Background: an optimization exercise with open tools, aiming at small area. Do not read the settings as production practice. Function was checked by simulation only, so behaviour that the tests miss may differ from the original. Not every run is shown, and edits may drop behaviour that the tests do not exercise. Power and IR drop assume default switching activity.

`design.v`:
```
module PEv3(
    input clk,
    input rst,
    input in_en,
    input [7:0] data_horz,
    input [7:0] data_obli,
    input [7:0] data_vert,
    input active,
    input A, B, C, D, E, H,
    output logic [7:0] horz_out,
    output logic [7:0] obli_out,
    output logic bypass_en,
    output logic [7:0] opsum
    );
    parameter iWIDTH = 8;
    parameter oWIDTH = 8;
    logic [7:0] data_a_reg, data_b_reg, m_reg, psum_reg;
    logic [7:0] m_wire, a_wire, psum_mux;
    always @(posedge clk) begin
        data_a_reg <= (rst & active & A & in_en) ? data_horz : 8'd0;
        data_b_reg <= (rst & active & B & in_en) ? (H ? data_vert : data_obli) : 8'd0;
    end
    mul8lo u_mul(.a(data_a_reg), .b(data_b_reg), .p(m_wire));
    assign psum_mux = (active & C) ? psum_reg : 8'd0;
    add8 u_add(.a(m_reg), .b(psum_mux), .s(a_wire));
    always @(posedge clk) begin
        m_reg <= m_wire;
        psum_reg <= a_wire;
        opsum <= (active & D) ? a_wire : (E ? data_vert : 8'd0);
        bypass_en <= in_en;
    end
    assign horz_out = data_a_reg;
    assign obli_out = data_b_reg;
endmodule
module mul8lo(input [7:0] a, input [7:0] b, output [7:0] p);
  wire w1, w2, w3, w4, w5, w6, w7, w8, w9, w10, w11, w12, w13, w14, w15, w16, w17, w18, w19, w20, w21, w22, w23, w24, w25, w26, w27, w28, w29, w30, w31, w32, w33, w34, w35, w36, w37, w38, w39, w40, w41, w42;
  assign p[0] = (a[0] & b[0]);
  assign w1 = (a[0] & b[1]) ^ (a[1] & b[0]);
  assign w2 = (a[0] & b[1]) & (a[1] & b[0]);
  assign p[1] = w1;
  assign w3 = (a[0] & b[2]) ^ (a[1] & b[1]) ^ (a[2] & b[0]);
  assign w4 = ((a[0] & b[2]) & (a[1] & b[1])) | ((a[0] & b[2]) & (a[2] & b[0])) | ((a[1] & b[1]) & (a[2] & b[0]));
  assign w5 = w2 ^ w3;
  assign w6 = w2 & w3;
  assign p[2] = w5;
  assign w7 = (a[0] & b[3]) ^ (a[1] & b[2]) ^ (a[2] & b[1]);
  assign w8 = ((a[0] & b[3]) & (a[1] & b[2])) | ((a[0] & b[3]) & (a[2] & b[1])) | ((a[1] & b[2]) & (a[2] & b[1]));
  assign w9 = (a[3] & b[0]) ^ w4 ^ w6;
  assign w10 = ((a[3] & b[0]) & w4) | ((a[3] & b[0]) & w6) | (w4 & w6);
  assign w11 = w7 ^ w9;
  assign w12 = w7 & w9;
  assign p[3] = w11;
  assign w13 = (a[0] & b[4]) ^ (a[1] & b[3]) ^ (a[2] & b[2]);
  assign w14 = ((a[0] & b[4]) & (a[1] & b[3])) | ((a[0] & b[4]) & (a[2] & b[2])) | ((a[1] & b[3]) & (a[2] & b[2]));
  assign w15 = (a[3] & b[1]) ^ (a[4] & b[0]) ^ w8;
  assign w16 = ((a[3] & b[1]) & (a[4] & b[0])) | ((a[3] & b[1]) & w8) | ((a[4] & b[0]) & w8);
  assign w17 = w10 ^ w12 ^ w13;
  assign w18 = (w10 & w12) | (w10 & w13) | (w12 & w13);
  assign w19 = w15 ^ w17;
  assign w20 = w15 & w17;
  assign p[4] = w19;
  assign w21 = (a[0] & b[5]) ^ (a[1] & b[4]) ^ (a[2] & b[3]);
  assign w22 = ((a[0] & b[5]) & (a[1] & b[4])) | ((a[0] & b[5]) & (a[2] & b[3])) | ((a[1] & b[4]) & (a[2] & b[3]));
  assign w23 = (a[3] & b[2]) ^ (a[4] & b[1]) ^ (a[5] & b[0]);
  assign w24 = ((a[3] & b[2]) & (a[4] & b[1])) | ((a[3] & b[2]) & (a[5] & b[0])) | ((a[4] & b[1]) & (a[5] & b[0]));
  assign w25 = w14 ^ w16 ^ w18;
  assign w26 = (w14 & w16) | (w14 & w18) | (w16 & w18);
  assign w27 = w20 ^ w21 ^ w23;
  assign w28 = (w20 & w21) | (w20 & w23) | (w21 & w23);
  assign w29 = w25 ^ w27;
  assign w30 = w25 & w27;
  assign p[5] = w29;
  assign w31 = (a[0] & b[6]) ^ (a[1] & b[5]) ^ (a[2] & b[4]);
  assign w32 = ((a[0] & b[6]) & (a[1] & b[5])) | ((a[0] & b[6]) & (a[2] & b[4])) | ((a[1] & b[5]) & (a[2] & b[4]));
  assign w33 = (a[3] & b[3]) ^ (a[4] & b[2]) ^ (a[5] & b[1]);
  assign w34 = ((a[3] & b[3]) & (a[4] & b[2])) | ((a[3] & b[3]) & (a[5] & b[1])) | ((a[4] & b[2]) & (a[5] & b[1]));
  assign w35 = (a[6] & b[0]) ^ w22 ^ w24;
  assign w36 = ((a[6] & b[0]) & w22) | ((a[6] & b[0]) & w24) | (w22 & w24);
  assign w37 = w26 ^ w28 ^ w30;
  assign w38 = (w26 & w28) | (w26 & w30) | (w28 & w30);
  assign w39 = w31 ^ w33 ^ w35;
  assign w40 = (w31 & w33) | (w31 & w35) | (w33 & w35);
  assign w41 = w37 ^ w39;
  assign w42 = w37 & w39;
  assign p[6] = w41;
  assign p[7] = (a[0] & b[7]) ^ (a[1] & b[6]) ^ (a[2] & b[5]) ^ (a[3] & b[4]) ^ (a[4] & b[3]) ^ (a[5] & b[2]) ^ (a[6] & b[1]) ^ (a[7] & b[0]) ^ w32 ^ w34 ^ w36 ^ w38 ^ w40 ^ w42;
endmodule
module add8(input [7:0] a, input [7:0] b, output [7:0] s);
  wire [7:0] c;
  assign s[0] = a[0] ^ b[0];
  assign c[0] = a[0] & b[0];
  genvar i;
  generate for (i = 1; i < 8; i = i + 1) begin : g_bit
    assign s[i] = a[i] ^ b[i] ^ c[i-1];
    assign c[i] = (a[i] & b[i]) | (a[i] & c[i-1]) | (b[i] & c[i-1]);
  end endgenerate
endmodule
module ACv2(
    input clk,
    input rst,
    input [7:0] ipsum,
    input bn_param_in_en,
    input [15:0] bn_param_in,
    input [2:0] config_bits,
    input in_en,
    input F,
    output [7:0] data_out,
    output logic data_out_en,
    output logic [15:0] bn_param_out,
    output logic bn_param_out_en
    );
    parameter IN_WIDTH = 8;
    parameter ACC_WIDTH = 8;
    parameter BN_SCALE_WIDTH = 8;
    parameter BN_SHIFT_WIDTH = 8;
    logic [7:0] ipsum_reg, psum_reg, add_node, bn_node;
    logic [15:0] bn_param_reg;
    logic in_en_dly, bn_valid;
    always @(posedge clk) begin
        ipsum_reg <= (rst & in_en) ? ipsum : 8'd0;
        psum_reg <= add_node;
        in_en_dly <= in_en;
        if (bn_param_in_en)
            bn_param_reg <= bn_param_in;
        bn_valid <= rst & (bn_valid | bn_param_in_en);
        bn_param_out_en <= bn_param_in_en;
        bn_param_out <= bn_param_in;
    end
    wire [7:0] acc_sum;
    add8 u_acc(.a(ipsum_reg), .b(psum_reg), .s(acc_sum));
    assign add_node = (config_bits[2] & in_en_dly) ? acc_sum : ipsum_reg;
    muladd8lo u_bn(.a(add_node), .b(bn_param_reg[15:8]), .c(bn_param_reg[7:0]), .p(bn_node));
    assign data_out = config_bits[0] ? (bn_valid ? bn_node : 8'd0) : add_node;
    assign data_out_en = F;
endmodule
module muladd8lo(input [7:0] a, input [7:0] b, input [7:0] c, output [7:0] p);
  wire w1, w2, w3, w4, w5, w6, w7, w8, w9, w10, w11, w12, w13, w14, w15, w16, w17, w18, w19, w20, w21, w22, w23, w24, w25, w26, w27, w28, w29, w30, w31, w32, w33, w34, w35, w36, w37, w38, w39, w40, w41, w42, w43, w44, w45, w46, w47, w48, w49, w50, w51, w52, w53, w54, w55, w56, w57, w58, w59, w60, w61, w62, w63, w64, w65, w66, w67, w68, w69, w70, w71, w72, w73, w74, w75, w76, w77, w78, w79, w80, w81, w82, w83, w84, w85, w86, w87, w88;
  assign w1 = (a[0] & b[5]) ^ (a[1] & b[4]);
  assign w2 = (a[0] & b[5]) & (a[1] & b[4]);
  assign w3 = (a[0] & b[6]) ^ (a[1] & b[5]) ^ (a[2] & b[4]);
  assign w4 = ((a[0] & b[6]) & (a[1] & b[5])) | ((a[0] & b[6]) & (a[2] & b[4])) | ((a[1] & b[5]) & (a[2] & b[4]));
  assign w5 = (a[3] & b[3]) ^ (a[4] & b[2]);
  assign w6 = (a[3] & b[3]) & (a[4] & b[2]);
  assign w7 = (a[0] & b[3]) ^ (a[1] & b[2]);
  assign w8 = (a[0] & b[3]) & (a[1] & b[2]);
  assign w9 = (a[0] & b[4]) ^ (a[1] & b[3]) ^ (a[2] & b[2]);
  assign w10 = ((a[0] & b[4]) & (a[1] & b[3])) | ((a[0] & b[4]) & (a[2] & b[2])) | ((a[1] & b[3]) & (a[2] & b[2]));
  assign w11 = (a[3] & b[1]) ^ (a[4] & b[0]);
  assign w12 = (a[3] & b[1]) & (a[4] & b[0]);
  assign w13 = w1 ^ (a[2] & b[3]) ^ (a[3] & b[2]);
  assign w14 = (w1 & (a[2] & b[3])) | (w1 & (a[3] & b[2])) | ((a[2] & b[3]) & (a[3] & b[2]));
  assign w15 = (a[4] & b[1]) ^ (a[5] & b[0]) ^ c[5];
  assign w16 = ((a[4] & b[1]) & (a[5] & b[0])) | ((a[4] & b[1]) & c[5]) | ((a[5] & b[0]) & c[5]);
  assign w17 = w3 ^ w5 ^ (a[5] & b[1]);
  assign w18 = (w3 & w5) | (w3 & (a[5] & b[1])) | (w5 & (a[5] & b[1]));
  assign w19 = (a[6] & b[0]) ^ c[6] ^ w2;
  assign w20 = ((a[6] & b[0]) & c[6]) | ((a[6] & b[0]) & w2) | (c[6] & w2);
  assign w21 = (a[0] & b[2]) ^ (a[1] & b[1]);
  assign w22 = (a[0] & b[2]) & (a[1] & b[1]);
  assign w23 = w7 ^ (a[2] & b[1]) ^ (a[3] & b[0]);
  assign w24 = (w7 & (a[2] & b[1])) | (w7 & (a[3] & b[0])) | ((a[2] & b[1]) & (a[3] & b[0]));
  assign w25 = w9 ^ w11 ^ c[4];
  assign w26 = (w9 & w11) | (w9 & c[4]) | (w11 & c[4]);
  assign w27 = w13 ^ w15 ^ w10;
  assign w28 = (w13 & w15) | (w13 & w10) | (w15 & w10);
  assign w29 = w17 ^ w19 ^ w14;
  assign w30 = (w17 & w19) | (w17 & w14) | (w19 & w14);
  assign w31 = (a[0] & b[1]) ^ (a[1] & b[0]);
  assign w32 = (a[0] & b[1]) & (a[1] & b[0]);
  assign w33 = w21 ^ (a[2] & b[0]) ^ c[2];
  assign w34 = (w21 & (a[2] & b[0])) | (w21 & c[2]) | ((a[2] & b[0]) & c[2]);
  assign w35 = w23 ^ c[3] ^ w22;
  assign w36 = (w23 & c[3]) | (w23 & w22) | (c[3] & w22);
  assign w37 = w25 ^ w8 ^ w24;
  assign w38 = (w25 & w8) | (w25 & w24) | (w8 & w24);
  assign w39 = w27 ^ w12 ^ w26;
  assign w40 = (w27 & w12) | (w27 & w26) | (w12 & w26);
  assign w41 = w29 ^ w16 ^ w28;
  assign w42 = (w29 & w16) | (w29 & w28) | (w16 & w28);
  assign w43 = (a[0] & b[0]) & c[0];
  assign w44 = (a[0] & b[0]) ^ c[0];
  assign w45 = w31 & c[1];
  assign w46 = w31 ^ c[1];
  assign w47 = w33 & w32;
  assign w48 = w33 ^ w32;
  assign w49 = w35 & w34;
  assign w50 = w35 ^ w34;
  assign w51 = w37 & w36;
  assign w52 = w37 ^ w36;
  assign w53 = w39 & w38;
  assign w54 = w39 ^ w38;
  assign w55 = w41 & w40;
  assign w56 = w41 ^ w40;
  assign w57 = w45 | (w46 & w43);
  assign w58 = w46 & w44;
  assign w59 = w49 | (w50 & w47);
  assign w60 = w50 & w48;
  assign w61 = w53 | (w54 & w51);
  assign w62 = w54 & w52;
  assign w63 = w47 | (w48 & w57);
  assign w64 = w48 & w58;
  assign w65 = w59 | (w60 & w57);
  assign w66 = w60 & w58;
  assign w67 = w55 | (w56 & w61);
  assign w68 = w56 & w62;
  assign w69 = w51 | (w52 & w65);
  assign w70 = w52 & w66;
  assign w71 = w61 | (w62 & w65);
  assign w72 = w62 & w66;
  assign w73 = w67 | (w68 & w65);
  assign w74 = w68 & w66;
  assign p[0] = w44;
  assign p[1] = w46 ^ w43;
  assign p[2] = w48 ^ w57;
  assign p[3] = w50 ^ w63;
  assign p[4] = w52 ^ w65;
  assign p[5] = w54 ^ w69;
  assign p[6] = w56 ^ w71;
  assign w75 = (a[0] & b[7]) ^ (a[1] & b[6]);
  assign w76 = (a[2] & b[5]) ^ (a[3] & b[4]);
  assign w77 = (a[4] & b[3]) ^ (a[5] & b[2]);
  assign w78 = (a[6] & b[1]) ^ (a[7] & b[0]);
  assign w79 = c[7] ^ w4;
  assign w80 = w6 ^ w18;
  assign w81 = w20 ^ w30;
  assign w82 = w75 ^ w76;
  assign w83 = w77 ^ w78;
  assign w84 = w79 ^ w80;
  assign w85 = w81 ^ w42;
  assign w86 = w82 ^ w83;
  assign w87 = w84 ^ w85;
  assign w88 = w86 ^ w87;
  assign p[7] = w88 ^ w73;
endmodule
`timescale 1ns / 1ps
module SystolicBank_v2(
	clk,
	rst,
	in_en,
	conv_mm,
	isac,
	isrelu,
	isbn,
	active_1,
	active_2,
	active_3,
	data_in_horz_1,
	data_in_horz_2,
	data_in_horz_3,
	data_in_obli_1,
	data_in_obli_2,
	data_in_obli_3,
	data_in_obli_4,
	data_in_obli_5,
	data_in_obli_6,
	bn_param_in,
	bn_param_in_en,
	A_1,
	A_2,
	A_3,
	A_4,
	B_1,
	B_2,
	B_3,
	B_4,
	C_1,
	C_2,
	C_3,
	C_4,
	D_1,
	D_2,
	D_3,
	D_4,
	E_1,
	E_2,
	E_3,
	E_4,
	F_1,
	F_2,
	F_3,
	F_4,
	G_1,
	G_2,
	G_3,
	G_4,
	H_1,
	H_2,
	H_3,
	H_4,
	dout_en_1,
	dout_en_2,
	dout_en_3,
	dout_en_4,
	dout_1,
	dout_2,
	dout_3,
	dout_4
);
	parameter nCols = 4;
	parameter nRows = 3;
	parameter iWidth = 8;
	parameter oWidth = 8;
	localparam MODE_CONV = 0; localparam MODE_MM = 1;
	input clk, rst, in_en, conv_mm, isac, isrelu, isbn;
	input active_1;
	input active_2;
	input active_3;
	input [7:0] data_in_horz_1;
	input [7:0] data_in_horz_2;
	input [7:0] data_in_horz_3;
	input [7:0] data_in_obli_1;
	input [7:0] data_in_obli_2;
	input [7:0] data_in_obli_3;
	input [7:0] data_in_obli_4;
	input [7:0] data_in_obli_5;
	input [7:0] data_in_obli_6;
	input [15:0] bn_param_in;
	input bn_param_in_en;
	input A_1;
	input A_2;
	input A_3;
	input A_4;
	input B_1;
	input B_2;
	input B_3;
	input B_4;
	input C_1;
	input C_2;
	input C_3;
	input C_4;
	input D_1;
	input D_2;
	input D_3;
	input D_4;
	input E_1;
	input E_2;
	input E_3;
	input E_4;
	input F_1;
	input F_2;
	input F_3;
	input F_4;
	input G_1;
	input G_2;
	input G_3;
	input G_4;
	input H_1;
	input H_2;
	input H_3;
	input H_4;
	output [7:0] dout_1;
	output [7:0] dout_2;
	output [7:0] dout_3;
	output [7:0] dout_4;
	output dout_en_1;
	output dout_en_2;
	output dout_en_3;
	output dout_en_4;
	logic bypass_en_1_0;
	logic bypass_en_1_1;
	logic bypass_en_1_2;
	logic bypass_en_1_3;
	logic bypass_en_1_4;
	logic bypass_en_2_0;
	logic bypass_en_2_1;
	logic bypass_en_2_2;
	logic bypass_en_2_3;
	logic bypass_en_2_4;
	logic bypass_en_3_0;
	logic bypass_en_3_1;
	logic bypass_en_3_2;
	logic bypass_en_3_3;
	logic bypass_en_3_4;
	logic [7:0] data_in_vert_1_1;
	logic [7:0] data_in_vert_1_2;
	logic [7:0] data_in_vert_1_3;
	logic [7:0] data_in_vert_1_4;
	logic [7:0] data_in_vert_2_1;
	logic [7:0] data_in_vert_2_2;
	logic [7:0] data_in_vert_2_3;
	logic [7:0] data_in_vert_2_4;
	logic [7:0] data_in_vert_3_1;
	logic [7:0] data_in_vert_3_2;
	logic [7:0] data_in_vert_3_3;
	logic [7:0] data_in_vert_3_4;
	logic [7:0] data_in_vert_4_1;
	logic [7:0] data_in_vert_4_2;
	logic [7:0] data_in_vert_4_3;
	logic [7:0] data_in_vert_4_4;
	logic [7:0] data_in_horz_1_0;
	logic [7:0] data_in_horz_1_1;
	logic [7:0] data_in_horz_1_2;
	logic [7:0] data_in_horz_1_3;
	logic [7:0] data_in_horz_1_4;
	logic [7:0] data_in_horz_2_0;
	logic [7:0] data_in_horz_2_1;
	logic [7:0] data_in_horz_2_2;
	logic [7:0] data_in_horz_2_3;
	logic [7:0] data_in_horz_2_4;
	logic [7:0] data_in_horz_3_0;
	logic [7:0] data_in_horz_3_1;
	logic [7:0] data_in_horz_3_2;
	logic [7:0] data_in_horz_3_3;
	logic [7:0] data_in_horz_3_4;
	logic [7:0] data_in_horz_4_0;
	logic [7:0] data_in_horz_4_1;
	logic [7:0] data_in_horz_4_2;
	logic [7:0] data_in_horz_4_3;
	logic [7:0] data_in_horz_4_4;
	logic [7:0] data_in_obli_1_0;
	logic [7:0] data_in_obli_1_1;
	logic [7:0] data_in_obli_1_2;
	logic [7:0] data_in_obli_1_3;
	logic [7:0] data_in_obli_1_4;
	logic [7:0] data_in_obli_2_0;
	logic [7:0] data_in_obli_2_1;
	logic [7:0] data_in_obli_2_2;
	logic [7:0] data_in_obli_2_3;
	logic [7:0] data_in_obli_2_4;
	logic [7:0] data_in_obli_3_0;
	logic [7:0] data_in_obli_3_1;
	logic [7:0] data_in_obli_3_2;
	logic [7:0] data_in_obli_3_3;
	logic [7:0] data_in_obli_3_4;
	logic [7:0] data_in_obli_4_0;
	logic [7:0] data_in_obli_4_1;
	logic [7:0] data_in_obli_4_2;
	logic [7:0] data_in_obli_4_3;
	logic [7:0] data_in_obli_4_4;
	logic [15:0] bn_param_out_1;
	logic [15:0] bn_param_out_2;
	logic [15:0] bn_param_out_3;
	logic [15:0] bn_param_out_4;
	logic bn_param_out_en_1;
	logic bn_param_out_en_2;
	logic bn_param_out_en_3;
	logic bn_param_out_en_4;
	assign data_in_vert_4_1 = (conv_mm == MODE_CONV)? 0: data_in_obli_3;
	assign data_in_vert_4_2 = (conv_mm == MODE_CONV)? 0: data_in_obli_4;
	assign data_in_vert_4_3 = (conv_mm == MODE_CONV)? 0: data_in_obli_5;
	assign data_in_vert_4_4 = (conv_mm == MODE_CONV)? 0: data_in_obli_6;
	assign bypass_en_1_0 = in_en;
	assign bypass_en_2_0 = in_en;
	assign bypass_en_3_0 = in_en;
	assign data_in_horz_1_0 = data_in_horz_1;
	assign data_in_horz_2_0 = data_in_horz_2;
	assign data_in_horz_3_0 = data_in_horz_3;
	assign data_in_obli_2_0 = (conv_mm == MODE_CONV)? data_in_obli_1: 0;
	assign data_in_obli_3_0 = (conv_mm == MODE_CONV)? data_in_obli_2: 0;
	assign data_in_obli_4_0 = (conv_mm == MODE_CONV)? data_in_obli_3: 0;
	assign data_in_obli_4_1 = (conv_mm == MODE_CONV)? data_in_obli_4: 0;
	assign data_in_obli_4_2 = (conv_mm == MODE_CONV)? data_in_obli_5: 0;
	assign data_in_obli_4_3 = (conv_mm == MODE_CONV)? data_in_obli_6: 0;
	PEv3 # (.iWIDTH(iWidth), .oWIDTH(oWidth)) p_1_1(.clk(clk), .rst(rst), .in_en(bypass_en_1_0), .data_vert(data_in_vert_2_1), .active(active_1), .data_horz(data_in_horz_1_0), .data_obli(data_in_obli_2_0), .A(A_1), .B(B_1), .C(C_1), .D(D_1), .E(E_1), .H(H_1), .horz_out(data_in_horz_1_1), .obli_out(data_in_obli_1_1), .bypass_en(bypass_en_1_1), .opsum(data_in_vert_1_1));
	PEv3 # (.iWIDTH(iWidth), .oWIDTH(oWidth)) p_1_2(.clk(clk), .rst(rst), .in_en(bypass_en_1_1), .data_vert(data_in_vert_2_2), .active(active_1), .data_horz(data_in_horz_1_1), .data_obli(data_in_obli_2_1), .A(A_2), .B(B_2), .C(C_2), .D(D_2), .E(E_2), .H(H_2), .horz_out(data_in_horz_1_2), .obli_out(data_in_obli_1_2), .bypass_en(bypass_en_1_2), .opsum(data_in_vert_1_2));
	PEv3 # (.iWIDTH(iWidth), .oWIDTH(oWidth)) p_1_3(.clk(clk), .rst(rst), .in_en(bypass_en_1_2), .data_vert(data_in_vert_2_3), .active(active_1), .data_horz(data_in_horz_1_2), .data_obli(data_in_obli_2_2), .A(A_3), .B(B_3), .C(C_3), .D(D_3), .E(E_3), .H(H_3), .horz_out(data_in_horz_1_3), .obli_out(data_in_obli_1_3), .bypass_en(bypass_en_1_3), .opsum(data_in_vert_1_3));
	PEv3 # (.iWIDTH(iWidth), .oWIDTH(oWidth)) p_1_4(.clk(clk), .rst(rst), .in_en(bypass_en_1_3), .data_vert(data_in_vert_2_4), .active(active_1), .data_horz(data_in_horz_1_3), .data_obli(data_in_obli_2_3), .A(A_4), .B(B_4), .C(C_4), .D(D_4), .E(E_4), .H(H_4), .horz_out(data_in_horz_1_4), .obli_out(data_in_obli_1_4), .bypass_en(bypass_en_1_4), .opsum(data_in_vert_1_4));
	PEv3 # (.iWIDTH(iWidth), .oWIDTH(oWidth)) p_2_1(.clk(clk), .rst(rst), .in_en(bypass_en_2_0), .data_vert(data_in_vert_3_1), .active(active_2), .data_horz(data_in_horz_2_0), .data_obli(data_in_obli_3_0), .A(A_1), .B(B_1), .C(C_1), .D(D_1), .E(E_1), .H(H_1), .horz_out(data_in_horz_2_1), .obli_out(data_in_obli_2_1), .bypass_en(bypass_en_2_1), .opsum(data_in_vert_2_1));
	PEv3 # (.iWIDTH(iWidth), .oWIDTH(oWidth)) p_2_2(.clk(clk), .rst(rst), .in_en(bypass_en_2_1), .data_vert(data_in_vert_3_2), .active(active_2), .data_horz(data_in_horz_2_1), .data_obli(data_in_obli_3_1), .A(A_2), .B(B_2), .C(C_2), .D(D_2), .E(E_2), .H(H_2), .horz_out(data_in_horz_2_2), .obli_out(data_in_obli_2_2), .bypass_en(bypass_en_2_2), .opsum(data_in_vert_2_2));
	PEv3 # (.iWIDTH(iWidth), .oWIDTH(oWidth)) p_2_3(.clk(clk), .rst(rst), .in_en(bypass_en_2_2), .data_vert(data_in_vert_3_3), .active(active_2), .data_horz(data_in_horz_2_2), .data_obli(data_in_obli_3_2), .A(A_3), .B(B_3), .C(C_3), .D(D_3), .E(E_3), .H(H_3), .horz_out(data_in_horz_2_3), .obli_out(data_in_obli_2_3), .bypass_en(bypass_en_2_3), .opsum(data_in_vert_2_3));
	PEv3 # (.iWIDTH(iWidth), .oWIDTH(oWidth)) p_2_4(.clk(clk), .rst(rst), .in_en(bypass_en_2_3), .data_vert(data_in_vert_3_4), .active(active_2), .data_horz(data_in_horz_2_3), .data_obli(data_in_obli_3_3), .A(A_4), .B(B_4), .C(C_4), .D(D_4), .E(E_4), .H(H_4), .horz_out(data_in_horz_2_4), .obli_out(data_in_obli_2_4), .bypass_en(bypass_en_2_4), .opsum(data_in_vert_2_4));
	PEv3 # (.iWIDTH(iWidth), .oWIDTH(oWidth)) p_3_1(.clk(clk), .rst(rst), .in_en(bypass_en_3_0), .data_vert(data_in_vert_4_1), .active(active_3), .data_horz(data_in_horz_3_0), .data_obli(data_in_obli_4_0), .A(A_1), .B(B_1), .C(C_1), .D(D_1), .E(E_1), .H(H_1), .horz_out(data_in_horz_3_1), .obli_out(data_in_obli_3_1), .bypass_en(bypass_en_3_1), .opsum(data_in_vert_3_1));
	PEv3 # (.iWIDTH(iWidth), .oWIDTH(oWidth)) p_3_2(.clk(clk), .rst(rst), .in_en(bypass_en_3_1), .data_vert(data_in_vert_4_2), .active(active_3), .data_horz(data_in_horz_3_1), .data_obli(data_in_obli_4_1), .A(A_2), .B(B_2), .C(C_2), .D(D_2), .E(E_2), .H(H_2), .horz_out(data_in_horz_3_2), .obli_out(data_in_obli_3_2), .bypass_en(bypass_en_3_2), .opsum(data_in_vert_3_2));
	PEv3 # (.iWIDTH(iWidth), .oWIDTH(oWidth)) p_3_3(.clk(clk), .rst(rst), .in_en(bypass_en_3_2), .data_vert(data_in_vert_4_3), .active(active_3), .data_horz(data_in_horz_3_2), .data_obli(data_in_obli_4_2), .A(A_3), .B(B_3), .C(C_3), .D(D_3), .E(E_3), .H(H_3), .horz_out(data_in_horz_3_3), .obli_out(data_in_obli_3_3), .bypass_en(bypass_en_3_3), .opsum(data_in_vert_3_3));
	PEv3 # (.iWIDTH(iWidth), .oWIDTH(oWidth)) p_3_4(.clk(clk), .rst(rst), .in_en(bypass_en_3_3), .data_vert(data_in_vert_4_4), .active(active_3), .data_horz(data_in_horz_3_3), .data_obli(data_in_obli_4_3), .A(A_4), .B(B_4), .C(C_4), .D(D_4), .E(E_4), .H(H_4), .horz_out(data_in_horz_3_4), .obli_out(data_in_obli_3_4), .bypass_en(bypass_en_3_4), .opsum(data_in_vert_3_4));
	ACv2 # (.IN_WIDTH(oWidth), .ACC_WIDTH(oWidth), .BN_SCALE_WIDTH(oWidth), .BN_SHIFT_WIDTH(oWidth)) ac_1(.clk(clk), .rst(rst), .config_bits({isac, isrelu, isbn}), .in_en(G_1), .ipsum(data_in_vert_1_1), .F(F_1), .bn_param_in_en(bn_param_in_en), .bn_param_in(bn_param_in), .bn_param_out(bn_param_out_1), .bn_param_out_en(bn_param_out_en_1), .data_out_en(dout_en_1), .data_out(dout_1));
	ACv2 # (.IN_WIDTH(oWidth), .ACC_WIDTH(oWidth), .BN_SCALE_WIDTH(oWidth), .BN_SHIFT_WIDTH(oWidth)) ac_2(.clk(clk), .rst(rst), .config_bits({isac, isrelu, isbn}), .in_en(G_2), .ipsum(data_in_vert_1_2), .F(F_2), .bn_param_in_en(bn_param_out_en_1), .bn_param_in(bn_param_out_1), .bn_param_out(bn_param_out_2), .bn_param_out_en(bn_param_out_en_2), .data_out_en(dout_en_2), .data_out(dout_2));
	ACv2 # (.IN_WIDTH(oWidth), .ACC_WIDTH(oWidth), .BN_SCALE_WIDTH(oWidth), .BN_SHIFT_WIDTH(oWidth)) ac_3(.clk(clk), .rst(rst), .config_bits({isac, isrelu, isbn}), .in_en(G_3), .ipsum(data_in_vert_1_3), .F(F_3), .bn_param_in_en(bn_param_out_en_2), .bn_param_in(bn_param_out_2), .bn_param_out(bn_param_out_3), .bn_param_out_en(bn_param_out_en_3), .data_out_en(dout_en_3), .data_out(dout_3));
	ACv2 # (.IN_WIDTH(oWidth), .ACC_WIDTH(oWidth), .BN_SCALE_WIDTH(oWidth), .BN_SHIFT_WIDTH(oWidth)) ac_4(.clk(clk), .rst(rst), .config_bits({isac, isrelu, isbn}), .in_en(G_4), .ipsum(data_in_vert_1_4), .F(F_4), .bn_param_in_en(bn_param_out_en_3), .bn_param_in(bn_param_out_3), .bn_param_out(bn_param_out_4), .bn_param_out_en(bn_param_out_en_4), .data_out_en(dout_en_4), .data_out(dout_4));
endmodule
module DFSMv2(
    input clk,
    input rst,
    input start,
    input [23:0] config_bits,
    input in_en,
    output logic start_out,
    output logic in_en_bypass,
    output logic A, B, C, D, E, F, G, H
    );
    parameter MAX_nPERIOD = 512;
    parameter MAX_nLMAC = 3072;
    parameter MAX_nSHFT = 3;
    localparam S0 = 2'd0, S1 = 2'd1, S2 = 2'd2, S0p = 2'd3;
    wire mode = config_bits[23];
    wire [8:0] config_nPeriod = config_bits[22:14];
    wire [11:0] config_nLMAC = config_bits[13:2];
    wire [1:0] config_nSHFT = config_bits[1:0];
    logic [1:0] state;
    logic [11:0] mac_count;
    logic [8:0] period_count;
    logic [2:0] F_dly;
    wire [11:0] mac_inc;
    inc #(12) u_mac_inc(.a(mac_count), .y(mac_inc));
    wire [8:0] period_inc;
    inc #(9) u_per_inc(.a(period_count), .y(period_inc));
    wire mac_more, per_more;
    ult #(12) u_mac_lt(.a(mac_inc), .b(config_nLMAC), .lt(mac_more));
    wire shft_more = mac_count[1:0] < config_nSHFT - 2'd1;
    ult #(9) u_per_lt(.a(period_inc), .b(config_nPeriod), .lt(per_more));
    always @(posedge clk) begin
        if (~rst) begin
            state <= S0;
            mac_count <= 12'd0;
            period_count <= 9'd0;
            F_dly <= 3'd0;
            F <= 1'b0;
        end
        else begin
            case (state)
                S0: begin
                    if (start) state <= S0p;
                    mac_count <= 12'd0;
                    period_count <= 9'd0;
                end
                S0p: begin
                    if (in_en) state <= S1;
                end
                S1: begin
                    if (!mac_more) state <= S2;
                    else if (~in_en) state <= S0p;
                    mac_count <= mac_more ? mac_inc : 12'd0;
                end
                S2: begin
                    if (!shft_more) state <= per_more ? (in_en ? S1 : S0p) : S0;
                    mac_count <= shft_more ? {10'd0, mac_count[1:0] + 2'd1} : 12'd0;
                    if (!mac_count[1]) period_count <= per_more ? period_inc : 9'd0;
                end
            endcase
            F_dly <= {F_dly[1:0], state == S2 && mac_count[1:0] == 2'd0};
            F <= F_dly[config_nSHFT - 2'd1];
        end
    end
    assign A = state == S1;
    assign B = state == S1 || state == S0p;
    always @(posedge clk) begin
        C <= state == S1 || state == S0p;
        D <= state == S1;
        E <= state == S2;
        H <= mode && state == S1;
        in_en_bypass <= in_en;
        start_out <= start;
    end
    assign G = E;
endmodule
module ult #(parameter W = 8) (input [W-1:0] a, input [W-1:0] b, output lt);
  wire [W-1:0] l;
  assign l[0] = ~a[0] & b[0];
  genvar i;
  generate for (i = 1; i < W; i = i + 1) begin : g_bit
    assign l[i] = (b[i] & ~a[i]) | ((b[i] | ~a[i]) & l[i-1]);
  end endgenerate
  assign lt = l[W-1];
endmodule
module inc #(parameter W = 8) (input [W-1:0] a, output [W-1:0] y);
  wire [W-1:0] c;
  assign y[0] = ~a[0];
  assign c[0] = a[0];
  genvar i;
  generate for (i = 1; i < W; i = i + 1) begin : g_bit
    assign y[i] = a[i] ^ c[i-1];
    assign c[i] = a[i] & c[i-1];
  end endgenerate
endmodule
module DFSMv3(
    input clk,
    input rst,
    input start,
    input [23:0] config_bits,
    input all_data_rdy,
    input in_en,
    output logic start_out,
    output logic in_en_bypass,
    output logic data_preread,
    output logic A, B, C, D, E, F, G, H
    );
    parameter MAX_nPERIOD = 512;
    parameter MAX_nLMAC = 3072;
    parameter MAX_nSHFT = 3;
    localparam S0 = 2'd0, S1 = 2'd1, S2 = 2'd2, S0p = 2'd3;
    wire mode = config_bits[23];
    wire [8:0] config_nPeriod = config_bits[22:14];
    wire [11:0] config_nLMAC = config_bits[13:2];
    wire [1:0] config_nSHFT = config_bits[1:0];
    logic [1:0] state;
    logic [11:0] mac_count;
    logic [8:0] period_count;
    logic [4:0] F_dly;
    wire [11:0] mac_inc;
    inc #(12) u_mac_inc(.a(mac_count), .y(mac_inc));
    wire [8:0] period_inc;
    inc #(9) u_per_inc(.a(period_count), .y(period_inc));
    wire mac_more, per_more;
    ult #(12) u_mac_lt(.a(mac_inc), .b(config_nLMAC), .lt(mac_more));
    wire shft_more = mac_count[1:0] < config_nSHFT - 2'd1;
    ult #(9) u_per_lt(.a(period_inc), .b(config_nPeriod), .lt(per_more));
    always @(posedge clk) begin
        if (~rst) begin
            state <= S0;
            mac_count <= 12'd0;
            period_count <= 9'd0;
            F_dly <= 5'd0;
            F <= 1'b0;
        end
        else begin
            case (state)
                S0: begin
                    if (start) state <= S0p;
                    mac_count <= 12'd0;
                    period_count <= 9'd0;
                end
                S0p: begin
                    if (all_data_rdy) state <= S1;
                end
                S1: begin
                    if (!mac_more) state <= S2;
                    else if (~all_data_rdy) state <= S0p;
                    mac_count <= mac_more ? mac_inc : 12'd0;
                end
                S2: begin
                    if (!shft_more) state <= per_more ? (all_data_rdy ? S1 : S0p) : S0;
                    mac_count <= shft_more ? {10'd0, mac_count[1:0] + 2'd1} : 12'd0;
                    if (!mac_count[1]) period_count <= per_more ? period_inc : 9'd0;
                end
            endcase
            F_dly <= {F_dly[3:0], state == S2 && mac_count[1:0] == 2'd0};
            F <= F_dly[{1'b0, config_nSHFT} + 3'd1];
        end
    end
    logic A_dly, B_dly, D_dly1, E_dly1, E_dly2, H_dly1, H_dly2;
    always @(posedge clk) begin
        A_dly <= state == S1;
        A <= A_dly;
        D_dly1 <= A;
        D <= D_dly1;
        B_dly <= state == S1 || state == S0p;
        B <= B_dly;
        C <= B;
        E_dly1 <= state == S2;
        E_dly2 <= E_dly1;
        E <= E_dly2;
        H_dly1 <= mode && state == S1;
        H_dly2 <= H_dly1;
        H <= H_dly2;
        in_en_bypass <= in_en;
        start_out <= start;
    end
    assign G = E;
    assign data_preread = state == S1;
endmodule
module SystolicCore(
	input clk,
	input rst,
	input start,
	input mode_conv_mm,
	input isac,
	input isrelu,
	input isbn,
	input [22:0] dfsm_config,
	input all_data_rdy,
	input pe_config_1_1,
	input pe_config_1_2,
	input pe_config_1_3,
	input pe_config_2_1,
	input pe_config_2_2,
	input pe_config_2_3,
	input [7:0] data_horz_1_1,
	input [7:0] data_horz_1_2,
	input [7:0] data_horz_1_3,
	input [7:0] data_horz_2_1,
	input [7:0] data_horz_2_2,
	input [7:0] data_horz_2_3,
	input [7:0] data_obli_1,
	input [7:0] data_obli_2,
	input [7:0] data_obli_3,
	input [7:0] data_obli_4,
	input [7:0] data_obli_5,
	input [7:0] data_obli_6,
	input [15:0] data_bn_1,
	input [15:0] data_bn_2,
	input data_bn_en,
	output data_preread,
	output [7:0] dout_1_1,
	output [7:0] dout_1_2,
	output [7:0] dout_1_3,
	output [7:0] dout_1_4,
	output [7:0] dout_2_1,
	output [7:0] dout_2_2,
	output [7:0] dout_2_3,
	output [7:0] dout_2_4,
	output dout_en_1_1,
	output dout_en_1_2,
	output dout_en_1_3,
	output dout_en_1_4,
	output dout_en_2_1,
	output dout_en_2_2,
	output dout_en_2_3,
	output dout_en_2_4
);
	parameter nCols = 4;
	parameter nRows = 3;
	parameter iWidth = 8;
	parameter oWidth = 8;
	parameter DFSM_MAX_nPERIOD = 512;
	parameter DFSM_MAX_nLMAC = 3072;
	parameter DFSM_MAX_nSHFT = 3;
	logic A_1, A_2, A_3, A_4;
	logic B_1, B_2, B_3, B_4;
	logic C_1, C_2, C_3, C_4;
	logic D_1, D_2, D_3, D_4;
	logic E_1, E_2, E_3, E_4;
	logic F_1, F_2, F_3, F_4;
	logic G_1, G_2, G_3, G_4;
	logic H_1, H_2, H_3, H_4;
	logic dfsm_data_en_1, dfsm_data_en_2, dfsm_data_en_3, dfsm_data_en_4;
	logic start_bypass_1, start_bypass_2, start_bypass_3, start_bypass_4;
	logic array_data_en;
	always@(posedge clk) begin
		array_data_en <= data_preread;
	end
	SystolicBank_v2 # (.iWidth(iWidth), .oWidth(oWidth), .nRows(nRows), .nCols(nCols)) bank_1(.clk(clk), .rst(rst), .in_en(array_data_en), .conv_mm(mode_conv_mm), .isac(isac), .isrelu(isrelu), .isbn(isbn), .bn_param_in_en(data_bn_en), .bn_param_in(data_bn_1), .active_1(pe_config_1_1), .active_2(pe_config_1_2), .active_3(pe_config_1_3), .data_in_horz_1(data_horz_1_1), .data_in_horz_2(data_horz_1_2), .data_in_horz_3(data_horz_1_3), .data_in_obli_1(data_obli_1), .data_in_obli_2(data_obli_2), .data_in_obli_3(data_obli_3), .data_in_obli_4(data_obli_4), .data_in_obli_5(data_obli_5), .data_in_obli_6(data_obli_6), .A_1(A_1), .A_2(A_2), .A_3(A_3), .A_4(A_4), .B_1(B_1), .B_2(B_2), .B_3(B_3), .B_4(B_4), .C_1(C_1), .C_2(C_2), .C_3(C_3), .C_4(C_4), .D_1(D_1), .D_2(D_2), .D_3(D_3), .D_4(D_4), .E_1(E_1), .E_2(E_2), .E_3(E_3), .E_4(E_4), .F_1(F_1), .F_2(F_2), .F_3(F_3), .F_4(F_4), .G_1(G_1), .G_2(G_2), .G_3(G_3), .G_4(G_4), .H_1(H_1), .H_2(H_2), .H_3(H_3), .H_4(H_4), .dout_en_1(dout_en_1_1), .dout_en_2(dout_en_1_2), .dout_en_3(dout_en_1_3), .dout_en_4(dout_en_1_4), .dout_1(dout_1_1), .dout_2(dout_1_2), .dout_3(dout_1_3), .dout_4(dout_1_4));
	SystolicBank_v2 # (.iWidth(iWidth), .oWidth(oWidth), .nRows(nRows), .nCols(nCols)) bank_2(.clk(clk), .rst(rst), .in_en(array_data_en), .conv_mm(mode_conv_mm), .isac(isac), .isrelu(isrelu), .isbn(isbn), .bn_param_in_en(data_bn_en), .bn_param_in(data_bn_2), .active_1(pe_config_2_1), .active_2(pe_config_2_2), .active_3(pe_config_2_3), .data_in_horz_1(data_horz_2_1), .data_in_horz_2(data_horz_2_2), .data_in_horz_3(data_horz_2_3), .data_in_obli_1(data_obli_1), .data_in_obli_2(data_obli_2), .data_in_obli_3(data_obli_3), .data_in_obli_4(data_obli_4), .data_in_obli_5(data_obli_5), .data_in_obli_6(data_obli_6), .A_1(A_1), .A_2(A_2), .A_3(A_3), .A_4(A_4), .B_1(B_1), .B_2(B_2), .B_3(B_3), .B_4(B_4), .C_1(C_1), .C_2(C_2), .C_3(C_3), .C_4(C_4), .D_1(D_1), .D_2(D_2), .D_3(D_3), .D_4(D_4), .E_1(E_1), .E_2(E_2), .E_3(E_3), .E_4(E_4), .F_1(F_1), .F_2(F_2), .F_3(F_3), .F_4(F_4), .G_1(G_1), .G_2(G_2), .G_3(G_3), .G_4(G_4), .H_1(H_1), .H_2(H_2), .H_3(H_3), .H_4(H_4), .dout_en_1(dout_en_2_1), .dout_en_2(dout_en_2_2), .dout_en_3(dout_en_2_3), .dout_en_4(dout_en_2_4), .dout_1(dout_2_1), .dout_2(dout_2_2), .dout_3(dout_2_3), .dout_4(dout_2_4));
	DFSMv3 # (.MAX_nPERIOD(DFSM_MAX_nPERIOD), .MAX_nLMAC(DFSM_MAX_nLMAC), .MAX_nSHFT(DFSM_MAX_nSHFT)) fsm_1(.clk(clk), .rst(rst), .config_bits({mode_conv_mm, dfsm_config}), .all_data_rdy(all_data_rdy), .in_en(array_data_en), .start(start), .data_preread(data_preread), .in_en_bypass(dfsm_data_en_1), .start_out(start_bypass_1), .A(A_1), .B(B_1), .C(C_1), .D(D_1), .E(E_1), .F(F_1), .G(G_1), .H(H_1));
	DFSMv2 # (.MAX_nPERIOD(DFSM_MAX_nPERIOD), .MAX_nLMAC(DFSM_MAX_nLMAC), .MAX_nSHFT(DFSM_MAX_nSHFT)) fsm_2(.clk(clk), .rst(rst), .config_bits({mode_conv_mm, dfsm_config}), .in_en(dfsm_data_en_1), .start(start_bypass_1), .in_en_bypass(dfsm_data_en_2), .start_out(start_bypass_2), .A(A_2), .B(B_2), .C(C_2), .D(D_2), .E(E_2), .F(F_2), .G(G_2), .H(H_2));
	DFSMv2 # (.MAX_nPERIOD(DFSM_MAX_nPERIOD), .MAX_nLMAC(DFSM_MAX_nLMAC), .MAX_nSHFT(DFSM_MAX_nSHFT)) fsm_3(.clk(clk), .rst(rst), .config_bits({mode_conv_mm, dfsm_config}), .in_en(dfsm_data_en_2), .start(start_bypass_2), .in_en_bypass(dfsm_data_en_3), .start_out(start_bypass_3), .A(A_3), .B(B_3), .C(C_3), .D(D_3), .E(E_3), .F(F_3), .G(G_3), .H(H_3));
	DFSMv2 # (.MAX_nPERIOD(DFSM_MAX_nPERIOD), .MAX_nLMAC(DFSM_MAX_nLMAC), .MAX_nSHFT(DFSM_MAX_nSHFT)) fsm_4(.clk(clk), .rst(rst), .config_bits({mode_conv_mm, dfsm_config}), .in_en(dfsm_data_en_3), .start(start_bypass_3), .in_en_bypass(dfsm_data_en_4), .start_out(start_bypass_4), .A(A_4), .B(B_4), .C(C_4), .D(D_4), .E(E_4), .F(F_4), .G(G_4), .H(H_4));
endmodule
```
`flow/run.sh`:
```
#!/bin/bash
# The standard layout, with the port buffers made of the smallest buffer.
set -e
export BUFFER_PORTS_ARGS="-buffer_cell sky130_fd_sc_hd__buf_1"
bash standard.sh > standard_flow.log 2>&1
```
`standard.sh`:
```
#!/bin/bash
# synth_recipe.tcl (not shown) runs the flow's synth.tcl, then flattens the netlist and writes it again
# the make line also repeats each setting of config.mk as NAME=value (left out here)
make -C /OpenROAD-flow-scripts/flow DESIGN_CONFIG=/design/flow/config.mk WORK_HOME=/design/flow/orfs CLKGATE_MAP_FILE= SYNTH_SCRIPT=/design/flow/synth_recipe.tcl "${@:-finish}"
```
`config.mk`:
```
export PLATFORM = sky130hd
export DESIGN_NAME = SystolicCore
export DESIGN_NICKNAME = SystolicCore
export VERILOG_FILES = /design/flow/design.v
export SDC_FILE = /design/flow/constraint.sdc
export NUM_CORES = 4
export LEC_CHECK = 0
export CAP_MARGIN = 0
export CORE_MARGIN = 2
export CORE_UTILIZATION = 60
export CTS_BUF_LIST = sky130_fd_sc_hd__clkbuf_4
export CTS_CLUSTER_DIAMETER = 60
export CTS_CLUSTER_SIZE = 8
export PLACE_DENSITY = 0.7
export SLEW_MARGIN = 0
```
`constraint.sdc`:
```
create_clock -name core_clock -period 12.0 [get_ports {clk}]
set_input_delay 2.4000 -clock core_clock [delete_from_list [all_inputs] [get_ports {clk}]]
set_output_delay 2.4000 -clock core_clock [all_outputs]
set_load 0.01 [all_outputs]
```
Fig. 1: run 1, PDN straps and rails
Pins as bars on the die edge. Tap cells in gray.
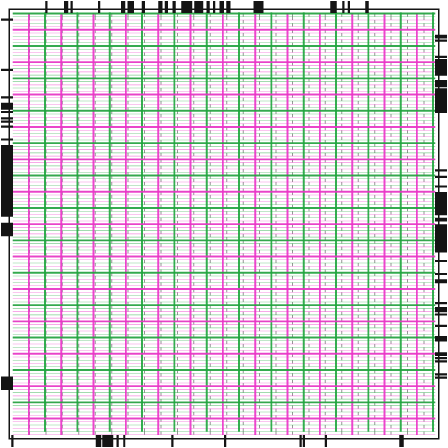
net	color
VDD	green
VSS	magenta
rows	130
met1 rails	131
met5 straps	26
signal pins	239
met4 straps	26
Die Y: 359 µm
DIE WIDTH: 359 µm
worst supply voltage drop on vdd: 0.105 mV
CORE AREA: 0.125 mm²

Fig. 2: run 1, cell classes on the final placement
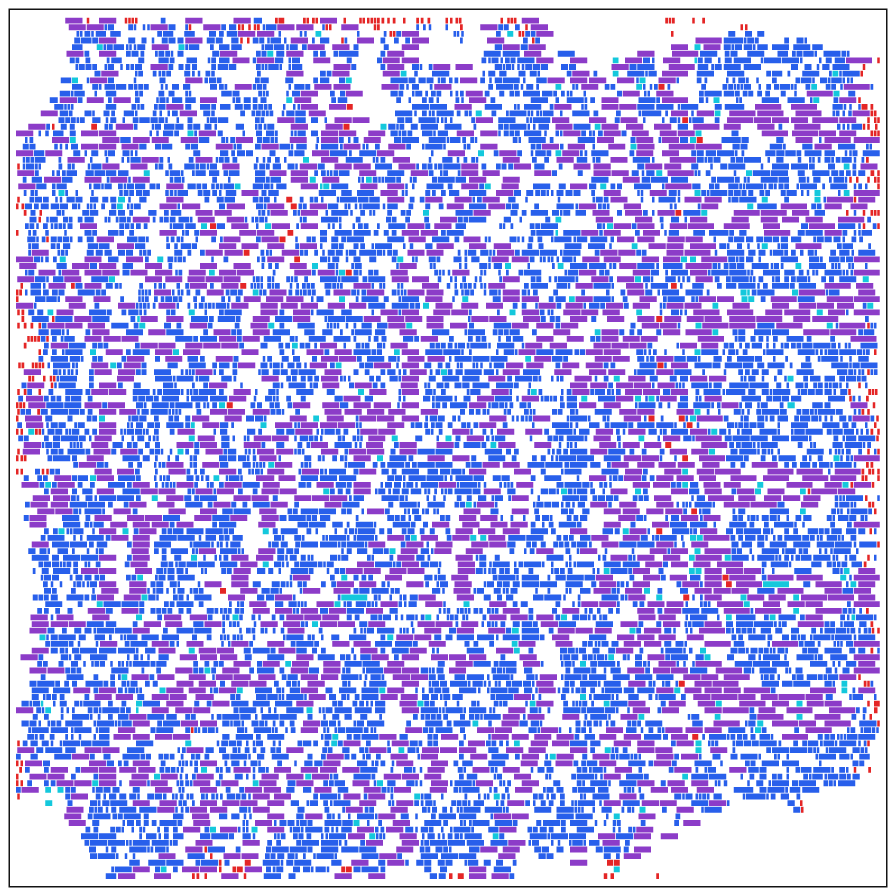
class	color	cells	share of their area
remaining logic cells	blue	5,613	57%
remaining buffers and delay cells	red	278	1.5%
registers	purple	1,465	39%
clock drivers and dummy loads	cyan	262	2.5%
fraction of standard cell area that is sequential: 0.382
Layout Cell Area excl Fill: 0.0803 mm²
utilization after layout: 0.640
Std-Cell Rows: 130

Fig. 3: run 1, clock network drawn from the DEF
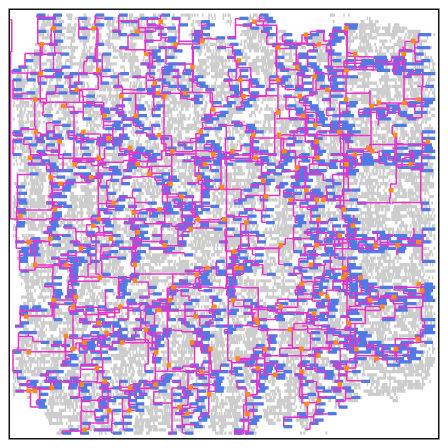
[clock-net drivers] orange | count: 204
[clock wires] magenta | length: 17,800 µm
[flip-flops] blue | count: 1,465
flops lie	spread over the die
routed clock nets	205
share of total power in the clock network: 0.295
skew final: 0.0719 ns
power in the clock group: 2.65 mW
clock latency at the later pin of the worst-skew pair: 1.25 ns

Fig. 4: run 1, metal layers overlaid
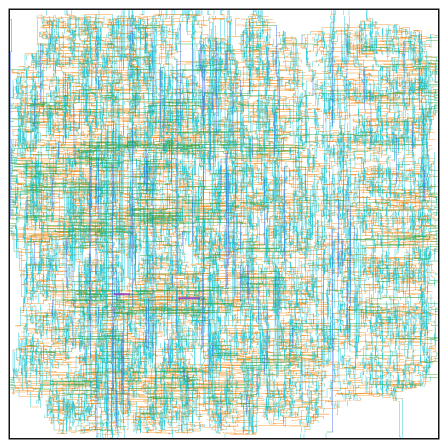
layer	color	wire length
M1	orange	77.0 mm
M3	green	11,400 µm
M5	purple	28.5 µm
M4	blue	6,450 µm
M2	cyan	84.1 mm
detailed-route wire length: 179,000 µm
total vias in the final route: 50,000
gr usage total: 0.283

==> flow_summary.html, run 1 <==
<table>
<tr><th>Metric</th><th>Value</th></tr>
<tr><th colspan="2">Run status</th></tr>
<tr><td>Result of the run</td><td>complete, no violations</td></tr>
<tr><th colspan="2">Synth</th></tr>
<tr><td>Cell variety after synth</td><td>74</td></tr>
<tr><td>Count of yosys warnings during synthesis</td><td>5</td></tr>
<tr><td>Largest family of logic cells by synthesized area</td><td>adder cells</td></tr>
<tr><td>Xor-xnor portion of the synthesized cell area</td><td>0.0615</td></tr>
<tr><td>Post-Synthesis Cells</td><td>7,276</td></tr>
<tr><td>Mean post-synth cell area</td><td>~10 µm²</td></tr>
<tr><td>Main flop type after synthesis</td><td>sky130_fd_sc_hd__dfxtp_1</td></tr>
<tr><td>Number of synthesized flops with an enable pin</td><td>128</td></tr>
<tr><th colspan="2">Clock network</th></tr>
<tr><td>Clock tree from TritonCTS</td><td>yes</td></tr>
<tr><td>CTS Sinks</td><td>between 1,000 and 1,500</td></tr>
<tr><td>Number of cells upsized or downsized after cts</td><td>0</td></tr>
<tr><td>Clock input transition at the sequential cells of the worst setup and hold paths</td><td>0.09 ns</td></tr>
<tr><th colspan="2">Floorplan</th></tr>
<tr><td>Top Ports</td><td>about 240</td></tr>
<tr><th colspan="2">Placed design</th></tr>
<tr><td>Global placer's final weighted congestion</td><td>0.926</td></tr>
<tr><td>IO buf count</td><td>~240</td></tr>
<tr><td>Count of placed standard cells including taps</td><td>approximately 9,000</td></tr>
<tr><td>Cell area after placement</td><td>0.0782 mm²</td></tr>
<tr><th colspan="2">Setup path</th></tr>
<tr><td>Setup crit start kind</td><td>primary input</td></tr>
<tr><td>Start-to-end type of the worst setup path</td><td>in2out</td></tr>
<tr><td>Critical path's largest stage delay</td><td>0.91 ns</td></tr>
<tr><th colspan="2">Power</th></tr>
<tr><td>Total power divided by cell area</td><td>112 mW/mm²</td></tr>
<tr><td>Total power draw</td><td>8.97 mW</td></tr>
<tr><td>Switching part of the total power</td><td>0.292</td></tr>
<tr><th colspan="2">Min path</th></tr>
<tr><td>Hold-critical path endpoint</td><td>fsm_1.H_dly2</td></tr>
<tr><th colspan="2">Final layout</th></tr>
<tr><td>Leading cell type in the layout, fill and taps excluded</td><td>sky130_fd_sc_hd__dfxtp_1</td></tr>
<tr><th colspan="2">Route</th></tr>
<tr><td>Wire length per cell</td><td>19.3 µm</td></tr>
<tr><td>Remaining DRCs</td><td>0</td></tr>
</table>
==> run 1: worst max-delay path: cells and delay by family <==
family	cells	cell delay [ns]
mux	1	0.91
xor+xnor	5	1.08
simple gates	3	1.17
fa+ha+maj	4	1.92
buf+inv	3	0.55
compound gates	1	0.17
==> run 1: cell type report <==
type                       count  area share
tap                         1650      0.0257
clock buffer                 244      0.0228
multi-input combinational   4943       0.521
sequential                  1465       0.382
antenna                        9    0.000281
clock inverter                18     0.00192
timing repair buffer         278      0.0151
inverter                     670      0.0313
==> run 1: worst max path at each step <==
stage	from	to	slack (ns)
after global placement	isac	dout_2_2[7]	1.48
after floorplan	isac	dout_2_4[7]	2.97
after CTS	bank_2.ac_4.ipsum_reg[0]	dout_2_4[7]	1.23
after detailed placement	isac	dout_2_2[7]	1.36
after global routing	bank_2.ac_4.ipsum_reg[0]	dout_2_4[7]	0.94
final	isac	dout_2_2[7]	1.40
==> run 1: per-layer routing <==
layer,vias up,GRT usage,part of all wire
met3,371,0.0543,0.064
met2,1444,0.459,0.47
met5,-,0,0.00016
li1,23600,-,-
met1,24600,0.379,0.43
met4,4,0.105,0.036
==> inputs of run 2 (changes only) <==
--- a/design.v
+++ b/design.v
@@ -116,12 +116,13 @@
     logic [7:0] ipsum_reg, psum_reg, add_node, bn_node;
     logic [15:0] bn_param_reg;
-    logic in_en_dly, bn_valid;
+    logic in_en_dly;
     always @(posedge clk) begin
         ipsum_reg <= (rst & in_en) ? ipsum : 8'd0;
         psum_reg <= add_node;
         in_en_dly <= in_en;
-        if (bn_param_in_en)
+        if (~rst)
+            bn_param_reg <= 16'd0;
+        else if (bn_param_in_en)
             bn_param_reg <= bn_param_in;
-        bn_valid <= rst & (bn_valid | bn_param_in_en);
         bn_param_out_en <= bn_param_in_en;
         bn_param_out <= bn_param_in;
@@ -131,9 +132,9 @@
     assign add_node = (config_bits[2] & in_en_dly) ? acc_sum : ipsum_reg;
     muladd8lo u_bn(.a(add_node), .b(bn_param_reg[15:8]), .c(bn_param_reg[7:0]), .p(bn_node));
-    assign data_out = config_bits[0] ? (bn_valid ? bn_node : 8'd0) : add_node;
+    assign data_out = config_bits[0] ? bn_node : add_node;
     assign data_out_en = F;
 endmodule
 module muladd8lo(input [7:0] a, input [7:0] b, input [7:0] c, output [7:0] p);
-  wire w1, w2, w3, w4, w5, w6, w7, w8, w9, w10, w11, w12, w13, w14, w15, w16, w17, w18, w19, w20, w21, w22, w23, w24, w25, w26, w27, w28, w29, w30, w31, w32, w33, w34, w35, w36, w37, w38, w39, w40, w41, w42, w43, w44, w45, w46, w47, w48, w49, w50, w51, w52, w53, w54, w55, w56, w57, w58, w59, w60, w61, w62, w63, w64, w65, w66, w67, w68, w69, w70, w71, w72, w73, w74, w75, w76, w77, w78, w79, w80, w81, w82, w83, w84, w85, w86, w87, w88;
+  wire w1, w2, w3, w4, w5, w6, w7, w8, w9, w10, w11, w12, w13, w14, w15, w16, w17, w18, w19, w20, w21, w22, w23, w24, w25, w26, w27, w28, w29, w30, w31, w32, w33, w34, w35, w36, w37, w38, w39, w40, w41, w42, w43, w44, w45, w46, w47, w48, w49, w50, w51, w52, w53, w54, w55, w56;
   assign w1 = (a[0] & b[5]) ^ (a[1] & b[4]);
   assign w2 = (a[0] & b[5]) & (a[1] & b[4]);
@@ -178,58 +179,26 @@
   assign w41 = w29 ^ w16 ^ w28;
   assign w42 = (w29 & w16) | (w29 & w28) | (w16 & w28);
-  assign w43 = (a[0] & b[0]) & c[0];
-  assign w44 = (a[0] & b[0]) ^ c[0];
-  assign w45 = w31 & c[1];
-  assign w46 = w31 ^ c[1];
-  assign w47 = w33 & w32;
-  assign w48 = w33 ^ w32;
-  assign w49 = w35 & w34;
-  assign w50 = w35 ^ w34;
-  assign w51 = w37 & w36;
-  assign w52 = w37 ^ w36;
-  assign w53 = w39 & w38;
-  assign w54 = w39 ^ w38;
-  assign w55 = w41 & w40;
-  assign w56 = w41 ^ w40;
-  assign w57 = w45 | (w46 & w43);
-  assign w58 = w46 & w44;
-  assign w59 = w49 | (w50 & w47);
-  assign w60 = w50 & w48;
-  assign w61 = w53 | (w54 & w51);
-  assign w62 = w54 & w52;
-  assign w63 = w47 | (w48 & w57);
-  assign w64 = w48 & w58;
-  assign w65 = w59 | (w60 & w57);
-  assign w66 = w60 & w58;
-  assign w67 = w55 | (w56 & w61);
-  assign w68 = w56 & w62;
-  assign w69 = w51 | (w52 & w65);
-  assign w70 = w52 & w66;
-  assign w71 = w61 | (w62 & w65);
-  assign w72 = w62 & w66;
-  assign w73 = w67 | (w68 & w65);
-  assign w74 = w68 & w66;
-  assign p[0] = w44;
-  assign p[1] = w46 ^ w43;
-  assign p[2] = w48 ^ w57;
-  assign p[3] = w50 ^ w63;
-  assign p[4] = w52 ^ w65;
-  assign p[5] = w54 ^ w69;
-  assign p[6] = w56 ^ w71;
-  assign w75 = (a[0] & b[7]) ^ (a[1] & b[6]);
-  assign w76 = (a[2] & b[5]) ^ (a[3] & b[4]);
-  assign w77 = (a[4] & b[3]) ^ (a[5] & b[2]);
-  assign w78 = (a[6] & b[1]) ^ (a[7] & b[0]);
-  assign w79 = c[7] ^ w4;
-  assign w80 = w6 ^ w18;
-  assign w81 = w20 ^ w30;
-  assign w82 = w75 ^ w76;
-  assign w83 = w77 ^ w78;
-  assign w84 = w79 ^ w80;
-  assign w85 = w81 ^ w42;
-  assign w86 = w82 ^ w83;
-  assign w87 = w84 ^ w85;
-  assign w88 = w86 ^ w87;
-  assign p[7] = w88 ^ w73;
+  assign w43 = (a[0] & b[0]) ^ c[0];
+  assign w44 = (a[0] & b[0]) & c[0];
+  assign p[0] = w43;
+  assign w45 = w31 ^ c[1] ^ w44;
+  assign w46 = (w31 & c[1]) | (w31 & w44) | (c[1] & w44);
+  assign p[1] = w45;
+  assign w47 = w33 ^ w32 ^ w46;
+  assign w48 = (w33 & w32) | (w33 & w46) | (w32 & w46);
+  assign p[2] = w47;
+  assign w49 = w35 ^ w34 ^ w48;
+  assign w50 = (w35 & w34) | (w35 & w48) | (w34 & w48);
+  assign p[3] = w49;
+  assign w51 = w37 ^ w36 ^ w50;
+  assign w52 = (w37 & w36) | (w37 & w50) | (w36 & w50);
+  assign p[4] = w51;
+  assign w53 = w39 ^ w38 ^ w52;
+  assign w54 = (w39 & w38) | (w39 & w52) | (w38 & w52);
+  assign p[5] = w53;
+  assign w55 = w41 ^ w40 ^ w54;
+  assign w56 = (w41 & w40) | (w41 & w54) | (w40 & w54);
+  assign p[6] = w55;
+  assign p[7] = (a[0] & b[7]) ^ (a[1] & b[6]) ^ (a[2] & b[5]) ^ (a[3] & b[4]) ^ (a[4] & b[3]) ^ (a[5] & b[2]) ^ (a[6] & b[1]) ^ (a[7] & b[0]) ^ c[7] ^ w4 ^ w6 ^ w18 ^ w20 ^ w30 ^ w42 ^ w56;
 endmodule
 `timescale 1ns / 1ps
--- a/config.mk
+++ b/config.mk
@@ -10,5 +10,5 @@
 export CORE_UTILIZATION = 60
 export CTS_BUF_LIST = sky130_fd_sc_hd__clkbuf_4
-export CTS_CLUSTER_DIAMETER = 60
+export CTS_CLUSTER_DIAMETER = 80
 export CTS_CLUSTER_SIZE = 8
 export PLACE_DENSITY = 0.7
==> run 2 against run 1 <==
Design area is 1.1% lower. Sequential share of layout area is 1.4 points lower. Maximum frequency is 3.5% lower. Synthesized area is 0.52% lower. Non-clock buffer count is 9 lower. Count of clock-buffer cells in the layout is 40 lower. Setup slack worse by 0.38 ns. Sequential cell count is 8 lower. Highest routed layer is now met4.
==> flow_summary.html, run 2 <==
<table>
<tr><th>Metric</th><th>Value</th></tr>
<tr><th colspan="2">Route</th></tr>
<tr><td>Highest metal layer with signal wires</td><td>met4</td></tr>
<tr><td>Wire length per cell</td><td>19.2 µm (-0.59%)</td></tr>
<tr><td>Post-route met1 wirelength</td><td>80,500 µm (+4.6%)</td></tr>
<tr><td>Remaining DRCs</td><td>0 (unchanged)</td></tr>
<tr><td>Total vias in the final route</td><td>50,200 (+0.25%)</td></tr>
<tr><td>Total met3 wirelength after detailed routing</td><td>10,700 µm (-6.3%)</td></tr>
<tr><td>Detailed-route wire length</td><td>179,000 µm (about the same)</td></tr>
<tr><th colspan="2">Final layout</th></tr>
<tr><td>Multi-input comb cells</td><td>5,033 (+1.8%)</td></tr>
<tr><td>Count of clock buffers in the final design</td><td>204 (-16%)</td></tr>
<tr><td>Number of buffers outside the clock class in the layout</td><td>269 (-3.2%)</td></tr>
<tr><td>Multi-input logic portion of the cell area</td><td>0.537 (+0.0159)</td></tr>
<tr><td>Number of ordinary inverters in the final layout</td><td>696 (+3.9%)</td></tr>
<tr><td>Ant. Diodes</td><td>5 (-4)</td></tr>
<tr><td>Buffer share of cell area</td><td>0.0144 (-0.000645)</td></tr>
<tr><td>Share of final layout cell area taken by clock buffers and inverters</td><td>0.0213 (-0.00343)</td></tr>
<tr><td>Leading cell type in the layout, fill and taps excluded</td><td>sky130_fd_sc_hd__dfxtp_1</td></tr>
<tr><td>Top cell class by occupied area</td><td>multi-input combinational cells</td></tr>
<tr><th colspan="2">Global routing</th></tr>
<tr><td>Gr usage total</td><td>0.285 (+0.00181)</td></tr>
<tr><td>Routing usage on met3</td><td>0.0457 (-0.00865)</td></tr>
<tr><td>Layer carrying the most global-route usage</td><td>met2</td></tr>
<tr><th colspan="2">Clock network</th></tr>
<tr><td>Clock input transition at the sequential cells of the worst setup and hold paths</td><td>0.09 ns (about the same)</td></tr>
<tr><td>Number of cells upsized or downsized after cts</td><td>0 (unchanged)</td></tr>
<tr><td>Clock tree from TritonCTS</td><td>yes</td></tr>
<tr><td>CTS Sinks</td><td>1,457 (-0.55%)</td></tr>
<tr><th colspan="2">Run status</th></tr>
<tr><td>Result of the run</td><td>complete, no violations</td></tr>
<tr><th colspan="2">Floorplan</th></tr>
<tr><td>DIE WIDTH</td><td>358 µm (-0.26%)</td></tr>
<tr><td>Std-Cell Rows</td><td>130 (unchanged)</td></tr>
<tr><td>Die Y</td><td>358 µm (-0.26%)</td></tr>
<tr><td>Top Ports</td><td>239 (unchanged)</td></tr>
<tr><th colspan="2">Setup path</th></tr>
<tr><td>Critical path's largest stage delay</td><td>0.54 ns (-0.37 ns)</td></tr>
<tr><td>Kind of cell adding the most delay to the critical path</td><td>adder cells</td></tr>
<tr><td>Setup crit start kind</td><td>register</td></tr>
<tr><td>Start-to-end type of the worst setup path</td><td>reg2out</td></tr>
<tr><td>Number of buffer and inverter stages on the critical path</td><td>5 (+2)</td></tr>
<tr><th colspan="2">Synth</th></tr>
<tr><td>Largest family of logic cells by synthesized area</td><td>adder cells</td></tr>
<tr><td>Mean post-synth cell area</td><td>10.1 µm² (-2.5%)</td></tr>
<tr><td>Main flop type after synthesis</td><td>sky130_fd_sc_hd__dfxtp_1</td></tr>
<tr><td>Cell variety after synth</td><td>85 (+15%)</td></tr>
<tr><td>Number of synthesized flops with an enable pin</td><td>0 (-100%)</td></tr>
<tr><td>Xor-xnor portion of the synthesized cell area</td><td>0.0582 (-0.00323)</td></tr>
<tr><td>Post-Synthesis Cells</td><td>7,426 (+2.1%)</td></tr>
<tr><td>Count of yosys warnings during synthesis</td><td>5 (unchanged)</td></tr>
<tr><th colspan="2">Placed design</th></tr>
<tr><td>Count of placed standard cells including taps</td><td>9,105 (+1.1%)</td></tr>
<tr><td>IO buf count</td><td>237 (unchanged)</td></tr>
<tr><td>Global placer's final weighted congestion</td><td>0.894 (-3.5%)</td></tr>
<tr><td>Cell area after placement</td><td>0.0776 mm² (-0.79%)</td></tr>
<tr><th colspan="2">Power</th></tr>
<tr><td>Switching part of the total power</td><td>0.299 (+0.00708)</td></tr>
<tr><td>Total power draw</td><td>8.77 mW (-2.3%)</td></tr>
<tr><td>Worst supply voltage drop on vdd</td><td>0.0910 mV (-13%)</td></tr>
<tr><th colspan="2">STA</th></tr>
<tr><td>Skew final</td><td>0.0808 ns (+0.00888 ns)</td></tr>
</table>
==> run 2: cell count changes in the layout (fill, tap and decap cells not counted), moves of 40 or more <==
cell,before,now
sky130_fd_sc_hd__nor2_1,245,372
sky130_fd_sc_hd__nor2b_1,96,26
sky130_fd_sc_hd__edfxtp_1,128,0
sky130_fd_sc_hd__and2_1,925,967
sky130_fd_sc_hd__ha_1,368,328
sky130_fd_sc_hd__dfxtp_1,1330,1447
sky130_fd_sc_hd__mux2i_1,128,262
==> run 2: path summary, 6_finish.rpt <==
kind / slack [ns] / depth (start not counted) / from / end
worst max-delay path: 1.02 / 25 / bank_1.ac_1.ipsum_reg[0] / dout_1_1[7]
worst min-delay path: 0.32 / 0 / bank_1.ac_1.bn_param_out[2] / bank_1.ac_2.bn_param_out[2]
worst max register to register: 6.84 / 18 / bank_2.p_2_1.data_b_reg[1] / bank_2.p_2_1.m_reg[7]
worst min register to register: 0.32 / 0 / bank_1.ac_1.bn_param_out[2] / bank_1.ac_2.bn_param_out[2]
Fig. 5: run 2, cell classes on the final placement
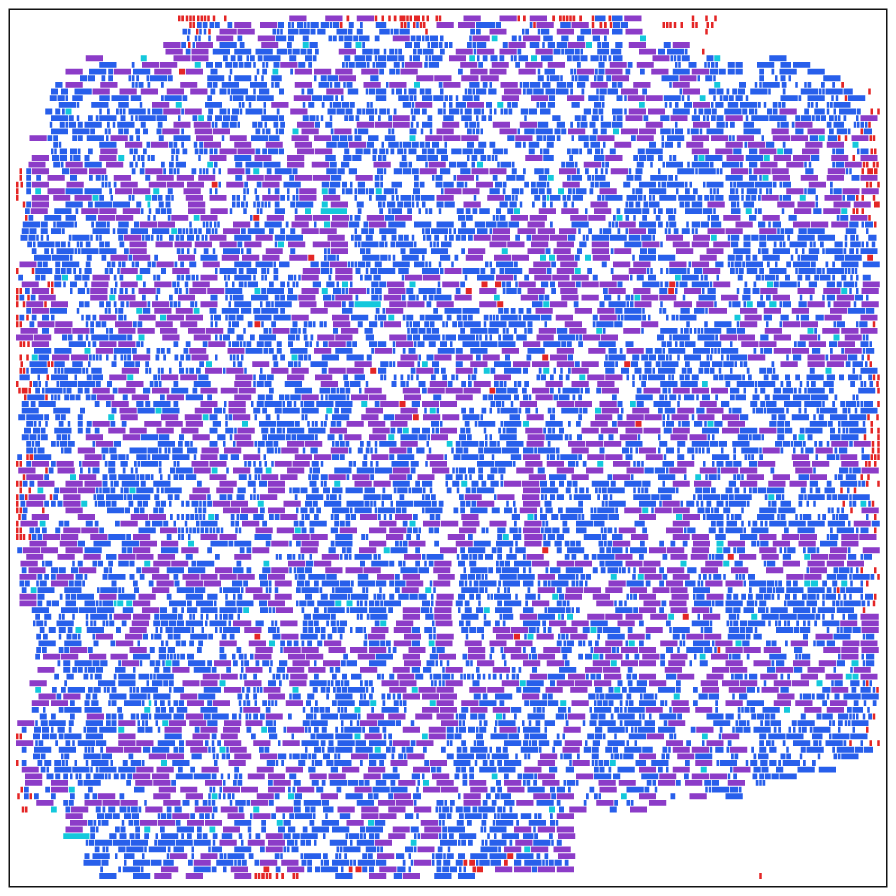
Layout Cell Area excl Fill: 0.0793 mm²
CORE AREA: 0.125 mm²
fraction of standard cell area that is sequential: 0.368

Fig. 6: run 2, placed standard cells
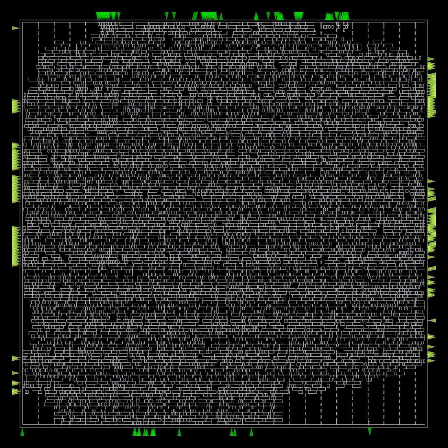
Tap Cells: 1,650
Post-Layout Cell Count: 9,328
flip-flop and latch count: 1,457
utilization after layout: 0.634

==> inputs of run 3 (changes only) <==
--- a/config.mk
+++ b/config.mk
@@ -10,5 +10,5 @@
 export CORE_UTILIZATION = 60
 export CTS_BUF_LIST = sky130_fd_sc_hd__clkbuf_4
-export CTS_CLUSTER_DIAMETER = 80
+export CTS_CLUSTER_DIAMETER = 60
 export CTS_CLUSTER_SIZE = 8
 export PLACE_DENSITY = 0.7
==> run 3 against run 2 <==
Still clean. Count of clock-buffer cells in the layout increased by 9. Total power increased by 1.3%. Critical path depth unchanged. Utilization increased by 0.16 points. Setup slack got worse by 0.023 ns. Clock power increased by 4%. Critical path type unchanged. Largest power group unchanged.
==> flow_summary.html, run 3 <==
<table>
<tr><th>Metric</th><th>Value</th></tr>
<tr><th colspan="2">Power</th></tr>
<tr><td>Total power draw</td><td>8.88 mW (+1.3%)</td></tr>
<tr><td>Worst supply voltage drop on vdd</td><td>0.0964 mV (+5.9%)</td></tr>
<tr><th colspan="2">Floorplan</th></tr>
<tr><td>Top Ports</td><td>239 (unchanged)</td></tr>
<tr><td>CORE AREA</td><td>0.125 mm² (unchanged)</td></tr>
<tr><td>Std-Cell Rows</td><td>130 (unchanged)</td></tr>
<tr><th colspan="2">Setup path</th></tr>
<tr><td>Number of buffer and inverter stages on the critical path</td><td>5 (unchanged)</td></tr>
<tr><td>Critical Path End</td><td>dout_1_1[7]</td></tr>
<tr><td>Setup crit start kind</td><td>register</td></tr>
<tr><td>Register-to-register setup slack</td><td>6.83 ns (about the same)</td></tr>
<tr><td>Origin of the worst setup path</td><td>bank_1.ac_1.ipsum_reg[0]</td></tr>
<tr><td>Highest fanout seen on the critical path</td><td>4</td></tr>
<tr><td>Worst R2R Start</td><td>bank_2.p_2_1.data_b_reg[0]</td></tr>
<tr><td>Worst reg-to-reg path cell count</td><td>18 (unchanged)</td></tr>
<tr><td>WP depth</td><td>25 (unchanged)</td></tr>
<tr><td>Critical path's largest stage delay</td><td>0.54 ns (about the same)</td></tr>
<tr><td>Critical path endpoint category</td><td>primary output</td></tr>
<tr><td>Kind of cell adding the most delay to the critical path</td><td>adder cells</td></tr>
<tr><td>R2R Path End</td><td>bank_2.p_2_1.m_reg[7]</td></tr>
<tr><td>Start-to-end type of the worst setup path</td><td>reg2out</td></tr>
<tr><th colspan="2">Run status</th></tr>
<tr><td>Result of the run</td><td>complete, no violations</td></tr>
<tr><th colspan="2">Min path</th></tr>
<tr><td>Cells on Worst Hold Path</td><td>0 (unchanged)</td></tr>
<tr><td>Beginning of the worst hold path</td><td>fsm_1.B_dly</td></tr>
<tr><th colspan="2">Route</th></tr>
<tr><td>Remaining DRCs</td><td>0 (unchanged)</td></tr>
<tr><td>Total met3 wirelength after detailed routing</td><td>10,800 µm (+1.2%)</td></tr>
<tr><td>Wire length per cell</td><td>19.1 µm (-0.21%)</td></tr>
<tr><td>Post-route met1 wirelength</td><td>80,900 µm (+0.50%)</td></tr>
<tr><td>Highest metal layer with signal wires</td><td>met4</td></tr>
<tr><td>Total vias in the final route</td><td>50,100 (-0.098%)</td></tr>
<tr><th colspan="2">Placed design</th></tr>
<tr><td>Cell area after placement</td><td>0.0776 mm² (unchanged)</td></tr>
<tr><td>Global placer's final weighted congestion</td><td>0.894 (unchanged)</td></tr>
<tr><td>Count of placed standard cells including taps</td><td>9,105 (unchanged)</td></tr>
<tr><td>IO buf count</td><td>237 (unchanged)</td></tr>
<tr><th colspan="2">Clock network</th></tr>
<tr><td>CTS Sinks</td><td>1,457 (unchanged)</td></tr>
<tr><td>Number of cells upsized or downsized after cts</td><td>0 (unchanged)</td></tr>
<tr><td>Clock input transition at the sequential cells of the worst setup and hold paths</td><td>0.09 ns (about the same)</td></tr>
<tr><th colspan="2">Final layout</th></tr>
<tr><td>Leading cell type in the layout, fill and taps excluded</td><td>sky130_fd_sc_hd__dfxtp_1</td></tr>
<tr><td>Area occupied by multi-input gates</td><td>between 0.04 and 0.05 mm²</td></tr>
<tr><td>Post-Layout Cell Count</td><td>9,353 (+0.27%)</td></tr>
<tr><th colspan="2">Synth</th></tr>
<tr><td>Number of synthesized flops with an enable pin</td><td>0 (unchanged)</td></tr>
<tr><td>Mean post-synth cell area</td><td>10.1 µm² (unchanged)</td></tr>
<tr><td>Top cells by count, synth</td><td>sky130_fd_sc_hd__dfxtp_1, sky130_fd_sc_hd__and2_1, sky130_fd_sc_hd__nand2_1, sky130_fd_sc_hd__fa_1, sky130_fd_sc_hd__inv_1</td></tr>
<tr><td>Cell variety after synth</td><td>85 (unchanged)</td></tr>
<tr><td>Main flop type after synthesis</td><td>sky130_fd_sc_hd__dfxtp_1</td></tr>
<tr><td>Post-Synthesis Cells</td><td>7,426 (unchanged)</td></tr>
<tr><th colspan="2">Global routing</th></tr>
<tr><td>Routing usage on met3</td><td>0.0454 (-0.000305)</td></tr>
<tr><td>Layer carrying the most global-route usage</td><td>met2</td></tr>
<tr><th colspan="2">STA</th></tr>
<tr><td>Skew final</td><td>0.0815 ns (+0.000747 ns)</td></tr>
<tr><td>Total negative slack for setup checks</td><td>0 ns</td></tr>
<tr><td>Setup repair after global routing missed its margin</td><td>false</td></tr>
</table>
-- run 3: cells by family (layout without fill, tap and decap cells) --
logic type,after synthesis,in the layout,share of synthesized area
compound gates,451,451,0.0368
xor+xnor,501,501,0.0582
fa+ha+maj,1071,1071,0.249
buf+inv,936,1202,0.0474
flops,1457,1457,0.387
mux,294,294,0.0398
other cells,0,11,0
simple gates,2716,2716,0.182
-- run 3: metrics by stage --
step	util	setup slack, ns	hold slack, ns
finish	0.636	0.996	0.328
global route	0.636	0.501	0.340
CTS	0.636	0.794	0.330
detailed placement	0.621	1.08	0.313
global placement	0.621	1.21	0.311
floorplan	-	2.35	0.310
-- run 3: cell type report --
cell class | count | area share
clock inverter | 24 | 0.00348
sequential | 1457 | 0.367
antenna | 11 | 0.000346
tap | 1650 | 0.0260
inverter | 696 | 0.0329
multi-input combinational | 5033 | 0.536
timing repair buffer | 269 | 0.0144
clock buffer | 213 | 0.0201
-- run 3: where the power goes --
group / switching [mW] / internal [mW] / total [mW]
Clock: 1.64 / 0.951 / 2.59
Combinational: 0.782 / 0.318 / 1.10
Sequential: 0.209 / 4.98 / 5.19
Fig. 7: run 3, metal layers overlaid
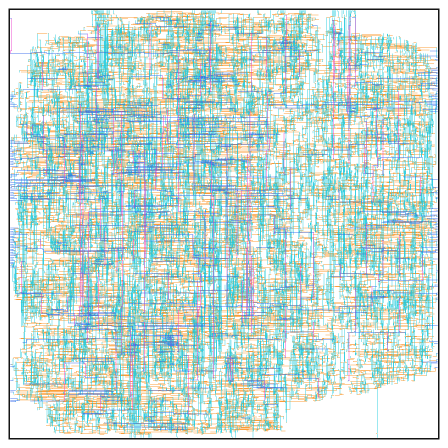
layer	color	wire length
M3	blue	10,800 µm
M1	orange	80.9 mm
M4	magenta	5,150 µm
M2	cyan	82.1 mm
gr usage total: 0.285
detailed-route wire length: 179,000 µm

Fig. 8: run 3, full-chip view from the flow's report step
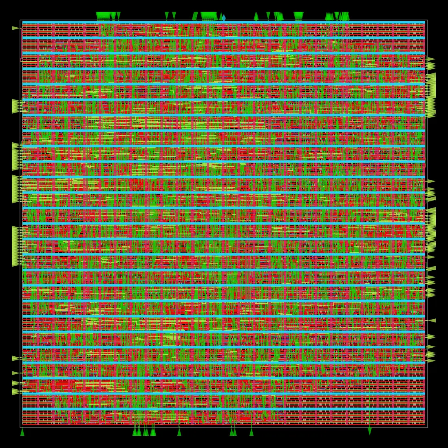
DIE WIDTH: 358 µm
Layout Cell Area excl Fill: 0.0795 mm²
die area: 0.128 mm²
Die Y: 358 µm

afterwards: timing with drivers on the ports:
Ports are ideal in the flow. The routed layouts listed here were re-timed in OpenROAD.
Step 1, drivers: a clkbuf_16 drives clk and a buf_2 each remaining input, both assumed.
Step 2 also shifts input and output timing later by t, the mid clock arrival at the registers, as if the neighbouring blocks saw the same clock.
Slacks: ideal ports / drivers / drivers and shift; pairs: ideal ports / drivers.
run	t (ns)	setup slack, ns	hold slack, ns	worst setup path at the end	pins driven straight from the clock port
run 1	1.284	1.398 / 1.364 / 1.377	0.321 / 0.321 / 0.321	input to output	1
run 2	1.232	1.019 / 0.945 / 1.080	0.320 / 0.320 / 0.320	input to output	1
run 3	1.267	0.996 / 0.920 / 1.113	0.328 / 0.328 / 0.328	input to output	1
After both steps setup and hold are still met in every run listed. For run 1, which loses most, drivers alone change the setup slack by -0.034 ns; drivers and shift together by -0.021 ns.
